Background: an optimization exercise with open tools, aiming at small area and a short achievable clock period. Do not read the settings as production practice.
The RTL was checked by simulation tests, not by an equivalence proof against the original design.
Not every run is shown, and edits may drop behaviour that the tests do not exercise.

## design.v

```verilog
`timescale 1ns/100ps
module priority_encoder(
			input [24:0] significand,
			input [7:0] Exponent_a,
			output reg [24:0] Significand,
			output [7:0] Exponent_sub
			);
reg [4:0] shift;
always @(significand)
begin
	casex (significand)
		25'b1_1xxx_xxxx_xxxx_xxxx_xxxx_xxxx :	begin
													Significand = significand;
									 				shift = 5'd0;
								 			  	end
		25'b1_01xx_xxxx_xxxx_xxxx_xxxx_xxxx : 	begin						
										 			Significand = significand << 1;
									 				shift = 5'd1;
								 			  	end
		25'b1_001x_xxxx_xxxx_xxxx_xxxx_xxxx : 	begin						
										 			Significand = significand << 2;
									 				shift = 5'd2;
								 				end
		25'b1_0001_xxxx_xxxx_xxxx_xxxx_xxxx : 	begin 							
													Significand = significand << 3;
								 	 				shift = 5'd3;
								 				end
		25'b1_0000_1xxx_xxxx_xxxx_xxxx_xxxx : 	begin						
									 				Significand = significand << 4;
								 	 				shift = 5'd4;
								 				end
		25'b1_0000_01xx_xxxx_xxxx_xxxx_xxxx : 	begin						
									 				Significand = significand << 5;
								 	 				shift = 5'd5;
								 				end
		25'b1_0000_001x_xxxx_xxxx_xxxx_xxxx : 	begin						 
									 				Significand = significand << 6;
								 	 				shift = 5'd6;
								 				end
		25'b1_0000_0001_xxxx_xxxx_xxxx_xxxx : 	begin						 
									 				Significand = significand << 7;
								 	 				shift = 5'd7;
								 				end
		25'b1_0000_0000_1xxx_xxxx_xxxx_xxxx : 	begin						 
									 				Significand = significand << 8;
								 	 				shift = 5'd8;
								 				end
		25'b1_0000_0000_01xx_xxxx_xxxx_xxxx : 	begin						 
									 				Significand = significand << 9;
								 	 				shift = 5'd9;
								 				end
		25'b1_0000_0000_001x_xxxx_xxxx_xxxx : 	begin						 
									 				Significand = significand << 10;
								 	 				shift = 5'd10;
								 				end
		25'b1_0000_0000_0001_xxxx_xxxx_xxxx : 	begin						 
									 				Significand = significand << 11;
								 	 				shift = 5'd11;
								 				end
		25'b1_0000_0000_0000_1xxx_xxxx_xxxx : 	begin						 
									 				Significand = significand << 12;
								 	 				shift = 5'd12;
								 				end
		25'b1_0000_0000_0000_01xx_xxxx_xxxx : 	begin						 
									 				Significand = significand << 13;
								 	 				shift = 5'd13;
								 				end
		25'b1_0000_0000_0000_001x_xxxx_xxxx : 	begin						 
									 				Significand = significand << 14;
								 	 				shift = 5'd14;
								 				end
		25'b1_0000_0000_0000_0001_xxxx_xxxx  : 	begin						 
									 				Significand = significand << 15;
								 	 				shift = 5'd15;
								 				end
		25'b1_0000_0000_0000_0000_1xxx_xxxx : 	begin						 
									 				Significand = significand << 16;
								 	 				shift = 5'd16;
								 				end
		25'b1_0000_0000_0000_0000_01xx_xxxx : 	begin						 
											 		Significand = significand << 17;
										 	 		shift = 5'd17;
												end
		25'b1_0000_0000_0000_0000_001x_xxxx : 	begin						 
									 				Significand = significand << 18;
								 	 				shift = 5'd18;
								 				end
		25'b1_0000_0000_0000_0000_0001_xxxx : 	begin						 
									 				Significand = significand << 19;
								 	 				shift = 5'd19;
												end
		25'b1_0000_0000_0000_0000_0000_1xxx :	begin						 
									 				Significand = significand << 20;
								 					shift = 5'd20;
								 				end
		25'b1_0000_0000_0000_0000_0000_01xx : 	begin						 
									 				Significand = significand << 21;
								 	 				shift = 5'd21;
								 				end
		25'b1_0000_0000_0000_0000_0000_001x : 	begin						 
									 				Significand = significand << 22;
								 	 				shift = 5'd22;
								 				end
		25'b1_0000_0000_0000_0000_0000_0001 : 	begin						 
									 				Significand = significand << 23;
								 	 				shift = 5'd23;
								 				end
		25'b1_0000_0000_0000_0000_0000_0000 : 	begin						 
								 					Significand = significand << 24;
							 	 					shift = 5'd24;
								 				end
		default : 	begin
						Significand = (~significand) + 1'b1;
						shift = 8'd0;
					end
	endcase
end
assign Exponent_sub = Exponent_a - shift;
endmodule
`timescale 1ns/100ps
module Addition_Subtraction(
input [31:0] a_operand,b_operand,  
input AddBar_Sub,				   
output Exception,
output [31:0] result               
);
wire operation_sub_addBar;
wire Comp_enable;
wire output_sign;
wire [31:0] operand_a,operand_b;
wire [23:0] significand_a,significand_b;
wire [7:0] exponent_diff;
wire [23:0] significand_b_add_sub;
wire [7:0] exponent_b_add_sub;
wire [24:0] significand_add;
wire [30:0] add_sum;
wire [23:0] significand_sub_complement;
wire [24:0] significand_sub;
wire [30:0] sub_diff;
wire [24:0] subtraction_diff; 
wire [7:0] exponent_sub;
wire [7:0] exp_a, exp_b;
wire perform;
assign {Comp_enable,operand_a,operand_b} = (a_operand[30:0] < b_operand[30:0]) ? {1'b1,b_operand,a_operand} : {1'b0,a_operand,b_operand};
assign exp_a = operand_a[30:23];
assign exp_b = operand_b[30:23];
assign Exception = (&operand_a[30:23]) | (&operand_b[30:23]);
assign output_sign = AddBar_Sub ? Comp_enable ? !operand_a[31] : operand_a[31] : operand_a[31] ;
assign operation_sub_addBar = AddBar_Sub ? operand_a[31] ^ operand_b[31] : ~(operand_a[31] ^ operand_b[31]);
assign significand_a = (|operand_a[30:23]) ? {1'b1,operand_a[22:0]} : {1'b0,operand_a[22:0]};
assign significand_b = (|operand_b[30:23]) ? {1'b1,operand_b[22:0]} : {1'b0,operand_b[22:0]};
assign exponent_diff = operand_a[30:23] - operand_b[30:23];
assign significand_b_add_sub = significand_b >> exponent_diff;
assign exponent_b_add_sub = operand_b[30:23] + exponent_diff; 
assign perform = (operand_a[30:23] == exponent_b_add_sub);
assign significand_add = (perform & operation_sub_addBar) ? (significand_a + significand_b_add_sub) : 25'd0; 
assign add_sum[22:0] = significand_add[24] ? significand_add[23:1] : significand_add[22:0];
assign add_sum[30:23] = significand_add[24] ? (1'b1 + operand_a[30:23]) : operand_a[30:23];
assign significand_sub_complement = (perform & !operation_sub_addBar) ? ~(significand_b_add_sub) + 24'd1 : 24'd0 ; 
assign significand_sub = perform ? (significand_a + significand_sub_complement) : 25'd0;
priority_encoder pe(significand_sub,operand_a[30:23],subtraction_diff,exponent_sub);
assign sub_diff[30:23] = exponent_sub;
assign sub_diff[22:0] = subtraction_diff[22:0];
assign result = Exception ? 32'b0 : ((!operation_sub_addBar) ? {output_sign,sub_diff} : {output_sign,add_sum});
endmodule
`timescale 1ns/100ps
module Multiplication(
		input [31:0] a_operand,
		input [31:0] b_operand,
		output Exception,Overflow,Underflow,
		output [31:0] result
		);
wire sign,product_round,normalised,zero;
wire [8:0] exponent,sum_exponent;
wire [22:0] product_mantissa;
wire [23:0] operand_a,operand_b;
wire [47:0] product,product_normalised;  
assign sign = a_operand[31] ^ b_operand[31];
assign Exception = (&a_operand[30:23]) | (&b_operand[30:23]);
assign operand_a = (|a_operand[30:23]) ? {1'b1,a_operand[22:0]} : {1'b0,a_operand[22:0]};
assign operand_b = (|b_operand[30:23]) ? {1'b1,b_operand[22:0]} : {1'b0,b_operand[22:0]};
assign product = operand_a * operand_b;			 
assign product_round = |product_normalised[22:0];   
assign normalised = product[47] ? 1'b1 : 1'b0;	
assign product_normalised = normalised ? product : product << 1;	 
assign product_mantissa = product_normalised[46:24] + {21'b0,(product_normalised[23] & product_round)};
assign zero = Exception ? 1'b0 : (product_mantissa == 23'd0) ? 1'b1 : 1'b0;
assign sum_exponent = a_operand[30:23] + b_operand[30:23];
assign exponent = sum_exponent - 8'd127 + normalised;
assign Overflow = ((exponent[8] & !exponent[7]) & !zero) ;  
assign Underflow = ((exponent[8] & exponent[7]) & !zero) ? 1'b1 : 1'b0; 
assign result = Exception ? 32'd0 : zero ? {sign,31'd0} : Overflow ? {sign,8'hFF,23'd0} : Underflow ? {sign,31'd0} : {sign,exponent[7:0],product_mantissa};
endmodule
`timescale 1ns/100ps
module Comparison (
	input [31:0] a_operand,
	input [31:0] b_operand,
	output reg [1:0] result
	);
    always @ (*) 
    begin
      result = 2'b00;
      if (a_operand[31] == 1'b1 & b_operand[31] == 1'b1)
      begin
        if (a_operand[30:23] == b_operand[30:23]) 
          begin
          if (a_operand[22:0] == b_operand[22:0]) begin
              result = 2'b00;
          end 
          else begin
            if (a_operand[22:0] > b_operand[22:0]) result = 2'b10;
            else result = 2'b01;
          end
        end
        else begin
          if (a_operand[30:23] > b_operand[30:23]) result = 2'b10;
          else result = 2'b01;
        end
      end 
      if (a_operand[31] == 1'b0 & b_operand[31] == 1'b1)
      begin
        result = 2'b01;
      end 
      if (a_operand[31] == 1'b1 & b_operand[31] == 1'b0)
      begin
        result = 2'b10;
      end 
      if (a_operand[31] == 1'b0 & b_operand[31] == 1'b0)
      begin
        if (a_operand[30:23] == b_operand[30:23]) begin
          if (a_operand[22:0] == b_operand[22:0]) begin
              result = 2'b00;
          end 
          else begin
            if (a_operand[22:0] > b_operand[22:0]) result = 2'b01;
            else result = 2'b10;
          end
        end
        else begin
          if (a_operand[30:23] > b_operand[30:23]) result = 2'b01;
          else result = 2'b10;
        end
      end    
    end
endmodule
`timescale 1ns/100ps
module neuron (CLK, INIT, RESET, SPIKED, V_OUT, U_OUT, I, a, b, c, d);
    localparam POINT_ZERO_FOUR = 32'h3d23d70a;
    localparam FIVE = 32'h40a00000;
    localparam ONE_FORTY = 32'h430c0000;
    localparam THIRTY = 32'h41f00000;
    input CLK, INIT, RESET;
    input [31:0] I, a, b, c, d;
    output SPIKED;
    output [31:0] V_OUT, U_OUT;
    reg [31:0] V;    
    reg [31:0] U;    
    assign V_OUT = V;
    assign U_OUT = U;
    wire [31:0] POINT_ZERO_FOUR_V, POINT_ZERO_FOUR_V_SQUARED, FIVE_V, B_V, 
                B_V_MINUS_U, ADD1_OUT, ADD2_OUT, ADD3_OUT, DV, DU, V_NEW, U_NEW, U_PLUS_D;
    wire [1:0] COMPARE_RESULT;
    wire Mul1_Exception, Mul1_Overflow, Mul1_Underflow,
         Mul2_Exception, Mul2_Overflow, Mul2_Underflow,
         Mul3_Exception, Mul3_Overflow, Mul3_Underflow,
         Mul4_Exception, Mul4_Overflow, Mul4_Underflow,
         Mul5_Exception, Mul5_Overflow, Mul5_Underflow,
         Add1_Exception, Add2_Exception, Add3_Exception,
         Add4_Exception, Add5_Exception, Add6_Exception,
         Add7_Exception, Add8_Exception;
    Multiplication mul1 (POINT_ZERO_FOUR, V, Mul1_Exception, Mul1_Overflow, Mul1_Underflow, POINT_ZERO_FOUR_V);
    Multiplication mul2 (POINT_ZERO_FOUR_V, V, Mul2_Exception, Mul2_Overflow, Mul2_Underflow, POINT_ZERO_FOUR_V_SQUARED);
    Multiplication mul3 (FIVE, V, Mul3_Exception, Mul3_Overflow, Mul3_Underflow, FIVE_V);
    Addition_Subtraction add1 (POINT_ZERO_FOUR_V_SQUARED, FIVE_V, 1'b0, Add1_Exception, ADD1_OUT);
    Addition_Subtraction add2 (ADD1_OUT, ONE_FORTY, 1'b0, Add2_Exception, ADD2_OUT);
    Addition_Subtraction add3 (ADD2_OUT, U, 1'b1, Add3_Exception, ADD3_OUT);
    Addition_Subtraction add4 (ADD3_OUT, I, 1'b0, Add4_Exception, DV);
    Addition_Subtraction add7 (V, DV, 1'b0, Add7_Exception, V_NEW);
    Multiplication mul4 (b, V, Mul4_Exception, Mul4_Overflow, Mul4_Underflow, B_V);
    Addition_Subtraction add5 (B_V, U, 1'b1, Add5_Exception, B_V_MINUS_U);
    Multiplication mul5 (a, B_V_MINUS_U, Mul5_Exception, Mul5_Overflow, Mul5_Underflow, DU);
    Addition_Subtraction add8 (U, DU, 1'b0, Add8_Exception, U_NEW);
    Addition_Subtraction add6 (U, d, 1'b0, Add6_Exception, U_PLUS_D);
    Comparison CuI (V, THIRTY, COMPARE_RESULT);
    assign SPIKED = (COMPARE_RESULT == 2'b00) | (COMPARE_RESULT == 2'b01);
    always @ (posedge CLK)
    begin
        if (INIT)
        begin
            V <= c;
            U <= 32'd0;
        end
        else if (RESET)
        begin
            V <= c;
            U <= U_PLUS_D;
        end
        else
        begin
            V <= V_NEW;
            U <= U_NEW;
        end
    end
endmodule
```

## constraint.sdc

```tcl
create_clock -name core_clock -period 120.0 [get_ports {CLK}]
set_input_delay 24.0000 -clock core_clock [delete_from_list [all_inputs] [get_ports {CLK}]]
set_output_delay 24.0000 -clock core_clock [all_outputs]
set_load 0.01 [all_outputs]
```

## run.sh

```bash
#!/bin/bash
# synth_recipe.tcl (not shown) runs the flow's synth.tcl, then flattens the netlist and writes it again
# the make line also repeats each setting of config.mk as NAME=value (left out here)
make -C /OpenROAD-flow-scripts/flow DESIGN_CONFIG=/design/flow/config.mk WORK_HOME=/design/flow/orfs CLKGATE_MAP_FILE= SYNTH_SCRIPT=/design/flow/synth_recipe.tcl finish
```

## config.mk

```make
export PLATFORM = sky130hd
export DESIGN_NAME = neuron
export DESIGN_NICKNAME = neuron
export VERILOG_FILES = /design/flow/design.v
export SDC_FILE = /design/flow/constraint.sdc
export NUM_CORES = 4
export LEC_CHECK = 0
export CAP_MARGIN = 20
export CORE_MARGIN = 2
export CORE_UTILIZATION = 40
export PLACE_DENSITY = 0.6
export SLEW_MARGIN = 20
```

run_1/closeup.png
The bar under the picture is 20 um long. Window x 446 to 496, y 446 to 496 um. Cells in grey, sequential cells in the stronger grey; small squares are vias.
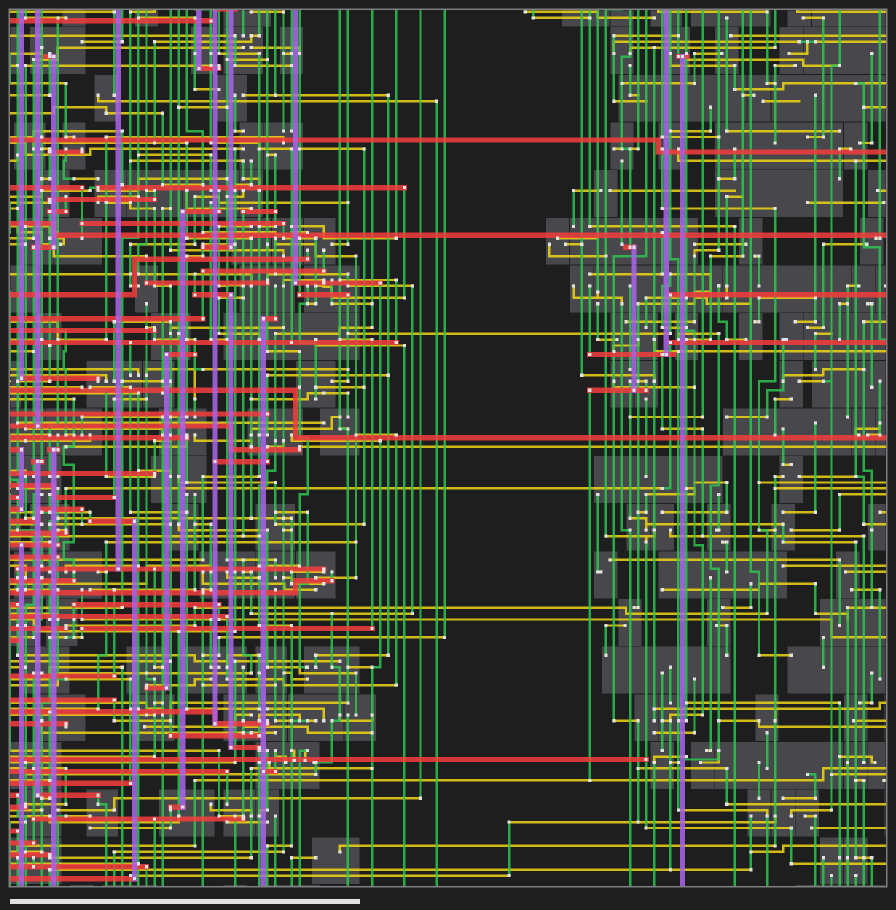
yellow -> M1
red -> M3
green -> M2
purple -> M4
sequential cells in the window = 0
cells with their middle in the window = 130
most frequent = nand2_1 (34), inv_1 (22), fa_1 (17)

run_1/layers.png
Two of the layers only.
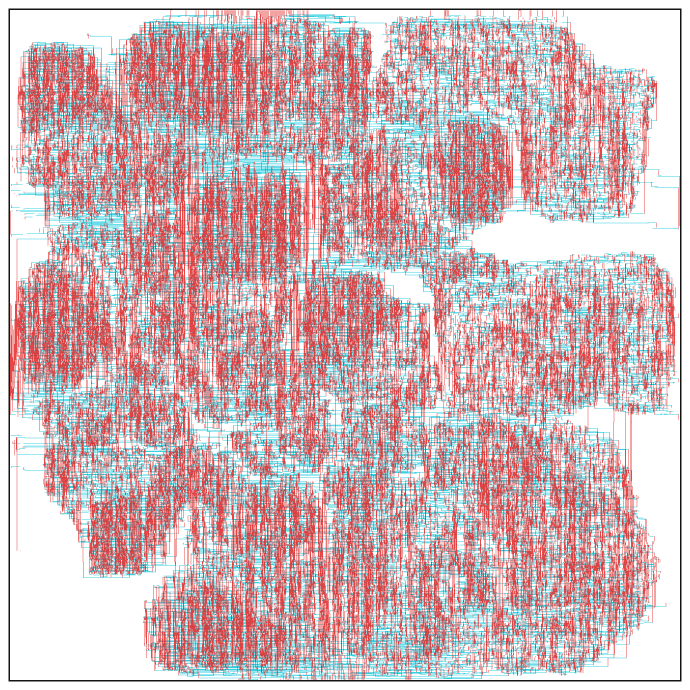
cyan -> M1  # wire length 291 mm
red -> M2  # wire length 298 mm
GRT Total Usage: 0.347
via count: 167000
Avg WL per Cell: 26.5 um

run_1/m4.png
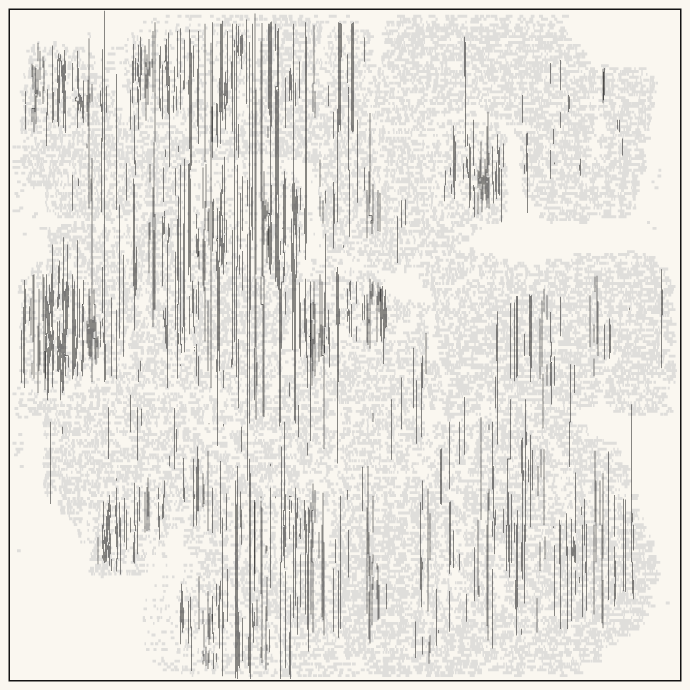
share of all routed wire = 5.8%
main direction = vertical
nets with wire on the layer = 699
DRT Wirelength: 702000 um

run_1/chip.png
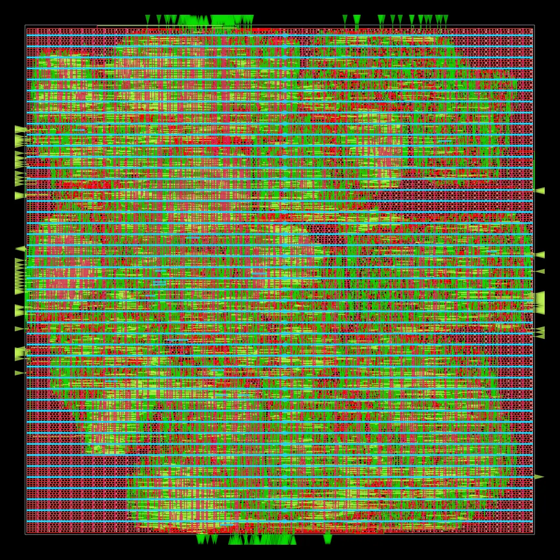
Die Width: 627 um
Row Count: 228
non-filler cells, final: 26500

run 1: sequential cells by signal, summed over array words and instances, names as in the netlist:
| register | flops |
|---|---|
| U | 32 |
| V | 32 |
run 1: cell type report:
cell class                 count  area, um2  share of cell area
multi-input combinational  17700     140000               0.847
inverter                    2686      10100              0.0609
timing repair buffer         871       7080              0.0428
tap                         5175       6470              0.0391
sequential                    64       1340             0.00809
clock buffer                   9        225             0.00136
clock inverter                 7       62.6            0.000378
antenna                       23       57.6            0.000348
run 1: synth_stat cells, types with 130 or more instances:
library cell / instances
nand2_1: 2775
inv_1: 2637
fa_1: 1696
nor2_1: 1694
ha_1: 1607
a21oi_1: 1365
clkbuf_1: 1075
o21ai_0: 1058
xnor2_1: 829
nor3_1: 623
nand3_1: 500
and2_1: 440
mux2i_1: 369
xor2_1: 317
o22ai_1: 298
o21bai_1: 264
a21o_1: 247
a221oi_1: 222
nand4_1: 213
and3_1: 202
nor4_1: 195
a211oi_1: 186
a31oi_1: 165
nand2b_1: 158
o221ai_1: 152
a22oi_1: 143
nor2b_1: 143
or3_1: 141
o211ai_1: 130
run 1: per-stage QoR:
stage | util | instances | cell area (um2)
finish | 0.429 | 26500 | 166000
global route | 0.429 | 26500 | 166000
CTS | 0.428 | 26500 | 165000
detailed placement | 0.428 | 26500 | 165000
global placement | 0.428 | 26500 | 165000
floorplan | - | 21700 | 155000
run 1: worst max path at each step:
stage | from | to | cells past startpoint
after floorplan | V[29] | V[30] | 431
after global placement | V[28] | V[30] | 394
after detailed placement | V[28] | V[30] | 395
after CTS | V[28] | V[30] | 395
after global routing | V[28] | V[30] | 398
final | V[28] | V[30] | 395
run 1: worst max-delay path, delay by kind of cell (launching register included):
kind / cells / cell delay [ns]
compound gates: 165 / 37.58
xor+xnor: 13 / 4.95
fa+ha+maj: 47 / 17.78
buf+inv: 37 / 9.25
flops: 1 / 0.53
mux: 4 / 1.25
simple gates: 129 / 36.49
run 1: cell families (layout without fill, tap and decap cells):
logic type	after synthesis	after routing
multiplexers	489	489
AND/OR/NAND/NOR	7442	7442
AO/OA/AOI/OAI	5310	5310
XOR/XNOR	1151	1151
adder cells (fa/ha/maj)	3303	3303
other	1	25
buffers and inverters	3897	3573
flip-flops	64	64
run 1: layout by cell type, fill, tap and decap left out, types with 442 or more instances in the layout:
cell,instances
xnor2_1,796
nor2_1,1678
nand2_1,2774
inv_1,2637
fa_1,1696
o21ai_0,1056
nor3_1,609
a21oi_1,1355
ha_1,1607
buf_4,643
nand3_1,499
and2_1,442
run 1: layer usage:
metal | global-route usage | part of all wire
met1 | 0.469 | 0.41
met2 | 0.526 | 0.42
met3 | 0.0700 | 0.10
met4 | 0.168 | 0.058
met5 | 0 | 0.00028
==> impl_metrics.json, run 1 <==
{
  "status": "no timing/DRC/antenna violations",
  "yosysWarnings": 3,
  "insertion_delay_ns": 0.44,
  "r2r_cells": 395,
  "synth_edf_count": 0,
  "critPathKind": "flip-flop to flip-flop",
  "drt_iter0_drc": 21900,
  "fin_worst_hold_slack_ns": 1.01,
  "avgViaCountPerCell": 6.29,
  "clockRootBuffer": "clkbuf_16",
  "grt.overflow.total": 0,
  "dp_slack_ns": 13.87,
  "grt_antenna_before_repair": 45,
  "synthesis.area_um2": 155000,
  "cts_buffer_depth": 2,
  "critPathMaxFanout": 69,
  "post-dp-hpwl_um": 552000,
  "cts_max_level": 3,
  "synth_mux_area_frac": 0.0341,
  "hold_path_class": "flip-flop to flip-flop",
  "async_flop_share": 0,
  "endpoint_kind": "flip-flop",
  "seq_area_frac_synth": 0.00824,
  "route.detailed.drc": 0,
  "crit_top_cell": "a21oi_1",
  "place_congestion": 1.07,
  "setup_violations": 0,
  "synth_top_area_share": 0.218,
  "io_buffers": 227,
  "syn_avg_cell_area_um2": 7.18,
  "synth_cells": 21700,
  "cts_buffers": 9,
  "ff2ff_setup_slack_ns": 11.68,
  "fin_ws_ns": 11.68,
  "fillCellCount": 40500,
  "synthAdderAreaFrac": 0.348,
  "cts_tree": "built",
  "tightest_slew_ns": 1.33,
  "cpMaxStageDelayCell": "nor3_1",
  "grt_pass1_vias": 162000,
  "syn2layout_area_growth_pct": 6.49,
  "cts_resized": 0,
  "cts_hold_buf": 0,
  "core_um2": 386000,
  "maxCapViolCount": 0,
  "final_nets": 24800,
  "arrival_ns": 108.62,
  "period_needed_ns": 108.32,
  "rsz0062_at_grt": "no",
  "clk_pin_slew_ns": 0.06
}
--- run 2 (changed files replaced; the others as in run 1) ---
==> design.v <==
module lzc24 (
    input  [23:0] d,
    output reg [4:0] lz
);
    integer i;
    always @(*) begin
        lz = 5'd24;
        for (i = 0; i < 24; i = i + 1)
            if (d[i]) lz = 5'd23 - i;
    end
endmodule
module fp_add (
    input  [31:0] x,
    input  [31:0] y,
    input         sub,
    output [31:0] r
);
    wire        swap = x[30:0] < y[30:0];
    wire [31:0] A = swap ? y : x;
    wire [31:0] B = swap ? x : y;
    wire        exc = (&x[30:23]) | (&y[30:23]);
    wire        sign = (sub & swap) ? ~A[31] : A[31];
    wire        addop = ~(sub ^ x[31] ^ y[31]);
    wire [23:0] sa = {|A[30:23], A[22:0]};
    wire [23:0] sbr = {|B[30:23], B[22:0]};
    wire [7:0]  ed = A[30:23] - B[30:23];
    wire [23:0] sb = (ed > 8'd23) ? 24'd0 : (sbr >> ed[4:0]);
    wire [24:0] S = {1'b0, sa} + {1'b0, addop ? sb : ~sb} + {24'd0, ~addop};
    wire        sbz = ~|sb;
    wire [22:0] m_add = S[24] ? S[23:1] : S[22:0];
    wire [7:0]  e_add = A[30:23] + {7'd0, S[24]};
    wire [23:0] D = S[23:0];
    wire [4:0]  lz;
    lzc24 u_lzc (.d(D), .lz(lz));
    wire [23:0] Dn = D << lz;
    wire [22:0] m_neg = ~sa[22:0] + 23'd1;
    wire [22:0] m_sub = sbz ? m_neg : Dn[22:0];
    wire [7:0]  e_sub = sbz ? A[30:23] : (A[30:23] - {3'd0, lz});
    assign r = exc ? 32'd0 : addop ? {sign, e_add, m_add} : {sign, e_sub, m_sub};
endmodule
module fp_mul_round (
    input  [31:0] x,
    input  [31:0] y,
    input  [47:0] P,
    output [31:0] r
);
    wire        sign = x[31] ^ y[31];
    wire        exc = (&x[30:23]) | (&y[30:23]);
    wire        n = P[47];
    wire [22:0] hi = n ? P[46:24] : P[45:23];
    wire        rb = n ? P[23] : P[22];
    wire        st = n ? (|P[22:0]) : (|P[21:0]);
    wire        inc = rb & st;
    wire [22:0] mant = hi + {22'd0, inc};
    wire        zero = inc ? (&hi) : ~|hi;
    wire [8:0]  e9 = {1'b0, x[30:23]} + {1'b0, y[30:23]} - 9'd127 + {8'd0, n};
    assign r = exc ? 32'd0 :
               zero ? {sign, 31'd0} :
               e9[8] ? (e9[7] ? {sign, 31'd0} : {sign, 8'hff, 23'd0}) :
               {sign, e9[7:0], mant};
endmodule
module fp_mul (
    input  [31:0] x,
    input  [31:0] y,
    output [31:0] r
);
    wire [23:0] mx = {|x[30:23], x[22:0]};
    wire [23:0] my = {|y[30:23], y[22:0]};
    wire [47:0] P = mx * my;
    fp_mul_round u_r (.x(x), .y(y), .P(P), .r(r));
endmodule
module fp_mul_c004 (
    input  [31:0] y,
    output [31:0] r
);
    wire [23:0] my = {|y[30:23], y[22:0]};
    wire [47:0] m = {24'd0, my};
    wire [47:0] P = (m << 23) + (m << 21) + (m << 18) + (m << 3) + (m << 1)
                  - (m << 13) - (m << 11) - (m << 8);
    fp_mul_round u_r (.x(32'h3d23d70a), .y(y), .P(P), .r(r));
endmodule
module fp_mul_c5 (
    input  [31:0] y,
    output [31:0] r
);
    wire [23:0] my = {|y[30:23], y[22:0]};
    wire [26:0] q = {3'd0, my} + {1'b0, my, 2'b00};
    wire [47:0] P = {q, 21'd0};
    fp_mul_round u_r (.x(32'h40a00000), .y(y), .P(P), .r(r));
endmodule
module ge_thirty (
    input  [31:0] v,
    output        ge
);
    assign ge = ~v[31] & (v[30:0] >= 31'h41f00000);
endmodule
`timescale 1ns/100ps
module neuron (CLK, INIT, RESET, SPIKED, V_OUT, U_OUT, I, a, b, c, d);
    localparam ONE_FORTY = 32'h430c0000;
    input CLK, INIT, RESET;
    input [31:0] I, a, b, c, d;
    output SPIKED;
    output [31:0] V_OUT, U_OUT;
    reg [31:0] V;    
    reg [31:0] U;    
    assign V_OUT = V;
    assign U_OUT = U;
    wire [31:0] P04V, P04VV, FIVE_V, ADD1_OUT, ADD2_OUT, ADD3_OUT, DV, V_NEW;
    wire [31:0] B_V, B_V_MINUS_U, DU, U_ADDEND, U_SUM;
    fp_mul_c004 mul1 (.y(V), .r(P04V));
    fp_mul      mul2 (.x(P04V), .y(V), .r(P04VV));
    fp_mul_c5   mul3 (.y(V), .r(FIVE_V));
    fp_add      add1 (.x(P04VV), .y(FIVE_V), .sub(1'b0), .r(ADD1_OUT));
    fp_add      add2 (.x(ADD1_OUT), .y(ONE_FORTY), .sub(1'b0), .r(ADD2_OUT));
    fp_add      add3 (.x(ADD2_OUT), .y(U), .sub(1'b1), .r(ADD3_OUT));
    fp_add      add4 (.x(ADD3_OUT), .y(I), .sub(1'b0), .r(DV));
    fp_add      add7 (.x(V), .y(DV), .sub(1'b0), .r(V_NEW));
    fp_mul      mul4 (.x(b), .y(V), .r(B_V));
    fp_add      add5 (.x(B_V), .y(U), .sub(1'b1), .r(B_V_MINUS_U));
    fp_mul      mul5 (.x(a), .y(B_V_MINUS_U), .r(DU));
    assign U_ADDEND = RESET ? d : DU;
    fp_add      add8 (.x(U), .y(U_ADDEND), .sub(1'b0), .r(U_SUM));
    ge_thirty cmp (.v(V), .ge(SPIKED));
    always @(posedge CLK) begin
        if (INIT) begin
            V <= c;
            U <= 32'd0;
        end else if (RESET) begin
            V <= c;
            U <= U_SUM;
        end else begin
            V <= V_NEW;
            U <= U_SUM;
        end
    end
endmodule
==> config.mk <==
export PLATFORM = sky130hd
export DESIGN_NAME = neuron
export DESIGN_NICKNAME = neuron
export VERILOG_FILES = /design/flow/design.v
export SDC_FILE = /design/flow/constraint.sdc
export NUM_CORES = 4
export LEC_CHECK = 0
export ABC_AREA = 1
export CAP_MARGIN = 20
export CORE_MARGIN = 2
export CORE_UTILIZATION = 40
export PLACE_DENSITY = 0.6
export SLEW_MARGIN = 20
run_2/gates.png
The bar under the picture is 200 um long.
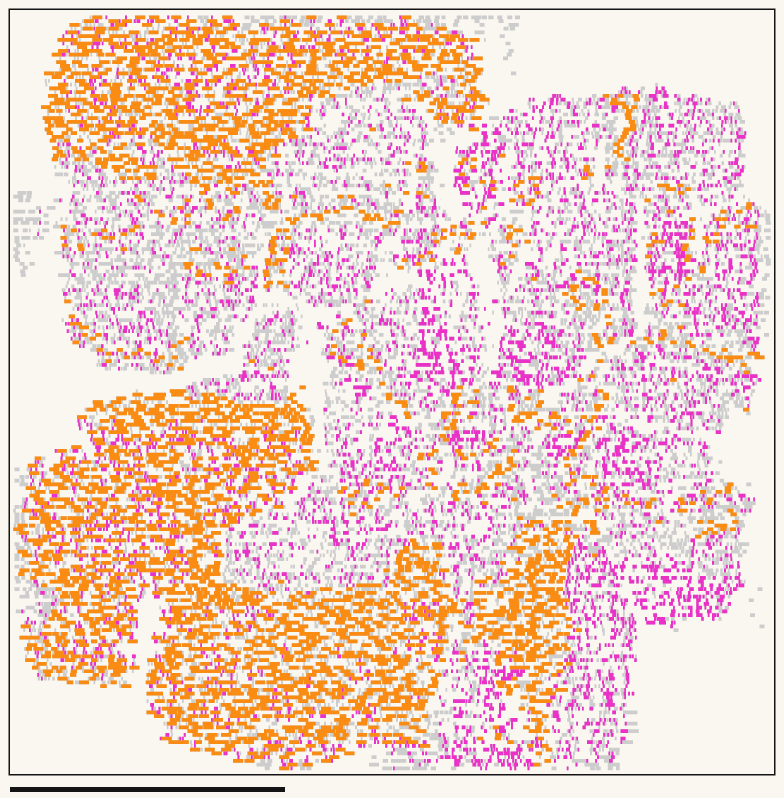
orange -> fa/ha/maj cells  # cells 2726
magenta -> nand cells  # cells 6365, where spread over the die
commonest non-fill, non-tap cell in the layout: nand2_1
non-filler cells, final: 22600

==> run 2 against run 1 <==
Effect of this change: still clean on timing, DRC and antenna; via count decreased by 26%; setup slack improved by 33 ns; die area decreased by 21%; critical endpoint is now V[29]; largest cell class unchanged.
==> impl_metrics.json, run 2 <==
{
  "status": "no timing/DRC/antenna violations",
  "setup_violations": 0,
  "cts_buffers": 9,
  "cts_hold_buf": 0,
  "post-dp-hpwl_um": 397000,
  "drt_iter0_drc": 13000,
  "synth_edf_count": 1,
  "clk_pin_slew_ns": 0.09,
  "critPathKind": "flip-flop to flip-flop",
  "grt_max_degree": 95,
  "syn_avg_cell_area_um2": 6.46,
  "synth_mux_area_frac": 0.00254,
  "synth_compound_area_frac": 0.134,
  "post-synth-top-area-cell": "fa_1",
  "grt_pass1_vias": 118000,
  "synth_top_family_by_area": "adder cells",
  "hold_violations": 0,
  "avgViaCountPerCell": 5.50,
  "synthDistinctLibCells": 108,
  "initial_core_util": 0.402,
  "r2r_cells": 338,
  "fin_ws_ns": 45.13,
  "synthesis.area_um2": 122000,
  "fin_worst_hold_slack_ns": 0.925,
  "yosysWarnings": 2,
  "final_cell_mix": "nand2_1 (4879), inv_1 (3322), fa_1 (1559)",
  "final_nets": 21500,
  "cts_buffer_depth": 2,
  "core_um2": 303000,
  "fmax_mhz": 13.4,
  "ant_nets": 0,
  "grt_use_total": 0.306,
  "critPathMaxFanout": 94,
  "die_w_um": 556,
  "cts_max_level": 3,
  "crit_required_ns": 120.32,
  "period_needed_ns": 74.87,
  "synthTopCellsByCount": "nand2_1 (4881), inv_1 (3324), fa_1 (1559), nor2_1 (1479), ha_1 (1167)",
  "dp_slack_ns": 45.83,
  "ioPinCount": 228,
  "synth_area_leaders": "fa_1 (26%), nand2_1 (15%), ha_1 (12%), inv_1 (10%), nor2_1 (4.6%)",
  "maxCapViolCount": 0,
  "clock_sinks": 64,
  "grt_antenna_before_repair": 16,
  "synth_top_area_share": 0.256,
  "io_buffers": 227,
  "reg_top3": "U (32), V (32)",
  "rsz0062_at_grt": "no",
  "slew_viol_final": 0,
  "endpoint_kind": "flip-flop",
  "crit_top_cell": "nand2_1",
  "cts_tree": "built",
  "skew_ns": 0.0249,
  "async_flop_share": 0,
  "yosysMostFrequentCell": "nand2_1",
  "ys_seq_elements": 64,
  "synth_ff_type": "dfxtp_1",
  "insertion_delay_ns": 0.45,
  "placed_area_um2": 127000,
  "cts_resized": 0,
  "place_congestion": 1.00,
  "die_area_um2": 309000,
  "hold_depth": 4,
  "max_stage_delay_ns": 0.93,
  "num_rows": 202,
  "dieHeight_um": 556,
  "clockRootBuffer": "clkbuf_16",
  "grt.overflow.total": 0,
  "dr.pass1.iters": 7,
  "drive_gt1_frac": 0.0493,
  "final_area_um2": 127000,
  "grt_first_pass_wirelength_um": 731000,
  "tightest_slew_ns": 1.25,
  "seq_area_frac_synth": 0.0106,
  "synth_xor_xnor_area_share": 0.0487,
  "syn2layout_area_growth_pct": 4.53,
  "max_slew_margin": 0.164,
  "start_kind": "flip-flop",
  "yosys.area_share.simple": 0.288,
  "dp_cells": 22600,
  "final_util": 0.421,
  "route.detailed.drc": 0,
  "min_period_over_period": 0.624,
  "cpMaxStageDelayCell": "o21ai_0",
  "hold_path_class": "flip-flop to flip-flop",
  "arrival_ns": 75.19,
  "synthAdderAreaFrac": 0.376,
  "synth_cells": 18900,
  "setup_tns_ns": 0,
  "postCtsSetupBuffers": 0
}
run_2/layers.png
Two of the layers only.
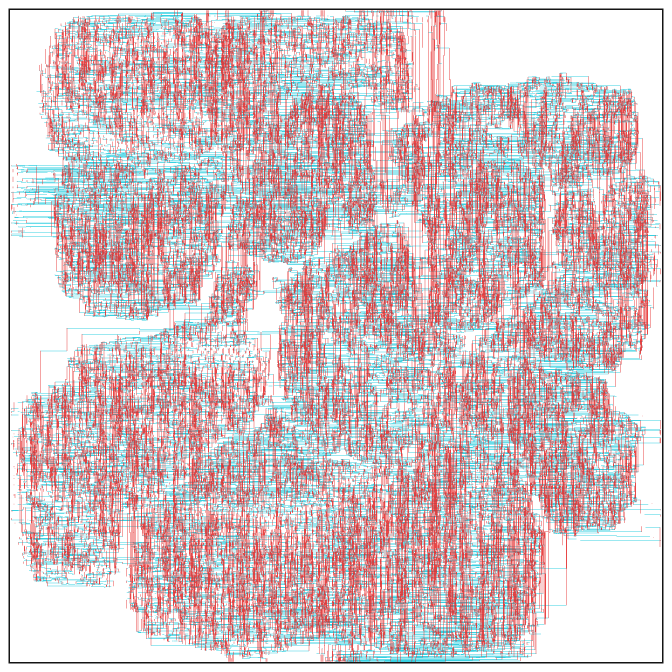
red -> M2  # wire length 207 mm
cyan -> M1  # wire length 215 mm
Avg WL per Cell: 21.4 um
via count: 124000
DRT Wirelength: 484000 um

==> run 2: cell count changes after synthesis, sizes merged, moves of 481 or more <==
cell / delta
nand2: +2371
inv: +801
xnor2: -677
clkbuf: -532
nand3: +508
a21oi: -501
nor3: -481
==> run 2: final cells by class <==
type                       count  area (um2)
clock inverter                 6        68.8
inverter                    3503       13200
antenna                        5        12.5
multi-input combinational  14600      104000
sequential                    64        1330
fill                       32700      176000
clock buffer                  10         229
tap                         3978        4980
timing repair buffer         449        3940
==> run 2: cell families after synthesis <==
kind of cell / count (synthesis)
AND/OR/NAND/NOR: 8250
buffers and inverters: 4264
AO/OA/AOI/OAI: 2893
adder cells (fa/ha/maj): 2726
XOR/XNOR: 663
flip-flops: 64
multiplexers: 31
other: 1
==> run 2: worst max-delay path, delay by kind of cell (launching register included) <==
family,cells,cell delay [ns]
flops,1,0.32
buf+inv,45,8.87
simple gates,135,24.00
compound gates,109,22.89
xor+xnor,11,2.33
fa+ha+maj,38,15.97
==> run 2: path summary, 6_finish.rpt <==
kind | start | endpoint | slack [ns]
setup / recovery | V[14] | V[29] | 45.13
hold / removal | U[30] | U[30] | 0.92
setup reg to reg | V[14] | V[29] | 45.13
hold reg to reg | U[30] | U[30] | 0.92
==> run 2: metal layers <==
layer / vias to the layer above / share of wire / track usage / wire [um]
met5: - / 0.000087 / 0 / 42
met4: 6 / 0.041 / 0.108 / 19800
met3: 760 / 0.087 / 0.0441 / 41900
met2: 5262 / 0.43 / 0.469 / 207000
met1: 59600 / 0.45 / 0.436 / 215000
li1: 58600 / - / - / -
## Run 3: large edit since run 2, in outline
design.v: 136 -> 3174 lines; modules unchanged: 3
  bk_add8: new, 23 lines
  bk_add23: new, 66 lines
  bk_add24: new, 67 lines
  bk_add31: new, 90 lines
  bk_add48: new, 137 lines
  fp_add: edited, 29 -> 39 lines
  fp_mul_round: edited, 21 -> 23 lines
  fp_mul: edited, 10 -> 11 lines
  fp_mul_c004: edited, 10 -> 9 lines
  fp_mul_c5: edited, 9 -> 11 lines
  mul24: new, 2035 lines
  mul24_c004: new, 606 lines
==> module bk_add48 as of run 3 <==
module bk_add48 (input [47:0] a, input [47:0] b, input ci, output [47:0] s, output co);
    wire [47:0] p = a ^ b;
    wire [47:0] g = a & b;
    wire G1 = g[0] | (p[0] & ci);
    wire G2 = g[2] | (p[2] & g[1]);
    wire P2 = p[2] & p[1];
    wire G3 = g[4] | (p[4] & g[3]);
    wire P3 = p[4] & p[3];
    wire G4 = g[6] | (p[6] & g[5]);
    wire P4 = p[6] & p[5];
    wire G5 = g[8] | (p[8] & g[7]);
    wire P5 = p[8] & p[7];
    wire G6 = g[10] | (p[10] & g[9]);
    wire P6 = p[10] & p[9];
    wire G7 = g[12] | (p[12] & g[11]);
    wire P7 = p[12] & p[11];
    wire G8 = g[14] | (p[14] & g[13]);
    wire P8 = p[14] & p[13];
    wire G9 = g[16] | (p[16] & g[15]);
    wire P9 = p[16] & p[15];
    wire G10 = g[18] | (p[18] & g[17]);
    wire P10 = p[18] & p[17];
    wire G11 = g[20] | (p[20] & g[19]);
    wire P11 = p[20] & p[19];
    wire G12 = g[22] | (p[22] & g[21]);
    wire P12 = p[22] & p[21];
    wire G13 = g[24] | (p[24] & g[23]);
    wire P13 = p[24] & p[23];
    wire G14 = g[26] | (p[26] & g[25]);
    wire P14 = p[26] & p[25];
    wire G15 = g[28] | (p[28] & g[27]);
    wire P15 = p[28] & p[27];
    wire G16 = g[30] | (p[30] & g[29]);
    wire P16 = p[30] & p[29];
    wire G17 = g[32] | (p[32] & g[31]);
    wire P17 = p[32] & p[31];
    wire G18 = g[34] | (p[34] & g[33]);
    wire P18 = p[34] & p[33];
    wire G19 = g[36] | (p[36] & g[35]);
    wire P19 = p[36] & p[35];
    wire G20 = g[38] | (p[38] & g[37]);
    wire P20 = p[38] & p[37];
    wire G21 = g[40] | (p[40] & g[39]);
    wire P21 = p[40] & p[39];
    wire G22 = g[42] | (p[42] & g[41]);
    wire P22 = p[42] & p[41];
    wire G23 = g[44] | (p[44] & g[43]);
    wire P23 = p[44] & p[43];
    wire G24 = g[46] | (p[46] & g[45]);
    wire P24 = p[46] & p[45];
    wire G25 = G2 | (P2 & G1);
    wire G26 = G4 | (P4 & G3);
    wire P26 = P4 & P3;
    wire G27 = G6 | (P6 & G5);
    wire P27 = P6 & P5;
    wire G28 = G8 | (P8 & G7);
    wire P28 = P8 & P7;
    wire G29 = G10 | (P10 & G9);
    wire P29 = P10 & P9;
    wire G30 = G12 | (P12 & G11);
    wire P30 = P12 & P11;
    wire G31 = G14 | (P14 & G13);
    wire P31 = P14 & P13;
    wire G32 = G16 | (P16 & G15);
    wire P32 = P16 & P15;
    wire G33 = G18 | (P18 & G17);
    wire P33 = P18 & P17;
    wire G34 = G20 | (P20 & G19);
    wire P34 = P20 & P19;
    wire G35 = G22 | (P22 & G21);
    wire P35 = P22 & P21;
    wire G36 = G24 | (P24 & G23);
    wire P36 = P24 & P23;
    wire G37 = G26 | (P26 & G25);
    wire G38 = G28 | (P28 & G27);
    wire P38 = P28 & P27;
    wire G39 = G30 | (P30 & G29);
    wire P39 = P30 & P29;
    wire G40 = G32 | (P32 & G31);
    wire P40 = P32 & P31;
    wire G41 = G34 | (P34 & G33);
    wire P41 = P34 & P33;
    wire G42 = G36 | (P36 & G35);
    wire P42 = P36 & P35;
    wire G43 = G38 | (P38 & G37);
    wire G44 = G40 | (P40 & G39);
    wire P44 = P40 & P39;
    wire G45 = G42 | (P42 & G41);
    wire P45 = P42 & P41;
    wire G46 = G44 | (P44 & G43);
    wire G47 = G45 | (P45 & G46);
    wire G48 = G39 | (P39 & G43);
    wire G49 = G41 | (P41 & G46);
    wire G50 = G27 | (P27 & G37);
    wire G51 = G29 | (P29 & G43);
    wire G52 = G31 | (P31 & G48);
    wire G53 = G33 | (P33 & G46);
    wire G54 = G35 | (P35 & G49);
    wire G55 = G3 | (P3 & G25);
    wire G56 = G5 | (P5 & G37);
    wire G57 = G7 | (P7 & G50);
    wire G58 = G9 | (P9 & G43);
    wire G59 = G11 | (P11 & G51);
    wire G60 = G13 | (P13 & G48);
    wire G61 = G15 | (P15 & G52);
    wire G62 = G17 | (P17 & G46);
    wire G63 = G19 | (P19 & G53);
    wire G64 = G21 | (P21 & G49);
    wire G65 = G23 | (P23 & G54);
    wire G66 = g[1] | (p[1] & G1);
    wire G67 = g[3] | (p[3] & G25);
    wire G68 = g[5] | (p[5] & G55);
    wire G69 = g[7] | (p[7] & G37);
    wire G70 = g[9] | (p[9] & G56);
    wire G71 = g[11] | (p[11] & G50);
    wire G72 = g[13] | (p[13] & G57);
    wire G73 = g[15] | (p[15] & G43);
    wire G74 = g[17] | (p[17] & G58);
    wire G75 = g[19] | (p[19] & G51);
    wire G76 = g[21] | (p[21] & G59);
    wire G77 = g[23] | (p[23] & G48);
    wire G78 = g[25] | (p[25] & G60);
    wire G79 = g[27] | (p[27] & G52);
    wire G80 = g[29] | (p[29] & G61);
    wire G81 = g[31] | (p[31] & G46);
    wire G82 = g[33] | (p[33] & G62);
    wire G83 = g[35] | (p[35] & G53);
    wire G84 = g[37] | (p[37] & G63);
    wire G85 = g[39] | (p[39] & G49);
    wire G86 = g[41] | (p[41] & G64);
    wire G87 = g[43] | (p[43] & G54);
    wire G88 = g[45] | (p[45] & G65);
    wire G89 = g[47] | (p[47] & G47);
    wire [48:0] c = {G89, G47, G88, G65, G87, G54, G86, G64, G85, G49, G84, G63, G83, G53, G82, G62, G81, G46, G80, G61, G79, G52, G78, G60, G77, G48, G76, G59, G75, G51, G74, G58, G73, G43, G72, G57, G71, G50, G70, G56, G69, G37, G68, G55, G67, G25, G66, G1, ci};
    assign s = p ^ c[47:0];
    assign co = c[48];
endmodule
==> module bk_add31 as of run 3 <==
module bk_add31 (input [30:0] a, input [30:0] b, input ci, output [30:0] s, output co);
    wire [30:0] p = a ^ b;
    wire [30:0] g = a & b;
    wire G1 = g[0] | (p[0] & ci);
    wire G2 = g[2] | (p[2] & g[1]);
    wire P2 = p[2] & p[1];
    wire G3 = g[4] | (p[4] & g[3]);
    wire P3 = p[4] & p[3];
    wire G4 = g[6] | (p[6] & g[5]);
    wire P4 = p[6] & p[5];
    wire G5 = g[8] | (p[8] & g[7]);
    wire P5 = p[8] & p[7];
    wire G6 = g[10] | (p[10] & g[9]);
    wire P6 = p[10] & p[9];
    wire G7 = g[12] | (p[12] & g[11]);
    wire P7 = p[12] & p[11];
    wire G8 = g[14] | (p[14] & g[13]);
    wire P8 = p[14] & p[13];
    wire G9 = g[16] | (p[16] & g[15]);
    wire P9 = p[16] & p[15];
    wire G10 = g[18] | (p[18] & g[17]);
    wire P10 = p[18] & p[17];
    wire G11 = g[20] | (p[20] & g[19]);
    wire P11 = p[20] & p[19];
    wire G12 = g[22] | (p[22] & g[21]);
    wire P12 = p[22] & p[21];
    wire G13 = g[24] | (p[24] & g[23]);
    wire P13 = p[24] & p[23];
    wire G14 = g[26] | (p[26] & g[25]);
    wire P14 = p[26] & p[25];
    wire G15 = g[28] | (p[28] & g[27]);
    wire P15 = p[28] & p[27];
    wire G16 = g[30] | (p[30] & g[29]);
    wire P16 = p[30] & p[29];
    wire G17 = G2 | (P2 & G1);
    wire G18 = G4 | (P4 & G3);
    wire P18 = P4 & P3;
    wire G19 = G6 | (P6 & G5);
    wire P19 = P6 & P5;
    wire G20 = G8 | (P8 & G7);
    wire P20 = P8 & P7;
    wire G21 = G10 | (P10 & G9);
    wire P21 = P10 & P9;
    wire G22 = G12 | (P12 & G11);
    wire P22 = P12 & P11;
    wire G23 = G14 | (P14 & G13);
    wire P23 = P14 & P13;
    wire G24 = G16 | (P16 & G15);
    wire P24 = P16 & P15;
    wire G25 = G18 | (P18 & G17);
    wire G26 = G20 | (P20 & G19);
    wire P26 = P20 & P19;
    wire G27 = G22 | (P22 & G21);
    wire P27 = P22 & P21;
    wire G28 = G24 | (P24 & G23);
    wire P28 = P24 & P23;
    wire G29 = G26 | (P26 & G25);
    wire G30 = G28 | (P28 & G27);
    wire P30 = P28 & P27;
    wire G31 = G30 | (P30 & G29);
    wire G32 = G27 | (P27 & G29);
    wire G33 = G19 | (P19 & G25);
    wire G34 = G21 | (P21 & G29);
    wire G35 = G23 | (P23 & G32);
    wire G36 = G3 | (P3 & G17);
    wire G37 = G5 | (P5 & G25);
    wire G38 = G7 | (P7 & G33);
    wire G39 = G9 | (P9 & G29);
    wire G40 = G11 | (P11 & G34);
    wire G41 = G13 | (P13 & G32);
    wire G42 = G15 | (P15 & G35);
    wire G43 = g[1] | (p[1] & G1);
    wire G44 = g[3] | (p[3] & G17);
    wire G45 = g[5] | (p[5] & G36);
    wire G46 = g[7] | (p[7] & G25);
    wire G47 = g[9] | (p[9] & G37);
    wire G48 = g[11] | (p[11] & G33);
    wire G49 = g[13] | (p[13] & G38);
    wire G50 = g[15] | (p[15] & G29);
    wire G51 = g[17] | (p[17] & G39);
    wire G52 = g[19] | (p[19] & G34);
    wire G53 = g[21] | (p[21] & G40);
    wire G54 = g[23] | (p[23] & G32);
    wire G55 = g[25] | (p[25] & G41);
    wire G56 = g[27] | (p[27] & G35);
    wire G57 = g[29] | (p[29] & G42);
    wire [31:0] c = {G31, G57, G42, G56, G35, G55, G41, G54, G32, G53, G40, G52, G34, G51, G39, G50, G29, G49, G38, G48, G33, G47, G37, G46, G25, G45, G36, G44, G17, G43, G1, ci};
    assign s = p ^ c[30:0];
    assign co = c[31];
endmodule
==> module bk_add8 as of run 3 <==
module bk_add8 (input [7:0] a, input [7:0] b, input ci, output [7:0] s, output co);
    wire [7:0] p = a ^ b;
    wire [7:0] g = a & b;
    wire G1 = g[0] | (p[0] & ci);
    wire G2 = g[2] | (p[2] & g[1]);
    wire P2 = p[2] & p[1];
    wire G3 = g[4] | (p[4] & g[3]);
    wire P3 = p[4] & p[3];
    wire G4 = g[6] | (p[6] & g[5]);
    wire P4 = p[6] & p[5];
    wire G5 = G2 | (P2 & G1);
    wire G6 = G4 | (P4 & G3);
    wire P6 = P4 & P3;
    wire G7 = G6 | (P6 & G5);
    wire G8 = G3 | (P3 & G5);
    wire G9 = g[1] | (p[1] & G1);
    wire G10 = g[3] | (p[3] & G5);
    wire G11 = g[5] | (p[5] & G8);
    wire G12 = g[7] | (p[7] & G7);
    wire [8:0] c = {G12, G7, G11, G8, G10, G5, G9, G1, ci};
    assign s = p ^ c[7:0];
    assign co = c[8];
endmodule
==> module fp_mul_c5 as of run 3 <==
module fp_mul_c5 (
    input  [31:0] y,
    output [31:0] r
);
    wire [23:0] my = {|y[30:23], y[22:0]};
    wire [26:0] q;
    assign q[1:0] = my[1:0];
    bk_add24 u_q (.a({2'd0, my[23:2]}), .b(my), .ci(1'b0), .s(q[25:2]), .co(q[26]));
    wire [47:0] P = {q, 21'd0};
    fp_mul_round u_r (.x(32'h40a00000), .y(y), .P(P), .r(r));
endmodule
==> module bk_add24 as of run 3 <==
module bk_add24 (input [23:0] a, input [23:0] b, input ci, output [23:0] s, output co);
    wire [23:0] p = a ^ b;
    wire [23:0] g = a & b;
    wire G1 = g[0] | (p[0] & ci);
    wire G2 = g[2] | (p[2] & g[1]);
    wire P2 = p[2] & p[1];
    wire G3 = g[4] | (p[4] & g[3]);
    wire P3 = p[4] & p[3];
    wire G4 = g[6] | (p[6] & g[5]);
    wire P4 = p[6] & p[5];
    wire G5 = g[8] | (p[8] & g[7]);
    wire P5 = p[8] & p[7];
    wire G6 = g[10] | (p[10] & g[9]);
    wire P6 = p[10] & p[9];
    wire G7 = g[12] | (p[12] & g[11]);
    wire P7 = p[12] & p[11];
    wire G8 = g[14] | (p[14] & g[13]);
    wire P8 = p[14] & p[13];
    wire G9 = g[16] | (p[16] & g[15]);
    wire P9 = p[16] & p[15];
    wire G10 = g[18] | (p[18] & g[17]);
    wire P10 = p[18] & p[17];
    wire G11 = g[20] | (p[20] & g[19]);
    wire P11 = p[20] & p[19];
    wire G12 = g[22] | (p[22] & g[21]);
    wire P12 = p[22] & p[21];
    wire G13 = G2 | (P2 & G1);
    wire G14 = G4 | (P4 & G3);
    wire P14 = P4 & P3;
    wire G15 = G6 | (P6 & G5);
    wire P15 = P6 & P5;
    wire G16 = G8 | (P8 & G7);
    wire P16 = P8 & P7;
    wire G17 = G10 | (P10 & G9);
    wire P17 = P10 & P9;
    wire G18 = G12 | (P12 & G11);
    wire P18 = P12 & P11;
    wire G19 = G14 | (P14 & G13);
    wire G20 = G16 | (P16 & G15);
    wire P20 = P16 & P15;
    wire G21 = G18 | (P18 & G17);
    wire P21 = P18 & P17;
    wire G22 = G20 | (P20 & G19);
    wire G23 = G21 | (P21 & G22);
    wire G24 = G15 | (P15 & G19);
    wire G25 = G17 | (P17 & G22);
    wire G26 = G3 | (P3 & G13);
    wire G27 = G5 | (P5 & G19);
    wire G28 = G7 | (P7 & G24);
    wire G29 = G9 | (P9 & G22);
    wire G30 = G11 | (P11 & G25);
    wire G31 = g[1] | (p[1] & G1);
    wire G32 = g[3] | (p[3] & G13);
    wire G33 = g[5] | (p[5] & G26);
    wire G34 = g[7] | (p[7] & G19);
    wire G35 = g[9] | (p[9] & G27);
    wire G36 = g[11] | (p[11] & G24);
    wire G37 = g[13] | (p[13] & G28);
    wire G38 = g[15] | (p[15] & G22);
    wire G39 = g[17] | (p[17] & G29);
    wire G40 = g[19] | (p[19] & G25);
    wire G41 = g[21] | (p[21] & G30);
    wire G42 = g[23] | (p[23] & G23);
    wire [24:0] c = {G42, G23, G41, G30, G40, G25, G39, G29, G38, G22, G37, G28, G36, G24, G35, G27, G34, G19, G33, G26, G32, G13, G31, G1, ci};
    assign s = p ^ c[23:0];
    assign co = c[24];
endmodule
==> module bk_add23 as of run 3 <==
module bk_add23 (input [22:0] a, input [22:0] b, input ci, output [22:0] s, output co);
    wire [22:0] p = a ^ b;
    wire [22:0] g = a & b;
    wire G1 = g[0] | (p[0] & ci);
    wire G2 = g[2] | (p[2] & g[1]);
    wire P2 = p[2] & p[1];
    wire G3 = g[4] | (p[4] & g[3]);
    wire P3 = p[4] & p[3];
    wire G4 = g[6] | (p[6] & g[5]);
    wire P4 = p[6] & p[5];
    wire G5 = g[8] | (p[8] & g[7]);
    wire P5 = p[8] & p[7];
    wire G6 = g[10] | (p[10] & g[9]);
    wire P6 = p[10] & p[9];
    wire G7 = g[12] | (p[12] & g[11]);
    wire P7 = p[12] & p[11];
    wire G8 = g[14] | (p[14] & g[13]);
    wire P8 = p[14] & p[13];
    wire G9 = g[16] | (p[16] & g[15]);
    wire P9 = p[16] & p[15];
    wire G10 = g[18] | (p[18] & g[17]);
    wire P10 = p[18] & p[17];
    wire G11 = g[20] | (p[20] & g[19]);
    wire P11 = p[20] & p[19];
    wire G12 = g[22] | (p[22] & g[21]);
    wire P12 = p[22] & p[21];
    wire G13 = G2 | (P2 & G1);
    wire G14 = G4 | (P4 & G3);
    wire P14 = P4 & P3;
    wire G15 = G6 | (P6 & G5);
    wire P15 = P6 & P5;
    wire G16 = G8 | (P8 & G7);
    wire P16 = P8 & P7;
    wire G17 = G10 | (P10 & G9);
    wire P17 = P10 & P9;
    wire G18 = G12 | (P12 & G11);
    wire P18 = P12 & P11;
    wire G19 = G14 | (P14 & G13);
    wire G20 = G16 | (P16 & G15);
    wire P20 = P16 & P15;
    wire G21 = G18 | (P18 & G17);
    wire P21 = P18 & P17;
    wire G22 = G20 | (P20 & G19);
    wire G23 = G21 | (P21 & G22);
    wire G24 = G15 | (P15 & G19);
    wire G25 = G17 | (P17 & G22);
    wire G26 = G3 | (P3 & G13);
    wire G27 = G5 | (P5 & G19);
    wire G28 = G7 | (P7 & G24);
    wire G29 = G9 | (P9 & G22);
    wire G30 = G11 | (P11 & G25);
    wire G31 = g[1] | (p[1] & G1);
    wire G32 = g[3] | (p[3] & G13);
    wire G33 = g[5] | (p[5] & G26);
    wire G34 = g[7] | (p[7] & G19);
    wire G35 = g[9] | (p[9] & G27);
    wire G36 = g[11] | (p[11] & G24);
    wire G37 = g[13] | (p[13] & G28);
    wire G38 = g[15] | (p[15] & G22);
    wire G39 = g[17] | (p[17] & G29);
    wire G40 = g[19] | (p[19] & G25);
    wire G41 = g[21] | (p[21] & G30);
    wire [23:0] c = {G23, G41, G30, G40, G25, G39, G29, G38, G22, G37, G28, G36, G24, G35, G27, G34, G19, G33, G26, G32, G13, G31, G1, ci};
    assign s = p ^ c[22:0];
    assign co = c[23];
endmodule
==> module fp_mul_c004 as of run 3 <==
module fp_mul_c004 (
    input  [31:0] y,
    output [31:0] r
);
    wire [23:0] my = {|y[30:23], y[22:0]};
    wire [47:0] P;
    mul24_c004 u_m (.m(my), .P(P));
    fp_mul_round u_r (.x(32'h3d23d70a), .y(y), .P(P), .r(r));
endmodule
==> module fp_mul_round as of run 3 <==
module fp_mul_round (
    input  [31:0] x,
    input  [31:0] y,
    input  [47:0] P,
    output [31:0] r
);
    wire        sign = x[31] ^ y[31];
    wire        exc = (&x[30:23]) | (&y[30:23]);
    wire        n = P[47];
    wire [22:0] hi = n ? P[46:24] : P[45:23];
    wire        rb = n ? P[23] : P[22];
    wire        st = n ? (|P[22:0]) : (|P[21:0]);
    wire        inc = rb & st;
    wire [22:0] mant;
    wire        mant_co;
    bk_add23 u_inc (.a(hi), .b(23'd0), .ci(inc), .s(mant), .co(mant_co));
    wire        zero = inc ? (&hi) : ~|hi;
    wire [8:0]  e9 = {1'b0, x[30:23]} + {1'b0, y[30:23]} - 9'd127 + {8'd0, n};
    assign r = exc ? 32'd0 :
               zero ? {sign, 31'd0} :
               e9[8] ? (e9[7] ? {sign, 31'd0} : {sign, 8'hff, 23'd0}) :
               {sign, e9[7:0], mant};
endmodule
run_3/closeup.png
The bar under the picture is 20 um long. Window x 372 to 422, y 372 to 422 um. Cells in grey, sequential cells in the stronger grey; small squares are vias.
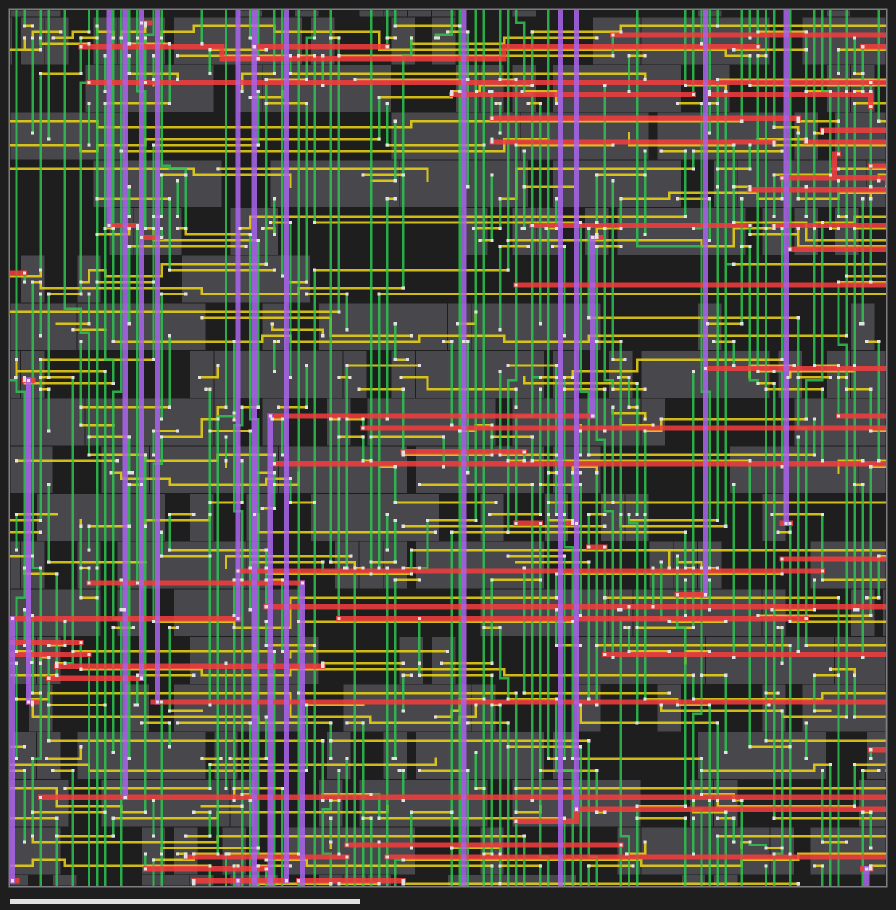
green -> M2
purple -> M4
yellow -> M1
red -> M3
sequential cells in the window = 0
cells with their middle in the window = 157
most frequent = fa_1 (56), nand2_1 (39), inv_1 (37)

==> run 3 against run 2 <==
Effect of this change: cell count is 15% lower; worst hold slack worse by 0.18 ns; non-clock buffer count is 14 lower; clock-buffer cell count is 1 higher; critical path depth is 36 higher; area after synthesis is 9.6% lower; highest routed layer unchanged.
==> impl_metrics.json, run 3 <==
{
  "top_usage_layer": "met2",
  "synthTopCellsByCount": "nand2_1 (4068), inv_1 (2706), fa_1 (1766), o21ai_0 (1086), nor2_1 (1057)",
  "regArea_um2": 1330,
  "avgViaCountPerCell": 5.44,
  "yosysMostFrequentCell": "nand2_1",
  "reg_top3": "U (32), V (32)",
  "dieHeight_um": 529,
  "grt_max_degree": 125,
  "yosysWarnings": 2,
  "synthesis.area_um2": 110000,
  "cts_tree": "built",
  "tightest_slew_ns": 1.37,
  "die_area_um2": 280000,
  "synth_ff_type": "dfxtp_1",
  "max_slew_margin": 0.0772,
  "cpLargestDelayFamily": "simple AND/OR/NAND/NOR gates",
  "ff2ff_setup_slack_ns": 42.12,
  "grt_first_pass_wirelength_um": 624000,
  "final_common_cell": "nand2_1",
  "final_cell_mix": "nand2_1 (4066), inv_1 (2705), fa_1 (1766)",
  "grt.overflow.total": 0,
  "endpoint_kind": "flip-flop",
  "synthDistinctLibCells": 104,
  "status": "no timing/DRC/antenna violations",
  "clk_pin_slew_ns": 0.07,
  "core_um2": 274000,
  "arrival_ns": 78.19,
  "final_area_um2": 114000,
  "grt_antenna_before_repair": 12,
  "crit_top_cell": "nand2_1",
  "syn_avg_cell_area_um2": 6.97,
  "syn2layout_area_growth_pct": 3.79,
  "critPathBufInv": 42,
  "grtUsageMet2": 0.479,
  "ys_seq_elements": 64,
  "start_kind": "flip-flop",
  "cts_resized": 0,
  "drt_iter0_drc": 9983,
  "met1_usage": 0.375,
  "min_period_over_period": 0.649,
  "cts_max_level": 3,
  "insertion_delay_ns": 0.45,
  "setup_violations": 0,
  "synth_edf_count": 1,
  "cts_buffers": 9,
  "clockRootBuffer": "clkbuf_16",
  "dr.pass1.iters": 6,
  "crit_required_ns": 120.31
}
run_3/layers.png
Two of the layers only.
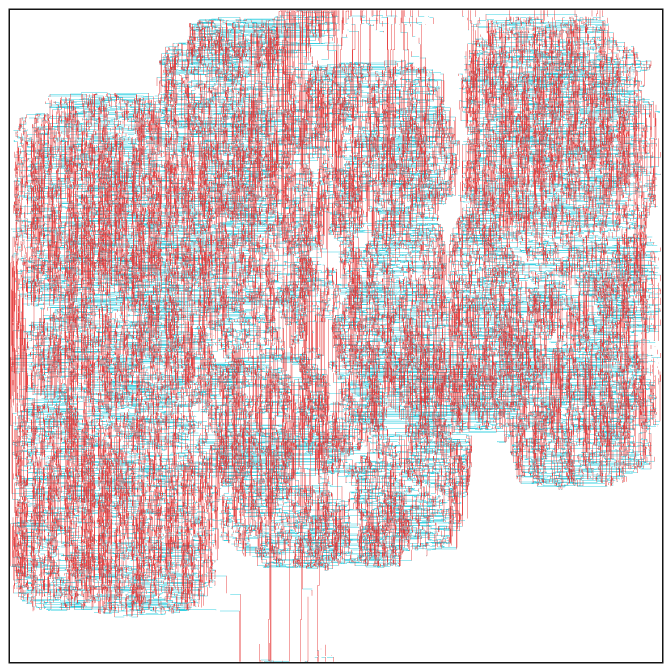
red -> M2  # wire length 189 mm
cyan -> M1  # wire length 165 mm
DRT Wirelength: 409000 um
Avg WL per Cell: 21.4 um
via count: 104000
GRT Total Usage: 0.289

run 3: worst max-delay path by stage:
stage                 end   from  cells past startpoint
floorplan           V[30]  V[15]                    402
global placement    V[30]  V[26]                    372
detailed placement  V[30]  V[26]                    374
CTS                 V[30]  V[26]                    374
global route        V[30]  V[26]                    382
finish              V[30]  V[26]                    374
run 3: final cells by class:
class	instances	share of cell area
repair buffers	435	0.0335
diodes	4	0.0000875
multi-input cells	12200	0.820
clock buffers	11	0.00222
well taps	3589	0.0392
inverters	2810	0.0926
flip-flops and latches	64	0.0116
clock inverters	5	0.000547
run 3: worst register-to-register path: cells and delay by family (launching register included):
family / cells / cell delay [ns]
AOI/OAI and AO/OA: 78 / 14.02
xor gates and xnor gates: 11 / 2.33
DFF: 1 / 0.44
adders and majority gates: 41 / 16.95
and+or+nand+nor: 202 / 34.17
buffers and inverters: 42 / 9.91
run 3: layer usage:
layer	up-vias	wire length [um]	part of all wire
li1	48600	-	-
met1	50300	165000	0.40
met2	4321	189000	0.46
met3	877	34000	0.083
met4	10	20800	0.051
met5	-	64	0.00016
run 3: logic make-up after synthesis:
logic type,count (synthesis),share of synthesized area
xor gates and xnor gates,456,0.0377
and+or+nand+nor,7132,0.291
buffers and inverters,3524,0.138
other,1,0.0000340
adders and majority gates,2600,0.415
DFF,64,0.0117
AOI/OAI and AO/OA,1999,0.103
muxes,41,0.00372
run 3: per-stage QoR:
step	std cells	worst slack (ns)	utilization	hold WS, ns
6_report	19100	42.12	0.418	0.744
5_1_grt	19100	34.97	0.418	0.797
4_1_cts	19100	42.32	0.418	0.738
3_5_place_dp	19100	42.57	0.417	0.727
3_3_place_gp	19100	43.80	0.417	0.734
2_1_floorplan	15800	57.19	-	0.593
==> run 4: changes to the inputs <==
--- a/config.mk
+++ b/config.mk
@@ -9,5 +9,5 @@
 export CAP_MARGIN = 20
 export CORE_MARGIN = 2
-export CORE_UTILIZATION = 40
-export PLACE_DENSITY = 0.6
+export CORE_UTILIZATION = 60
+export PLACE_DENSITY = 0.75
 export SLEW_MARGIN = 20
run_4/layers.png
Two of the layers only.
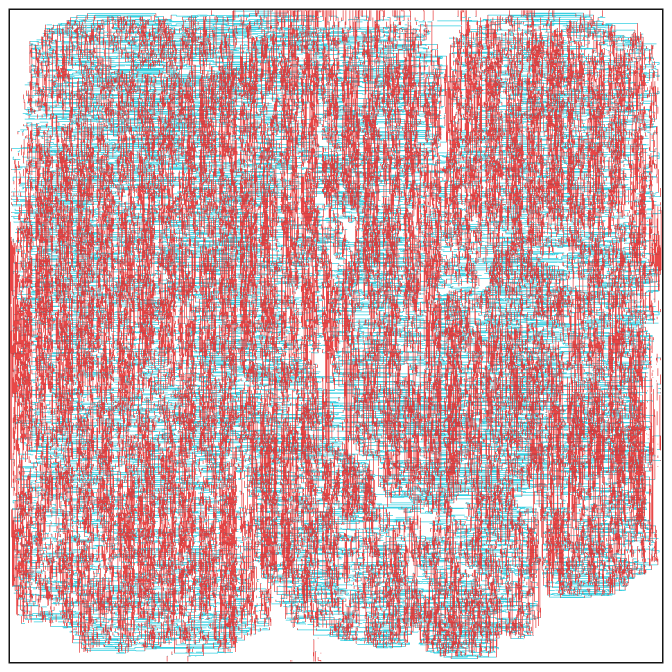
red -> M2  # wire length 169 mm
cyan -> M1  # wire length 146 mm
DRT Wirelength: 389000 um
Avg WL per Cell: 21.6 um

==> run 4 against run 3 <==
Effect of this change: still clean on timing, DRC and antenna; sequential share of layout area hardly changed; routed wire length shrank 4.8%; non-clock buffer count decreased by 19; via count increased by 1.8%; critical path depth increased by 12; synthesized cell count unchanged; setup slack got worse by 2.2 ns; critical path type unchanged.
==> impl_metrics.json, run 4 <==
{
  "placed_area_um2": 113000,
  "cts_buffer_depth": 2,
  "final_nets": 18300,
  "vias": 106000,
  "slew_viol_final": 0,
  "setup_violations": 0,
  "grt_pass1_vias": 104000,
  "synth_top_family_by_area": "adder cells",
  "route.detailed.drc": 0,
  "rsz0062_at_grt": "no",
  "post-synth-top-area-cell": "fa_1",
  "cts_resized": 0,
  "cts_hold_buf": 0,
  "syn_avg_cell_area_um2": 6.97,
  "postCtsSetupBuffers": 0,
  "synthesis.area_um2": 110000,
  "synth_cells": 15800,
  "ant_nets": 0,
  "place_congestion": 1.07,
  "synth_compound_area_frac": 0.103,
  "synth_area_leaders": "fa_1 (32%), nand2_1 (14%), ha_1 (9.5%), inv_1 (9.2%), o21ai_0 (4.9%)",
  "grt.overflow.total": 0,
  "fin_worst_hold_slack_ns": 0.700,
  "synth_top_area_share": 0.321,
  "final_area_um2": 113000,
  "max_slew_margin": 0.201,
  "min_period_over_period": 0.667,
  "io_buffers": 227,
  "start_kind": "flip-flop",
  "reg_top3": "U (32), V (32)",
  "synthDistinctLibCells": 104,
  "endpoint_kind": "flip-flop",
  "critPathMaxFanout": 92,
  "final_cells": 18000,
  "clk_pin_slew_ns": 0.06,
  "critPathKind": "flip-flop to flip-flop",
  "fmax_mhz": 12.5,
  "clock_sinks": 64,
  "yosys.area_share.simple": 0.291,
  "synthTopCellsByCount": "nand2_1 (4068), inv_1 (2706), fa_1 (1766), o21ai_0 (1086), nor2_1 (1057)",
  "cts_buffers": 9,
  "cts_max_level": 3,
  "final_common_cell": "nand2_1",
  "insertion_delay_ns": 0.42,
  "seq_area_frac_synth": 0.0117,
  "grt_antenna_before_repair": 18,
  "clockRootBuffer": "clkbuf_16",
  "status": "no timing/DRC/antenna violations",
  "cts_tree": "built",
  "dp_cells": 18000,
  "synthAdderAreaFrac": 0.415,
  "drive_gt1_frac": 0.0645,
  "grt_use_total": 0.416,
  "cpMaxStageDelayCell": "clkinv_1",
  "top_layer_used": "met5",
  "async_flop_share": 0,
  "yosysMostFrequentCell": "nand2_1",
  "synth_xor_xnor_area_share": 0.0377,
  "avgViaCountPerCell": 5.89,
  "ioPinCount": 228,
  "synth_ff_type": "dfxtp_1",
  "wl_met1_um": 146000,
  "post-dp-hpwl_um": 310000,
  "yosysWarnings": 2,
  "hold_path_class": "flip-flop to flip-flop",
  "tightest_slew_ns": 1.19,
  "core_um2": 183000,
  "synth_edf_count": 1,
  "grt_max_degree": 125,
  "maxCapViolCount": 0,
  "crit_required_ns": 120.31,
  "initial_core_util": 0.603,
  "crit_top_cell": "nand2_1",
  "synth_mux_area_frac": 0.00372,
  "period_needed_ns": 80.09,
  "hold_violations": 0,
  "wl_met2_um": 169000,
  "skew_ns": 0.0159,
  "setup_tns_ns": 0
}
run_4/chip.png
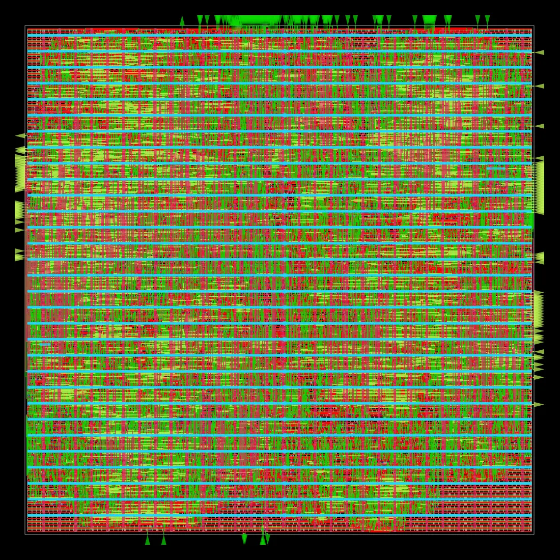
Row Count: 157
Die Width: 433 um
die height: 433 um
final core occ: 0.617

-- run 4: cell count changes in the layout (fill, tap and decap cells not counted), moves of 3 or more --
cell             change
buf_2                -3
buf_4               -18
clkdlybuf4s50_1      +3
dfxtp_2              +3
dfxtp_4              -3
diode_2             +15
-- run 4: worst paths after layout --
kind / start / to / slack (ns) / cells after the start
worst min-delay path: U[30] / U[30] / 0.70 / 4
worst max register to register: V[9] / V[30] / 39.91 / 386
worst max-delay path: V[9] / V[30] / 39.91 / 386
worst min register to register: U[30] / U[30] / 0.70 / 4
-- run 4: cell type report --
type	instances	area, um2
Multi-Input combinational cell	12200	93900
Fill cell	17500	70000
Inverter	2810	10600
Timing Repair Buffer	416	3690
Tap cell	2464	3080
Sequential cell	64	1320
Clock buffer	11	243
Clock inverter	5	78.8
Antenna cell	19	47.5
-- run 4: logic make-up after synthesis --
kind of cell             after synthesis
AND/OR/NAND/NOR                     7132
buffers and inverters               3524
adder cells (fa/ha/maj)             2600
AO/OA/AOI/OAI                       1999
XOR/XNOR                             456
flip-flops                            64
multiplexers                          41
other                                  1
-- run 4: critical path, delay by kind of cell (launching register included) --
| kind | cells | cell delay, ns |
|---|---|---|
| AND/OR/NAND/NOR | 209 | 33.60 |
| XOR/XNOR | 12 | 2.26 |
| adder cells (fa/ha/maj) | 40 | 17.22 |
| AO/OA/AOI/OAI | 79 | 14.31 |
| flip-flops | 1 | 0.31 |
| buffers and inverters | 46 | 12.06 |
-- run 4: per-stage QoR --
stage	setup WS [ns]
2_1_floorplan	57.19
3_3_place_gp	42.99
3_5_place_dp	41.34
4_1_cts	41.20
5_1_grt	32.74
6_report	39.91
-- run 4: layer usage --
layer	GRT usage	vias to the layer above
li1	-	48600
met1	0.524	50200
met2	0.642	5803
met3	0.0933	1482
met4	0.274	4
met5	0	-
==> run 5: changes to the inputs <==
--- a/config.mk
+++ b/config.mk
@@ -7,7 +7,7 @@
 export LEC_CHECK = 0
 export ABC_AREA = 1
-export CAP_MARGIN = 20
+export CAP_MARGIN = 50
 export CORE_MARGIN = 2
 export CORE_UTILIZATION = 60
 export PLACE_DENSITY = 0.75
-export SLEW_MARGIN = 20
+export SLEW_MARGIN = 70
run_5/closeup.png
The bar under the picture is 20 um long. Window x 300 to 350, y 300 to 350 um. Cells in grey, sequential cells in the stronger grey; small squares are vias.
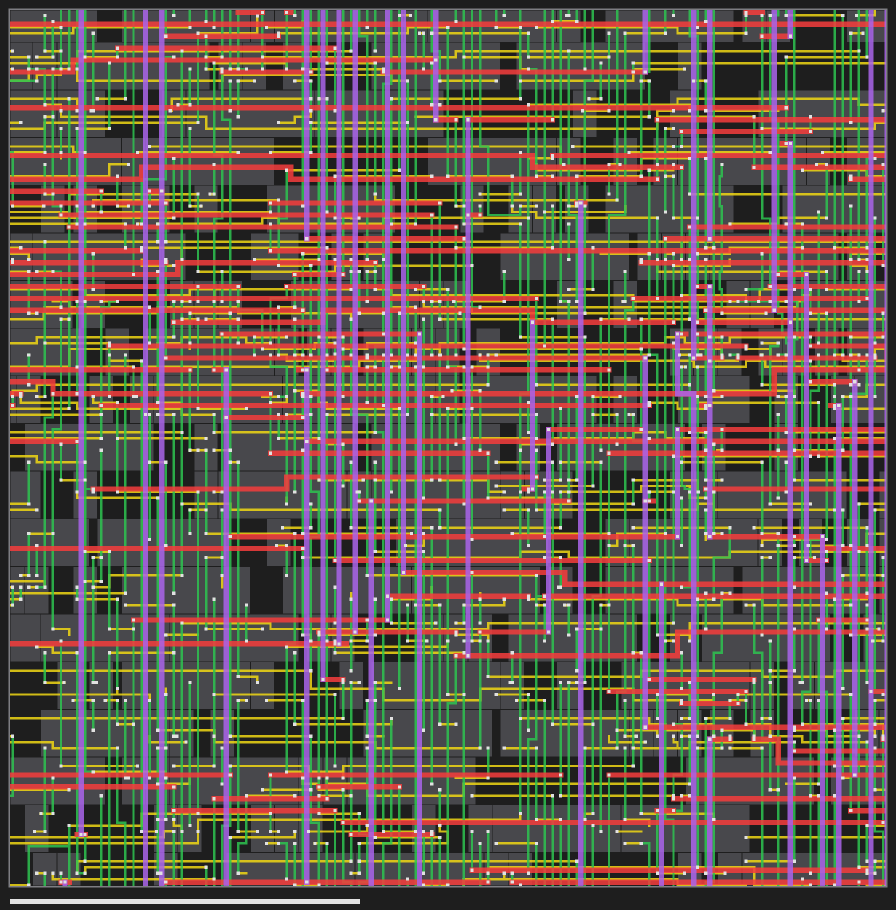
purple -> M4
yellow -> M1
red -> M3
green -> M2
cells with their middle in the window = 206
most frequent = fa_1 (64), nand2_1 (47), nor2_1 (47)
sequential cells in the window = 0

==> run 5 against run 4 <==
Effect of this change: still clean on timing, DRC and antenna; non-clock buffer count up 60; via count increased by 0.60%; critical path depth up 4; sequential share of layout area about the same; synthesized cell count stayed put; design area up 2.3%; utilization increased by 1.4 points; flip-flop and latch count did not move; setup slack improved by 11 ns; critical path type unchanged.
==> impl_metrics.json, run 5 <==
{
  "core_um2": 183000,
  "tightest_slew_ns": 0.508,
  "fin_ws_ns": 50.44,
  "clk_pin_slew_ns": 0.07,
  "num_rows": 157,
  "place_congestion": 1.07,
  "seq_area_frac_synth": 0.0117,
  "setup_tns_ns": 0,
  "yosysMostFrequentCell": "nand2_1",
  "synthTopCellsByCount": "nand2_1 (4068), inv_1 (2706), fa_1 (1766), o21ai_0 (1086), nor2_1 (1057)",
  "yosysWarnings": 2,
  "worst_r2r_endpoint": "V[30]",
  "fmax_mhz": 14.4,
  "final_nets": 18400,
  "drt_iter0_drc": 11300,
  "grt_antenna_before_repair": 16,
  "die_w_um": 433,
  "drive_gt1_frac": 0.0921,
  "grt_first_pass_wirelength_um": 602000,
  "ioPinCount": 228,
  "post-synth-top-area-cell": "fa_1",
  "io_buffers": 227,
  "routedWlPerCell_um": 21.6,
  "fillCellCount": 17100,
  "grt_max_degree": 71,
  "dr.pass1.iters": 6,
  "synth_top_area_share": 0.321,
  "clock_sinks": 64,
  "synth_ff_type": "dfxtp_1",
  "cts_resized": 0,
  "synthesis.area_um2": 110000,
  "arrival_ns": 69.86,
  "cts_buffers": 9,
  "async_flop_share": 0,
  "crit_top_cell": "nand2_1",
  "clockRootBuffer": "clkbuf_16",
  "skew_ns": 0.0239,
  "dieHeight_um": 433,
  "synth_cells": 15800,
  "synth_edf_count": 1,
  "dp_slack_ns": 50.91,
  "dp_cells": 18000,
  "ant_nets": 0,
  "wirelength_um": 391000,
  "final_common_cell": "nand2_1",
  "r2r_cells": 390,
  "fin_worst_hold_slack_ns": 0.710,
  "critPathMaxFanout": 39,
  "avgViaCountPerCell": 5.90,
  "endpoint_kind": "flip-flop",
  "cp-startpoint": "V[11]",
  "final_cell_mix": "nand2_1 (4044), inv_1 (2635), fa_1 (1766)",
  "ff2ff_setup_slack_ns": 50.44,
  "min_period_over_period": 0.580,
  "postCtsSetupBuffers": 0,
  "post-dp-hpwl_um": 312000,
  "hold_path_class": "flip-flop to flip-flop",
  "setup_violations": 0,
  "insertion_delay_ns": 0.41,
  "grt_use_total": 0.417,
  "synthDistinctLibCells": 104,
  "rsz0062_at_grt": "no",
  "synth_area_leaders": "fa_1 (32%), nand2_1 (14%), ha_1 (9.5%), inv_1 (9.2%), o21ai_0 (4.9%)",
  "status": "no timing/DRC/antenna violations",
  "initial_core_util": 0.603,
  "die_area_um2": 187000,
  "start_kind": "flip-flop",
  "regArea_um2": 1370,
  "syn_avg_cell_area_um2": 6.97,
  "critPathKind": "flip-flop to flip-flop",
  "slew_viol_final": 0,
  "rr_startpoint": "V[11]",
  "max_slew_margin": 0.660,
  "cts_hold_buf": 0,
  "hold_violations": 0,
  "cts_max_level": 3,
  "syn2layout_area_growth_pct": 4.73,
  "cts_tree": "built",
  "cts_buffer_depth": 2,
  "max_stage_delay_ns": 0.63,
  "reg_top3": "U (32), V (32)",
  "period_needed_ns": 69.56,
  "maxCapViolCount": 0,
  "crit_required_ns": 120.29,
  "multi_input_area_um2": 95600,
  "vias": 107000
}
run_5/gates.png
The bar under the picture is 100 um long.
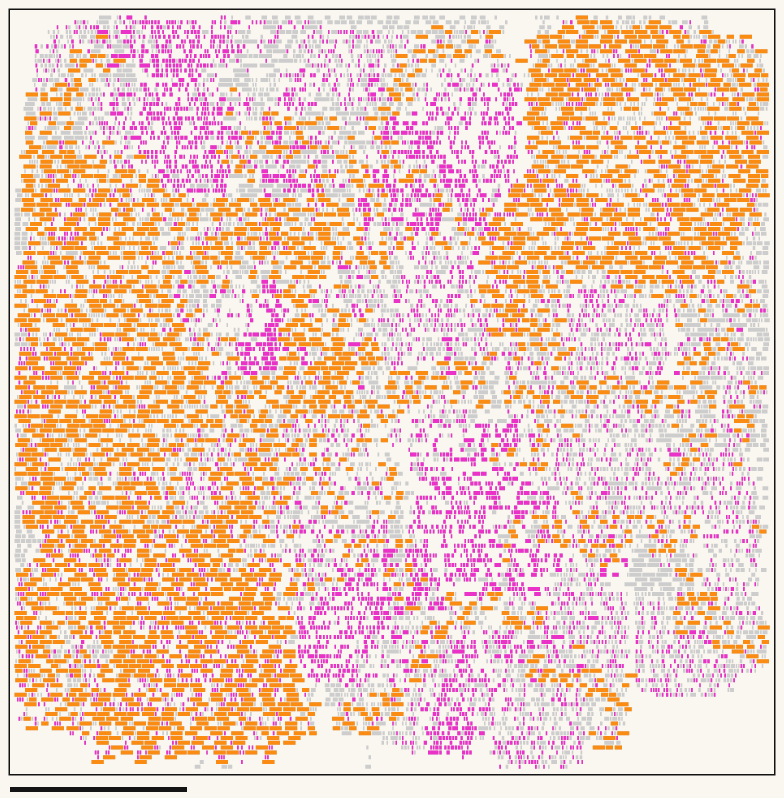
orange -> fa/ha/maj cells  # cells 2600, where spread over the die
magenta -> nand cells  # cells 5740, where spread over the die
non-filler cells, final: 18100
fraction of area in multi-input gates: 0.828

run 5: kinds of logic after synthesis:
group,Yosys count,share of synthesized area
DFF,64,0.0117
AOI/OAI and AO/OA,1999,0.103
xor gates and xnor gates,456,0.0377
adders and majority gates,2600,0.415
buffers and inverters,3524,0.138
other,1,0.0000340
muxes,41,0.00372
and+or+nand+nor,7132,0.291
run 5: final cells by class:
cell class / count / share of cell area
Inverter: 2810 / 0.0924
Clock inverter: 5 / 0.000466
Timing Repair Buffer: 476 / 0.0382
Tap cell: 2464 / 0.0267
Clock buffer: 11 / 0.00220
Multi-Input combinational cell: 12200 / 0.828
Sequential cell: 64 / 0.0119
Antenna cell: 17 / 0.000368
run 5: per-stage QoR:
step	util	cell area [um2]
6_report	0.631	115000
2_1_floorplan	-	110000
3_5_place_dp	0.627	115000
5_1_grt	0.631	115000
3_3_place_gp	0.615	113000
4_1_cts	0.629	115000
run 5: routing by layer:
metal / track usage / share of wire
met2: 0.648 / 0.44
met4: 0.265 / 0.080
met3: 0.0888 / 0.11
met1: 0.528 / 0.37
met5: 0 / 0.000023
run 5: how the worst min path moves through the flow:
stage | cells past startpoint | startpoint | endpoint
finish | 4 | U[30] | U[30]
global route | 4 | U[30] | U[30]
CTS | 4 | U[30] | U[30]
detailed placement | 4 | U[30] | U[30]
global placement | 4 | U[30] | U[30]
floorplan | 2 | U[31] | U[31]
run 5: worst max-delay path: cells and delay by family (launching register included):
kind | cells | cell delay (ns)
AND/OR/NAND/NOR | 198 | 25.63
XOR/XNOR | 12 | 1.90
flip-flops | 1 | 0.54
AO/OA/AOI/OAI | 86 | 14.44
adder cells (fa/ha/maj) | 41 | 17.03
buffers and inverters | 53 | 9.67
## Run 6: large edit since run 5, in outline
design.v: 3174 -> 3085 lines; modules unchanged: 0
  mul24: edited, 2035 -> 1694 lines
  mul24_c004: edited, 606 -> 631 lines
  fa_cell: new, 4 lines
  neuron: edited, 39 -> 388 lines
  u_update: new, 367 lines
  removed: lzc24, bk_add8, bk_add23, bk_add24, bk_add31, bk_add48, fp_add, fp_mul_round, fp_mul, fp_mul_c004, fp_mul_c5, ge_thirty
==> module fa_cell as of run 6 <==
module fa_cell (input a, input b, input c, output s, output co);
    assign s = a ^ b ^ c;
    assign co = (a & b) | (c & (a ^ b));
endmodule
--- a/config.mk
+++ b/config.mk
@@ -11,3 +11,5 @@
 export CORE_UTILIZATION = 60
 export PLACE_DENSITY = 0.75
-export SLEW_MARGIN = 70
+export SLEW_MARGIN = 80
+export SYNTH_HIERARCHICAL = 1
+export SYNTH_MINIMUM_KEEP_SIZE = 0
run_6/layers.png
Two of the layers only.
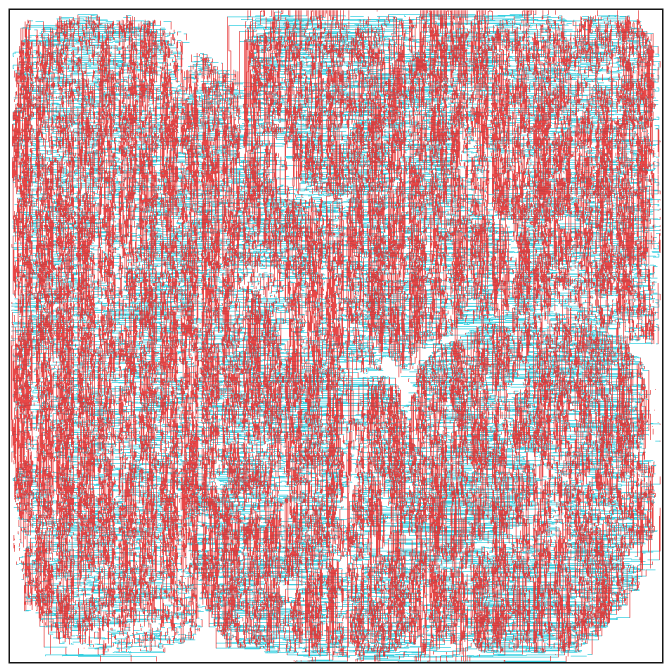
red -> M2  # wire length 177 mm
cyan -> M1  # wire length 145 mm
Avg WL per Cell: 21.6 um
via count: 108000

==> run 6 against run 5 <==
Effect of this change: sequential share of layout area barely moved; maximum frequency rose by 2.7%; die area fell by 2.6%; worst hold slack improved by 0.076 ns; setup slack improved by 1.8 ns; synthesized cell count fell by 2.5%; global-route usage fell by 0.14 points; cell count fell by 1.4%; area after synthesis fell by 2.7%.
==> impl_metrics.json, run 6 <==
{
  "seq_area_frac_synth": 0.0120,
  "cts_max_level": 3,
  "synthDistinctLibCells": 89,
  "arrival_ns": 67.99,
  "post-synth-top-area-cell": "fa_1",
  "final_util": 0.678,
  "cts_resized": 0,
  "final_nets": 18300,
  "clk_pin_slew_ns": 0.06,
  "drive_gt1_frac": 0.121,
  "dieHeight_um": 427,
  "hold_violations": 0,
  "grt_pass1_vias": 106000,
  "cts_hold_buf": 0,
  "critPathKind": "flip-flop to flip-flop",
  "place_congestion": 1.02,
  "grt_first_pass_wirelength_um": 593000,
  "clockRootBuffer": "clkbuf_16",
  "drt_iter0_drc": 11300,
  "num_rows": 155,
  "die_area_um2": 182000,
  "grt_max_degree": 54,
  "postCtsSetupBuffers": 0,
  "fmax_mhz": 14.8,
  "ys_seq_elements": 64,
  "min_period_over_period": 0.564,
  "synth_edf_count": 1,
  "reg_top3": "U (32), V (32)",
  "slew_viol_final": 0,
  "endpoint_kind": "flip-flop",
  "status": "no timing/DRC/antenna violations",
  "yosysWarnings": 10,
  "crit_top_cell": "nand2_1",
  "synth_ff_type": "dfxtp_1",
  "period_needed_ns": 67.73,
  "grt_antenna_before_repair": 22,
  "grt.overflow.total": 0,
  "die_w_um": 427,
  "start_kind": "flip-flop",
  "syn_avg_cell_area_um2": 6.96,
  "ioPinCount": 228,
  "setup_violations": 0
}
run_6/closeup.png
The bar under the picture is 20 um long. Window x 295 to 345, y 295 to 345 um. Cells in grey, sequential cells in the stronger grey; small squares are vias.
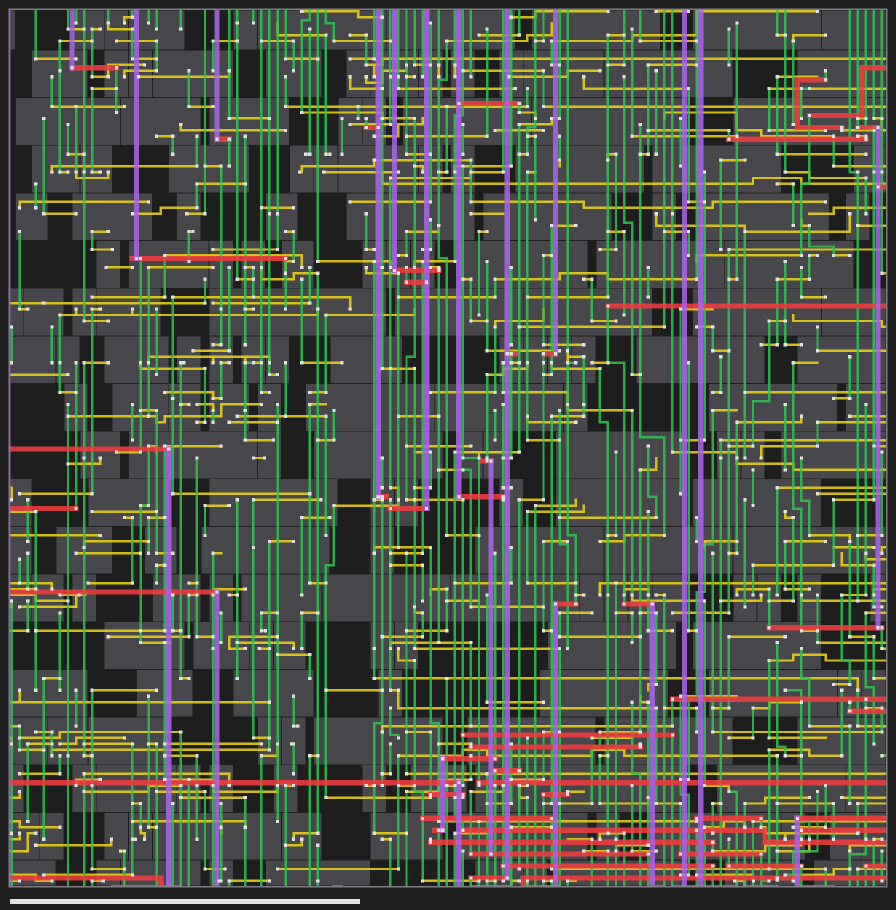
yellow -> M1
purple -> M4
red -> M3
green -> M2
sequential cells in the window = 0
cells with their middle in the window = 201
most frequent = nand2_1 (63), fa_1 (52), inv_1 (17)

## run 6: cell families after synthesis
logic type                 share of synthesized area
AOI/OAI and AO/OA                             0.0925
xor gates and xnor gates                      0.0401
adders and majority gates                      0.438
buffers and inverters                          0.106
DFF                                           0.0120
muxes                                        0.00261
other                                      0.0000349
and+or+nand+nor                                0.309
## run 6: worst paths after layout
kind,startpoint,to,slack [ns],cells after the start
max,V[28],V[30],52.27,400
min reg2reg,U[31],U[31],0.79,4
max reg2reg,V[28],V[30],52.27,400
min,U[31],U[31],0.79,4
## run 6: through the flow
step | cells | area (um2) | setup WS (ns)
after floorplan | 15400 | 107000 | 59.71
after CTS | 17800 | 119000 | 52.85
final | 17800 | 121000 | 52.27
after global placement | 17500 | 111000 | 46.91
after global routing | 17800 | 121000 | 46.51
after detailed placement | 17700 | 119000 | 53.04
## run 6: modules after synthesis (local to each module, per instance)
module	area (um2)	flops+latches	cells	times used
mul24_c004	2640	0	375	1
mul24	5260	0	1080	3
neuron	40500	64	7180	1
u_update	17000	0	3068	1
fa_cell	20.0	0	1	1566
## run 6: per-layer routing
layer  wire, um  track usage  vias up
met3      36600       0.0754     1370
met1     145000        0.520    51200
met4      26400        0.239       22
met5        183            0        -
met2     177000        0.675     5973
li1           -            -    49000
## run 6: layout make-up
cell class	instances	area [um2]
Timing Repair Buffer	766	8220
Tap cell	2355	2950
Sequential cell	64	1390
Inverter	1936	7470
Multi-Input combinational cell	12700	100000
Clock inverter	6	71.3
Clock buffer	10	250
Fill cell	15400	57300
Antenna cell	15	37.5
## run 6: worst max-delay path, delay by kind of cell, from the launching register on
| kind | cells | cell delay [ns] |
|---|---|---|
| xor gates and xnor gates | 12 | 2.01 |
| buffers and inverters | 71 | 13.06 |
| DFF | 1 | 0.31 |
| adders and majority gates | 39 | 15.51 |
| AOI/OAI and AO/OA | 78 | 11.65 |
| and+or+nand+nor | 200 | 24.72 |
==> run 7: changes to the inputs <==
--- a/config.mk
+++ b/config.mk
@@ -11,5 +11,5 @@
 export CORE_UTILIZATION = 60
 export PLACE_DENSITY = 0.75
-export SLEW_MARGIN = 80
+export SLEW_MARGIN = 70
 export SYNTH_HIERARCHICAL = 1
 export SYNTH_MINIMUM_KEEP_SIZE = 0
run_7/gates.png
The bar under the picture is 100 um long.
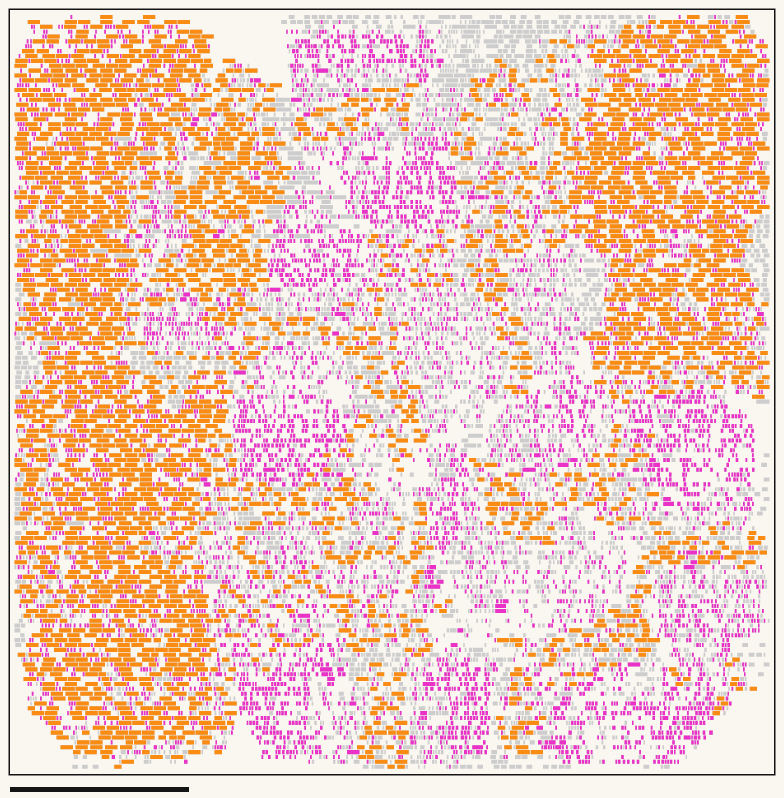
magenta -> nand cells  # cells 6631, where spread over the die
orange -> fa/ha/maj cells  # cells 2669, where spread over the die
fraction of area in multi-input gates: 0.849
non-filler cells, final: 17600

==> run 7 against run 6 <==
Effect of this change: critical path depth shrank 24; cell count shrank 1.3%; clock skew shrank 0.0051 ns; global-route usage shrank 0.73 points; die area is the same.
==> impl_metrics.json, run 7 <==
{
  "dieHeight_um": 427,
  "io_buffers": 227,
  "critPathMaxFanout": 43,
  "setup_violations": 0,
  "cts_resized": 0,
  "top_layer_used": "met5",
  "vias": 105000,
  "place_congestion": 1.02,
  "grt_pass1_vias": 103000,
  "grt_max_degree": 72,
  "post-synth-top-area-cell": "fa_1",
  "insertion_delay_ns": 0.37,
  "synthTopCellsByCount": "nand2_1 (4703), fa_1 (1819), inv_1 (1816), nand3_1 (1538), ha_1 (850)",
  "cts_hold_buf": 0,
  "drive_gt1_frac": 0.0719,
  "reg_top3": "U (32), V (32)",
  "die_w_um": 427,
  "avgViaCountPerCell": 5.99,
  "syn_avg_cell_area_um2": 6.96,
  "final_nets": 18000,
  "num_rows": 155,
  "skew_ns": 0.0135,
  "min_period_over_period": 0.568,
  "post-dp-hpwl_um": 298000,
  "grt_antenna_before_repair": 18,
  "final_common_cell": "nand2_1",
  "grt_use_total": 0.408,
  "route.detailed.drc": 0,
  "hold_path_class": "flip-flop to flip-flop",
  "grt.overflow.total": 0,
  "slew_viol_final": 0,
  "placed_area_um2": 113000,
  "clock_sinks": 64,
  "endpoint_kind": "flip-flop",
  "status": "no timing/DRC/antenna violations",
  "synthDistinctLibCells": 89,
  "clk_pin_slew_ns": 0.06,
  "start_kind": "flip-flop",
  "async_flop_share": 0,
  "synth_top_area_share": 0.339,
  "dr.pass1.iters": 7,
  "cts_tree": "built",
  "wl_met1_um": 143000,
  "crit_top_cell": "nand2_1",
  "postCtsSetupBuffers": 0,
  "arrival_ns": 68.40,
  "clockRootBuffer": "clkbuf_16",
  "core_um2": 178000,
  "rsz0062_at_grt": "no",
  "wirelength_um": 376000,
  "final_area_um2": 113000,
  "rr_startpoint": "V[23]",
  "initial_core_util": 0.603,
  "synth_cells": 15400,
  "crit_required_ns": 120.26,
  "dp_cells": 17500,
  "hold_violations": 0,
  "tightest_slew_ns": 0.569,
  "synth_ff_type": "dfxtp_1",
  "cp-startpoint": "V[23]",
  "fmax_mhz": 14.7,
  "maxCapViolCount": 0,
  "routedWlPerCell_um": 21.4,
  "synthesis.area_um2": 107000,
  "cpMaxStageDelayCell": "fa_1",
  "critPathKind": "flip-flop to flip-flop"
}
run_7/chip.png
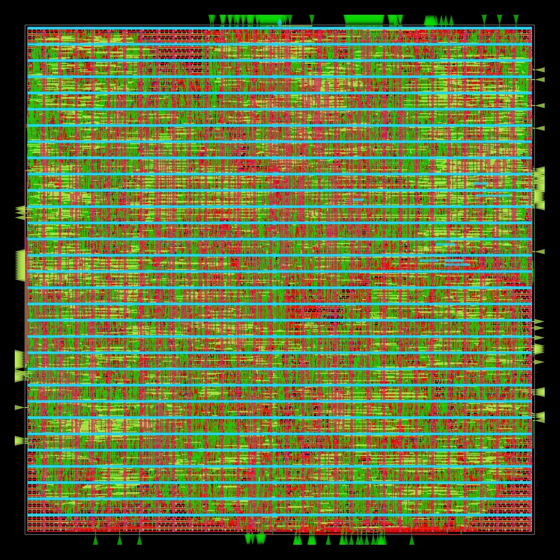
Die ar.: 182000 um2
number of I/O pins: 228
final core occ: 0.637

==> run 7: cell count changes in the layout (fill, tap and decap cells not counted), sizes merged <==
cell and delta:
buf -204, clkbuf -29, clkdlybuf4s15 -3, clkinv -3, inv +3, clkdlybuf4s25 -2
clkdlybuf4s50 +2, dlymetal6s2s +2, clkinvlp +1, diode +1
==> run 7: Yosys stat by module, one instance, submodules excluded <==
module / flip-flops and latches / area, um2 / copies in the design
fa_cell: 0 / 20.0 / 1566
mul24: 0 / 5260 / 3
mul24_c004: 0 / 2640 / 1
neuron: 64 / 40500 / 1
u_update: 0 / 17000 / 1
==> run 7: routing by layer <==
metal  GRT usage  up-vias
met2       0.664     5772
met4       0.222       14
met3      0.0701     1272
met1       0.518    49800
met5           0        -
li1            -    48500
==> run 7: area by class of cell <==
| type | instances | area [um2] |
|---|---|---|
| clock inverters | 7 | 76.3 |
| repair buffers | 533 | 5130 |
| diodes | 16 | 40.0 |
| flip-flops and latches | 64 | 1380 |
| inverters | 1936 | 7340 |
| well taps | 2355 | 2950 |
| fillers | 16500 | 64500 |
| multi-input cells | 12700 | 96400 |
| clock buffers | 9 | 225 |
==> run 7: final timing paths <==
check	slack [ns]	cells past startpoint	end
max	51.86	376	V[30]
min	0.82	4	U[31]
max reg2reg	51.86	376	V[30]
min reg2reg	0.82	4	U[31]
==> run 7: kinds of logic after synthesis <==
logic type,Yosys count,synth area share
compound gates,1787,0.0925
simple gates,7680,0.309
buf+inv,2710,0.106
mux,28,0.00261
other cells,1,0.0000349
fa+ha+maj,2669,0.438
xor+xnor,490,0.0401
flops,64,0.0120
==> run 7: worst max-delay path: cells and delay by family (launching register included) <==
| kind | cells | cell delay, ns |
|---|---|---|
| and+or+nand+nor | 195 | 26.60 |
| xor gates and xnor gates | 11 | 2.00 |
| adders and majority gates | 39 | 15.53 |
| DFF | 1 | 0.43 |
| AOI/OAI and AO/OA | 79 | 14.23 |
| buffers and inverters | 52 | 8.95 |
==> run 7: through the flow <==
stage,hold slack [ns],utilization,setup WS (ns)
final,0.823,0.637,51.86
after global routing,0.845,0.637,45.67
after CTS,0.814,0.634,51.09
after detailed placement,0.805,0.632,51.15
after global placement,1.06,0.621,46.91
after floorplan,0.652,-,59.71
==> run 8: changes to the inputs <==
--- a/config.mk
+++ b/config.mk
@@ -7,5 +7,5 @@
 export LEC_CHECK = 0
 export ABC_AREA = 1
-export CAP_MARGIN = 50
+export CAP_MARGIN = 30
 export CORE_MARGIN = 2
 export CORE_UTILIZATION = 60
run_8/layers.png
Two of the layers only.
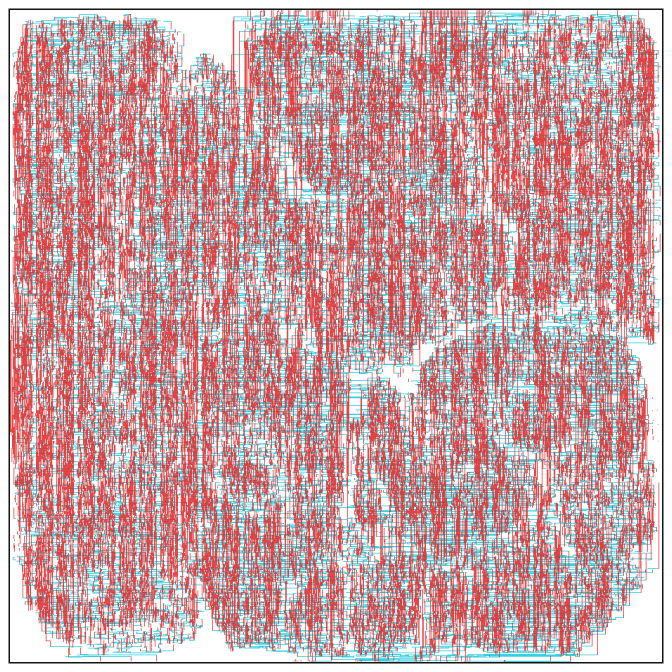
cyan -> M1  # wire length 143 mm
red -> M2  # wire length 173 mm
Avg WL per Cell: 21.4 um
DRT Wirelength: 376000 um
via count: 105000
GRT Total Usage: 0.407

==> run 8 against run 7 <==
Effect of this change: sequential share of layout area is essentially flat; worst hold slack lost 0.027 ns; die area unchanged.
==> impl_metrics.json, run 8 <==
{
  "arrival_ns": 69.06,
  "cts_tree": "built",
  "tightest_slew_ns": 0.658,
  "final_common_cell": "nand2_1",
  "clock_sinks": 64,
  "clockRootBuffer": "clkbuf_16",
  "core_um2": 178000,
  "yosys.area_share.simple": 0.309,
  "hold_violations": 0,
  "placed_area_um2": 113000,
  "syn_avg_cell_area_um2": 6.96,
  "synth_ff_type": "dfxtp_1",
  "cts_buffers": 9,
  "critPathKind": "flip-flop to flip-flop",
  "grt_pass1_vias": 104000,
  "synth_cells": 15400,
  "maxCapViolCount": 0,
  "synthDistinctLibCells": 89,
  "cts_resized": 0,
  "synth_top_area_share": 0.339,
  "clk_pin_slew_ns": 0.06,
  "period_needed_ns": 68.81,
  "synth_top_family_by_area": "adder cells",
  "io_buffers": 227,
  "skew_ns": 0.0115,
  "synth_xor_xnor_area_share": 0.0401,
  "status": "no timing/DRC/antenna violations",
  "endpoint_kind": "flip-flop",
  "initial_core_util": 0.603,
  "cts_buffer_depth": 2,
  "drive_gt1_frac": 0.0712,
  "slew_viol_final": 0,
  "start_kind": "flip-flop",
  "syn2layout_area_growth_pct": 5.70,
  "max_slew_margin": 0.557,
  "num_rows": 155,
  "drt_iter0_drc": 11200,
  "ys_seq_elements": 64,
  "seq_area_frac_synth": 0.0120,
  "hold_depth": 4,
  "grt.overflow.total": 0,
  "synth_edf_count": 1,
  "yosysWarnings": 10,
  "cts_max_level": 3,
  "post-dp-hpwl_um": 297000,
  "die_area_um2": 182000,
  "setup_tns_ns": 0,
  "yosysMostFrequentCell": "nand2_1",
  "rsz0062_at_grt": "no",
  "reg_top3": "U (32), V (32)",
  "die_w_um": 427,
  "final_area_um2": 113000,
  "ant_nets": 0,
  "grt_antenna_before_repair": 18,
  "insertion_delay_ns": 0.37,
  "fillCellCount": 16500,
  "cts_hold_buf": 0,
  "crit_required_ns": 120.25,
  "synthTopCellsByCount": "nand2_1 (4703), fa_1 (1819), inv_1 (1816), nand3_1 (1538), ha_1 (850)",
  "hold_path.startpoint": "U[31]",
  "synthesis.area_um2": 107000,
  "critPathMaxFanout": 43,
  "dr.pass1.iters": 8,
  "synth_mux_area_frac": 0.00261,
  "grt_first_pass_wirelength_um": 581000,
  "setup_violations": 0,
  "ff2ff_setup_slack_ns": 51.19,
  "final_cell_mix": "nand2_1 (4691), fa_1 (1819), inv_1 (1796)",
  "synthAdderAreaFrac": 0.438
}
run_8/gates.png
The bar under the picture is 100 um long.
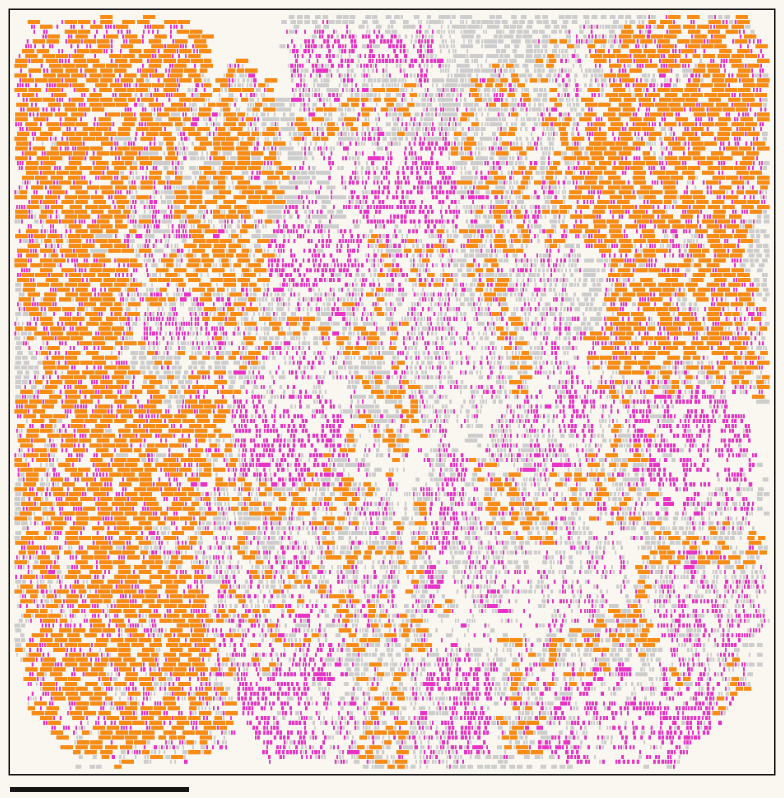
magenta -> nand cells  # cells 6631, where spread over the die
orange -> fa/ha/maj cells  # cells 2669, where spread over the die
non-filler cells, final: 17600
fraction of area in multi-input gates: 0.849

==> run 8: cell counts after synthesis <==
No cell type changed its count.
==> run 8: area by class of cell <==
class / instances / share of cell area
Clock buffer: 9 / 0.00199
Clock inverter: 7 / 0.000673
Timing Repair Buffer: 530 / 0.0449
Inverter: 1936 / 0.0647
Antenna cell: 18 / 0.000397
Sequential cell: 64 / 0.0121
Tap cell: 2355 / 0.0260
Multi-Input combinational cell: 12700 / 0.849
==> run 8: critical path, delay by kind of cell (launching register included) <==
kind / cells / cell delay (ns)
adders and majority gates: 39 / 15.67
and+or+nand+nor: 192 / 26.36
AOI/OAI and AO/OA: 81 / 14.96
DFF: 1 / 0.55
buffers and inverters: 50 / 8.88
xor gates and xnor gates: 11 / 1.98
==> run 8: routing by layer <==
metal	wire length, um	GRT usage
met5	71	0.000794
met4	24700	0.228
met3	35800	0.0717
met2	173000	0.662
met1	143000	0.513
==> run 8: stage by stage <==
| stage | hold WS (ns) | setup WS (ns) | std cells | util |
|---|---|---|---|---|
| 3_5_place_dp | 0.803 | 51.27 | 17500 | 0.632 |
| 2_1_floorplan | 0.652 | 59.71 | 15400 | - |
| 4_1_cts | 0.813 | 51.12 | 17600 | 0.634 |
| 5_1_grt | 0.821 | 44.57 | 17600 | 0.637 |
| 3_3_place_gp | 1.06 | 46.91 | 17500 | 0.621 |
| 6_report | 0.797 | 51.19 | 17600 | 0.637 |
==> run 8: Yosys stat by module (local to each module, per instance) <==
module / cells inside / flip-flops and latches / cell area [um2]
mul24_c004: 375 / 0 / 2640
u_update: 3068 / 0 / 17000
neuron: 7180 / 64 / 40500
fa_cell: 1 / 0 / 20.0
mul24: 1080 / 0 / 5260
==> run 8: cell families after synthesis <==
logic type,count (synthesis)
simple gates,7680
buf+inv,2710
fa+ha+maj,2669
compound gates,1787
xor+xnor,490
flops,64
mux,28
other cells,1
==> run 8: worst max-delay path by stage <==
stage	from	to	slack, ns	cells past startpoint
after detailed placement	V[23]	V[30]	51.27	371
final	V[23]	V[30]	51.19	373
after floorplan	V[28]	V[30]	59.71	373
after global placement	V[23]	V[30]	46.91	356
after global routing	V[23]	V[30]	44.57	377
after CTS	V[23]	V[30]	51.12	369
==> run 9: changes to the inputs <==
==> flow/run.sh (new file) <==
#!/bin/bash
set -euo pipefail
W=$(pwd)
bash "$W/standard.sh" SETUP_SLACK_MARGIN=60 finish > "$W/flow_make.log" 2>&1
==> standard.sh (new file) <==
#!/bin/bash
# synth_recipe.tcl (not shown) runs the flow's synth.tcl, then flattens the netlist and writes it again
# the make line also repeats each setting of config.mk as NAME=value (left out here)
make -C /OpenROAD-flow-scripts/flow DESIGN_CONFIG=/design/flow/config.mk WORK_HOME=/design/flow/orfs CLKGATE_MAP_FILE= SYNTH_SCRIPT=/design/flow/synth_recipe.tcl "${@:-finish}"
--- a/config.mk
+++ b/config.mk
@@ -7,5 +7,5 @@
 export LEC_CHECK = 0
 export ABC_AREA = 1
-export CAP_MARGIN = 30
+export CAP_MARGIN = 50
 export CORE_MARGIN = 2
 export CORE_UTILIZATION = 60
removed: run.sh
run_9/layers.png
Two of the layers only.
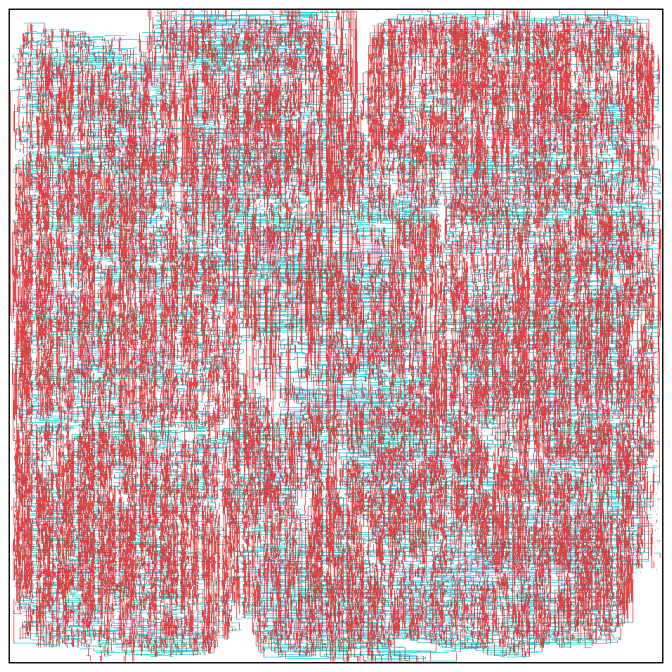
cyan -> M1  # wire length 150 mm
red -> M2  # wire length 178 mm
via count: 111000
DRT Wirelength: 405000 um
Avg WL per Cell: 22.4 um
GRT Total Usage: 0.418

==> run 9 against run 8 <==
Effect of this change: still clean on timing, DRC and antenna; cell count rose by 2.9%; non-clock buffer count rose by 481; synthesized cell count did not move; clock skew rose by 0.0073 ns; critical path depth fell by 177; routed wire length rose by 7.6%; design area rose by 8.3%; utilization rose by 5.3 points; highest routed layer unchanged.
==> impl_metrics.json, run 9 <==
{
  "status": "no timing/DRC/antenna violations",
  "drt_iter0_drc": 12600,
  "slew_viol_final": 0,
  "ioPinCount": 228,
  "grt_max_degree": 54,
  "cpMaxStageDelayCell": "fa_2",
  "yosysMostFrequentCell": "nand2_1",
  "syn2layout_area_growth_pct": 14.5,
  "dr.pass1.iters": 10,
  "grt_antenna_before_repair": 9,
  "cts_buffer_depth": 2,
  "post-synth-top-area-cell": "fa_1",
  "synth_edf_count": 1,
  "synthesis.area_um2": 107000,
  "seq_area_frac_synth": 0.0120,
  "avgViaCountPerCell": 6.12,
  "endpoint_kind": "flip-flop",
  "die_area_um2": 182000,
  "cts_tree": "built",
  "final_nets": 18600,
  "dieHeight_um": 427,
  "crit_required_ns": 120.28,
  "initial_core_util": 0.603,
  "synth_ff_type": "dfxtp_1",
  "rsz0062_at_grt": "no",
  "synthDistinctLibCells": 89,
  "setup_tns_ns": 0,
  "ys_seq_elements": 64,
  "setup_violations": 0,
  "min_period_over_period": 0.488,
  "critPathKind": "input port to flip-flop",
  "crit_top_cell": "nand2_1",
  "critPathMaxFanout": 24,
  "yosysWarnings": 10,
  "route.detailed.drc": 0,
  "max_stage_delay_ns": 0.61,
  "grt.overflow.total": 0,
  "io_buffers": 227,
  "die_w_um": 427,
  "start_kind": "input port",
  "hold_path_class": "flip-flop to flip-flop",
  "place_congestion": 1.08,
  "ff2ff_setup_slack_ns": 62.67,
  "worst_r2r_endpoint": "V[30]",
  "insertion_delay_ns": 0.40,
  "clock_sinks": 64,
  "maxCapViolCount": 0,
  "period_needed_ns": 58.58,
  "async_flop_share": 0,
  "r2r_cells": 381,
  "synthTopCellsByCount": "nand2_1 (4703), fa_1 (1819), inv_1 (1816), nand3_1 (1538), ha_1 (850)",
  "grt_first_pass_wirelength_um": 596000,
  "cts_hold_buf": 0,
  "max_slew_margin": 0.601,
  "post-dp-hpwl_um": 297000,
  "grt_pass1_vias": 105000,
  "tightest_slew_ns": 0.592,
  "placed_area_um2": 113000,
  "clk_pin_slew_ns": 0.06,
  "reg_top3": "U (32), V (32)",
  "syn_avg_cell_area_um2": 6.96,
  "core_um2": 178000,
  "fillCellCount": 15100,
  "final_cell_mix": "nand2_1 (4618), fa_1 (1751), inv_1 (1746)",
  "arrival_ns": 58.86,
  "synth_top_area_share": 0.339,
  "fmax_mhz": 17.1,
  "rr_startpoint": "V[22]",
  "hold_path.startpoint": "U[31]",
  "drive_gt1_frac": 0.141,
  "hold_depth": 4,
  "ant_nets": 0,
  "worstHoldEndpoint": "U[31]",
  "clockRootBuffer": "clkbuf_16",
  "skew_ns": 0.0187,
  "synth_area_leaders": "fa_1 (34%), nand2_1 (16%), ha_1 (9.9%), nand3_1 (7.2%), inv_1 (6.4%)",
  "final_common_cell": "nand2_1",
  "synth_cells": 15400,
  "hold_violations": 0,
  "cts_buffers": 9,
  "cts_max_level": 3
}
run_9/chip.png
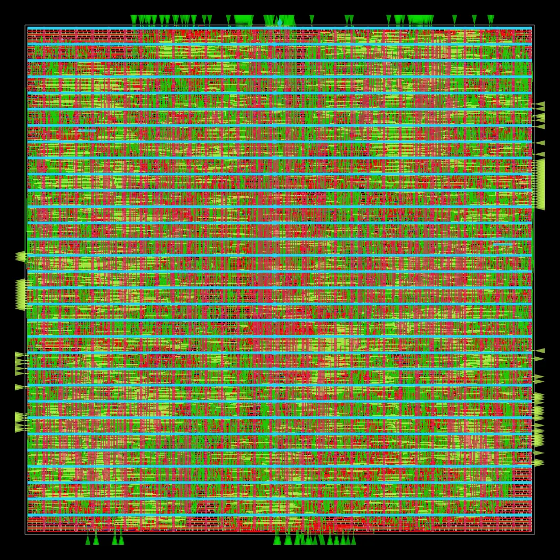
final core occ: 0.690
Row Count: 155
Final Cell Area: 123000 um2
non-filler cells, final: 18100

run 9: cell counts after synthesis:
No cell type changed its count.
run 9: timing repair:
action / CTS / global route
pin swaps: 94 / 326
endpoints found under the setup margin: 63 / 62
gates cloned: 43 / 63
setup buffers: 124 / 295
resized for setup: 336 / 770
hold endpoints to repair: 0 / 0
run 9: through the flow:
step,setup slack (ns),util,cells,hold slack (ns)
after floorplan,60.13,-,15400,0.652
after global placement,47.67,0.620,17500,0.965
final,61.42,0.690,18100,0.806
after CTS,60.00,0.652,17700,0.796
after global routing,58.91,0.690,18100,0.819
after detailed placement,50.79,0.633,17500,0.788
run 9: final cells by class:
class                           count  area (um2)  share of cell area
Clock inverter                      6        83.8            0.000682
Clock buffer                       10         229             0.00186
Tap cell                         2355        2950              0.0240
Sequential cell                    64        1380              0.0112
Inverter                         1936        7580              0.0617
Timing Repair inverter              6        45.0            0.000367
Timing Repair Buffer             1011       10500              0.0854
Multi-Input combinational cell  12700      100000               0.815
Antenna cell                        8        20.0            0.000163
run 9: how the worst max path moves through the flow:
stage                     cells after the start  endpoint  startpoint
after floorplan                             373     V[30]       V[28]
after global placement                      357     V[30]       V[27]
after detailed placement                    377     V[30]       V[23]
after CTS                                   203     U[30]        b[4]
after global routing                        388     V[30]       V[29]
final                                       196     U[30]        b[5]
run 9: per-layer routing:
metal,vias up,part of all wire,global-route usage
met3,1642,0.11,0.0781
met1,52400,0.37,0.539
li1,49600,-,-
met4,4,0.081,0.262
met2,7094,0.44,0.651
met5,-,0.000064,0
run 9: modules after synthesis, one instance, submodules excluded:
module      times used  flip-flops and latches  cells  area (um2)
mul24_c004           1                       0    375        2640
fa_cell           1566                       0      1        20.0
mul24                3                       0   1080        5260
neuron               1                      64   7180       40500
u_update             1                       0   3068       17000
run 9: logic make-up after synthesis:
logic type	share of synthesized area
AND/OR/NAND/NOR	0.309
buffers and inverters	0.106
adder cells (fa/ha/maj)	0.438
AO/OA/AOI/OAI	0.0925
XOR/XNOR	0.0401
flip-flops	0.0120
multiplexers	0.00261
other	0.0000349
run 9: worst max-delay path, delay by kind of cell:
family                     cells  cell delay, ns
AOI/OAI and AO/OA             38            5.94
xor gates and xnor gates       6            1.10
adders and majority gates     29           12.07
buffers and inverters         36            4.65
and+or+nand+nor               87           10.96

==> notes/layouts.md <==
Pictures saved along the way, in no particular order.

Full-chip view from the flow's report step.
(a)
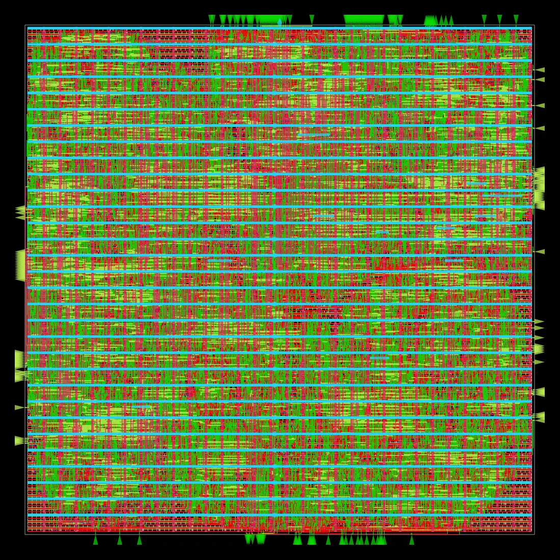
(b)
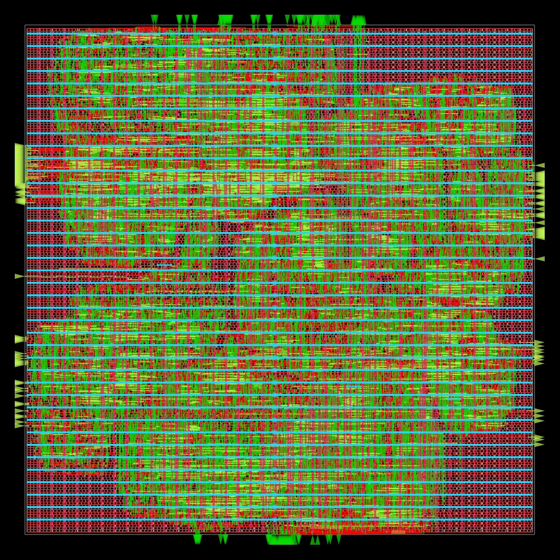
(c)
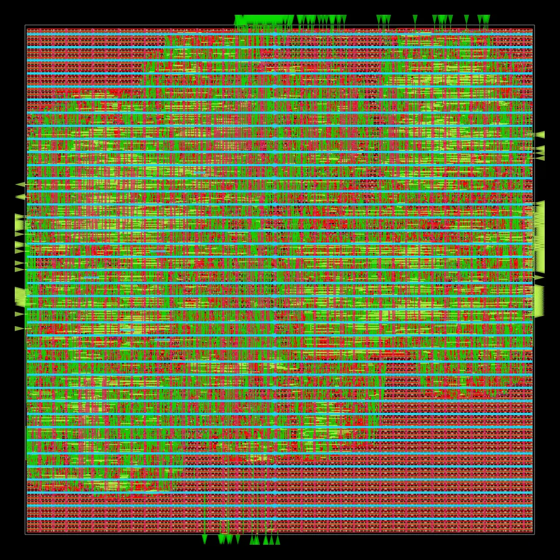
(d)
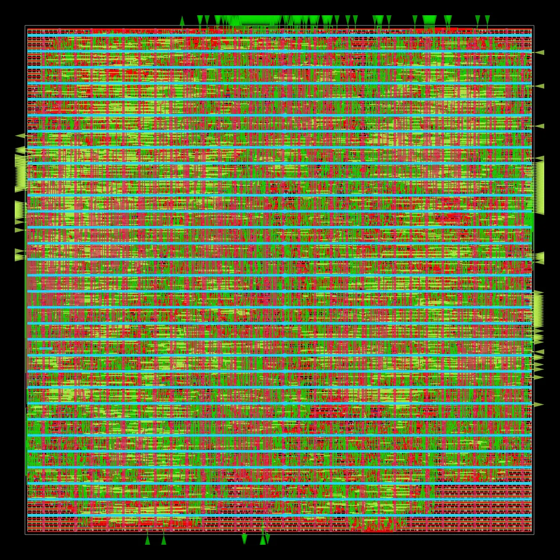
The one with the most cells is (b).
The one with the most wire is (b).
(d) -> run 5
(c) -> run 3
(b) -> run 2
(a) -> run 6

afterwards: timing with drivers on the ports:
No port has a modelled driver above. Below, the same layouts with a new extraction and two added sets of constraints. Step 1, drivers: a clkbuf_16 drives CLK and a buf_2 each remaining input, both assumed. Step 2 times the ports against the registers' clock, not the clock port: input delays grow and output delays shrink by t, the midpoint of the rising clock arrivals with the driver on. a / b / c = no drivers / after step 1 / after step 2; a / b = the first two.
run | shift t [ns] | setup slack, ns | latest minus earliest clock arrival (ns) | worst register clock-pin slew, ns | worst data-port slew with drivers (ns)
run 1 | 0.516 | 11.685 / 11.685 / 11.685 | 0.026 / 0.026 | 0.09 / 0.09 | 0.48
run 2 | 0.512 | 45.129 / 45.129 / 45.129 | 0.025 / 0.025 | 0.09 / 0.09 | 0.18
run 3 | 0.490 | 42.123 / 42.123 / 42.123 | 0.041 / 0.041 | 0.10 / 0.10 | 0.16
run 4 | 0.483 | 39.906 / 39.906 / 39.906 | 0.016 / 0.016 | 0.07 / 0.07 | 0.25
run 5 | 0.478 | 50.435 / 50.435 / 50.435 | 0.024 / 0.024 | 0.08 / 0.08 | 0.26
run 6 | 0.418 | 52.271 / 52.271 / 52.271 | 0.019 / 0.019 | 0.08 / 0.08 | 0.20
run 7 | 0.412 | 51.860 / 51.860 / 51.860 | 0.013 / 0.013 | 0.07 / 0.07 | 0.18
run 8 | 0.416 | 51.193 / 51.193 / 51.193 | 0.012 / 0.012 | 0.07 / 0.07 | 0.20
run 9 | 0.450 | 61.420 / 61.457 / 61.007 | 0.019 / 0.019 | 0.07 / 0.07 | 0.34
After both steps setup and hold are still met in every run listed. For run 9, which loses most, drivers alone change the setup slack by +0.037 ns; drivers and shift together by -0.413 ns.
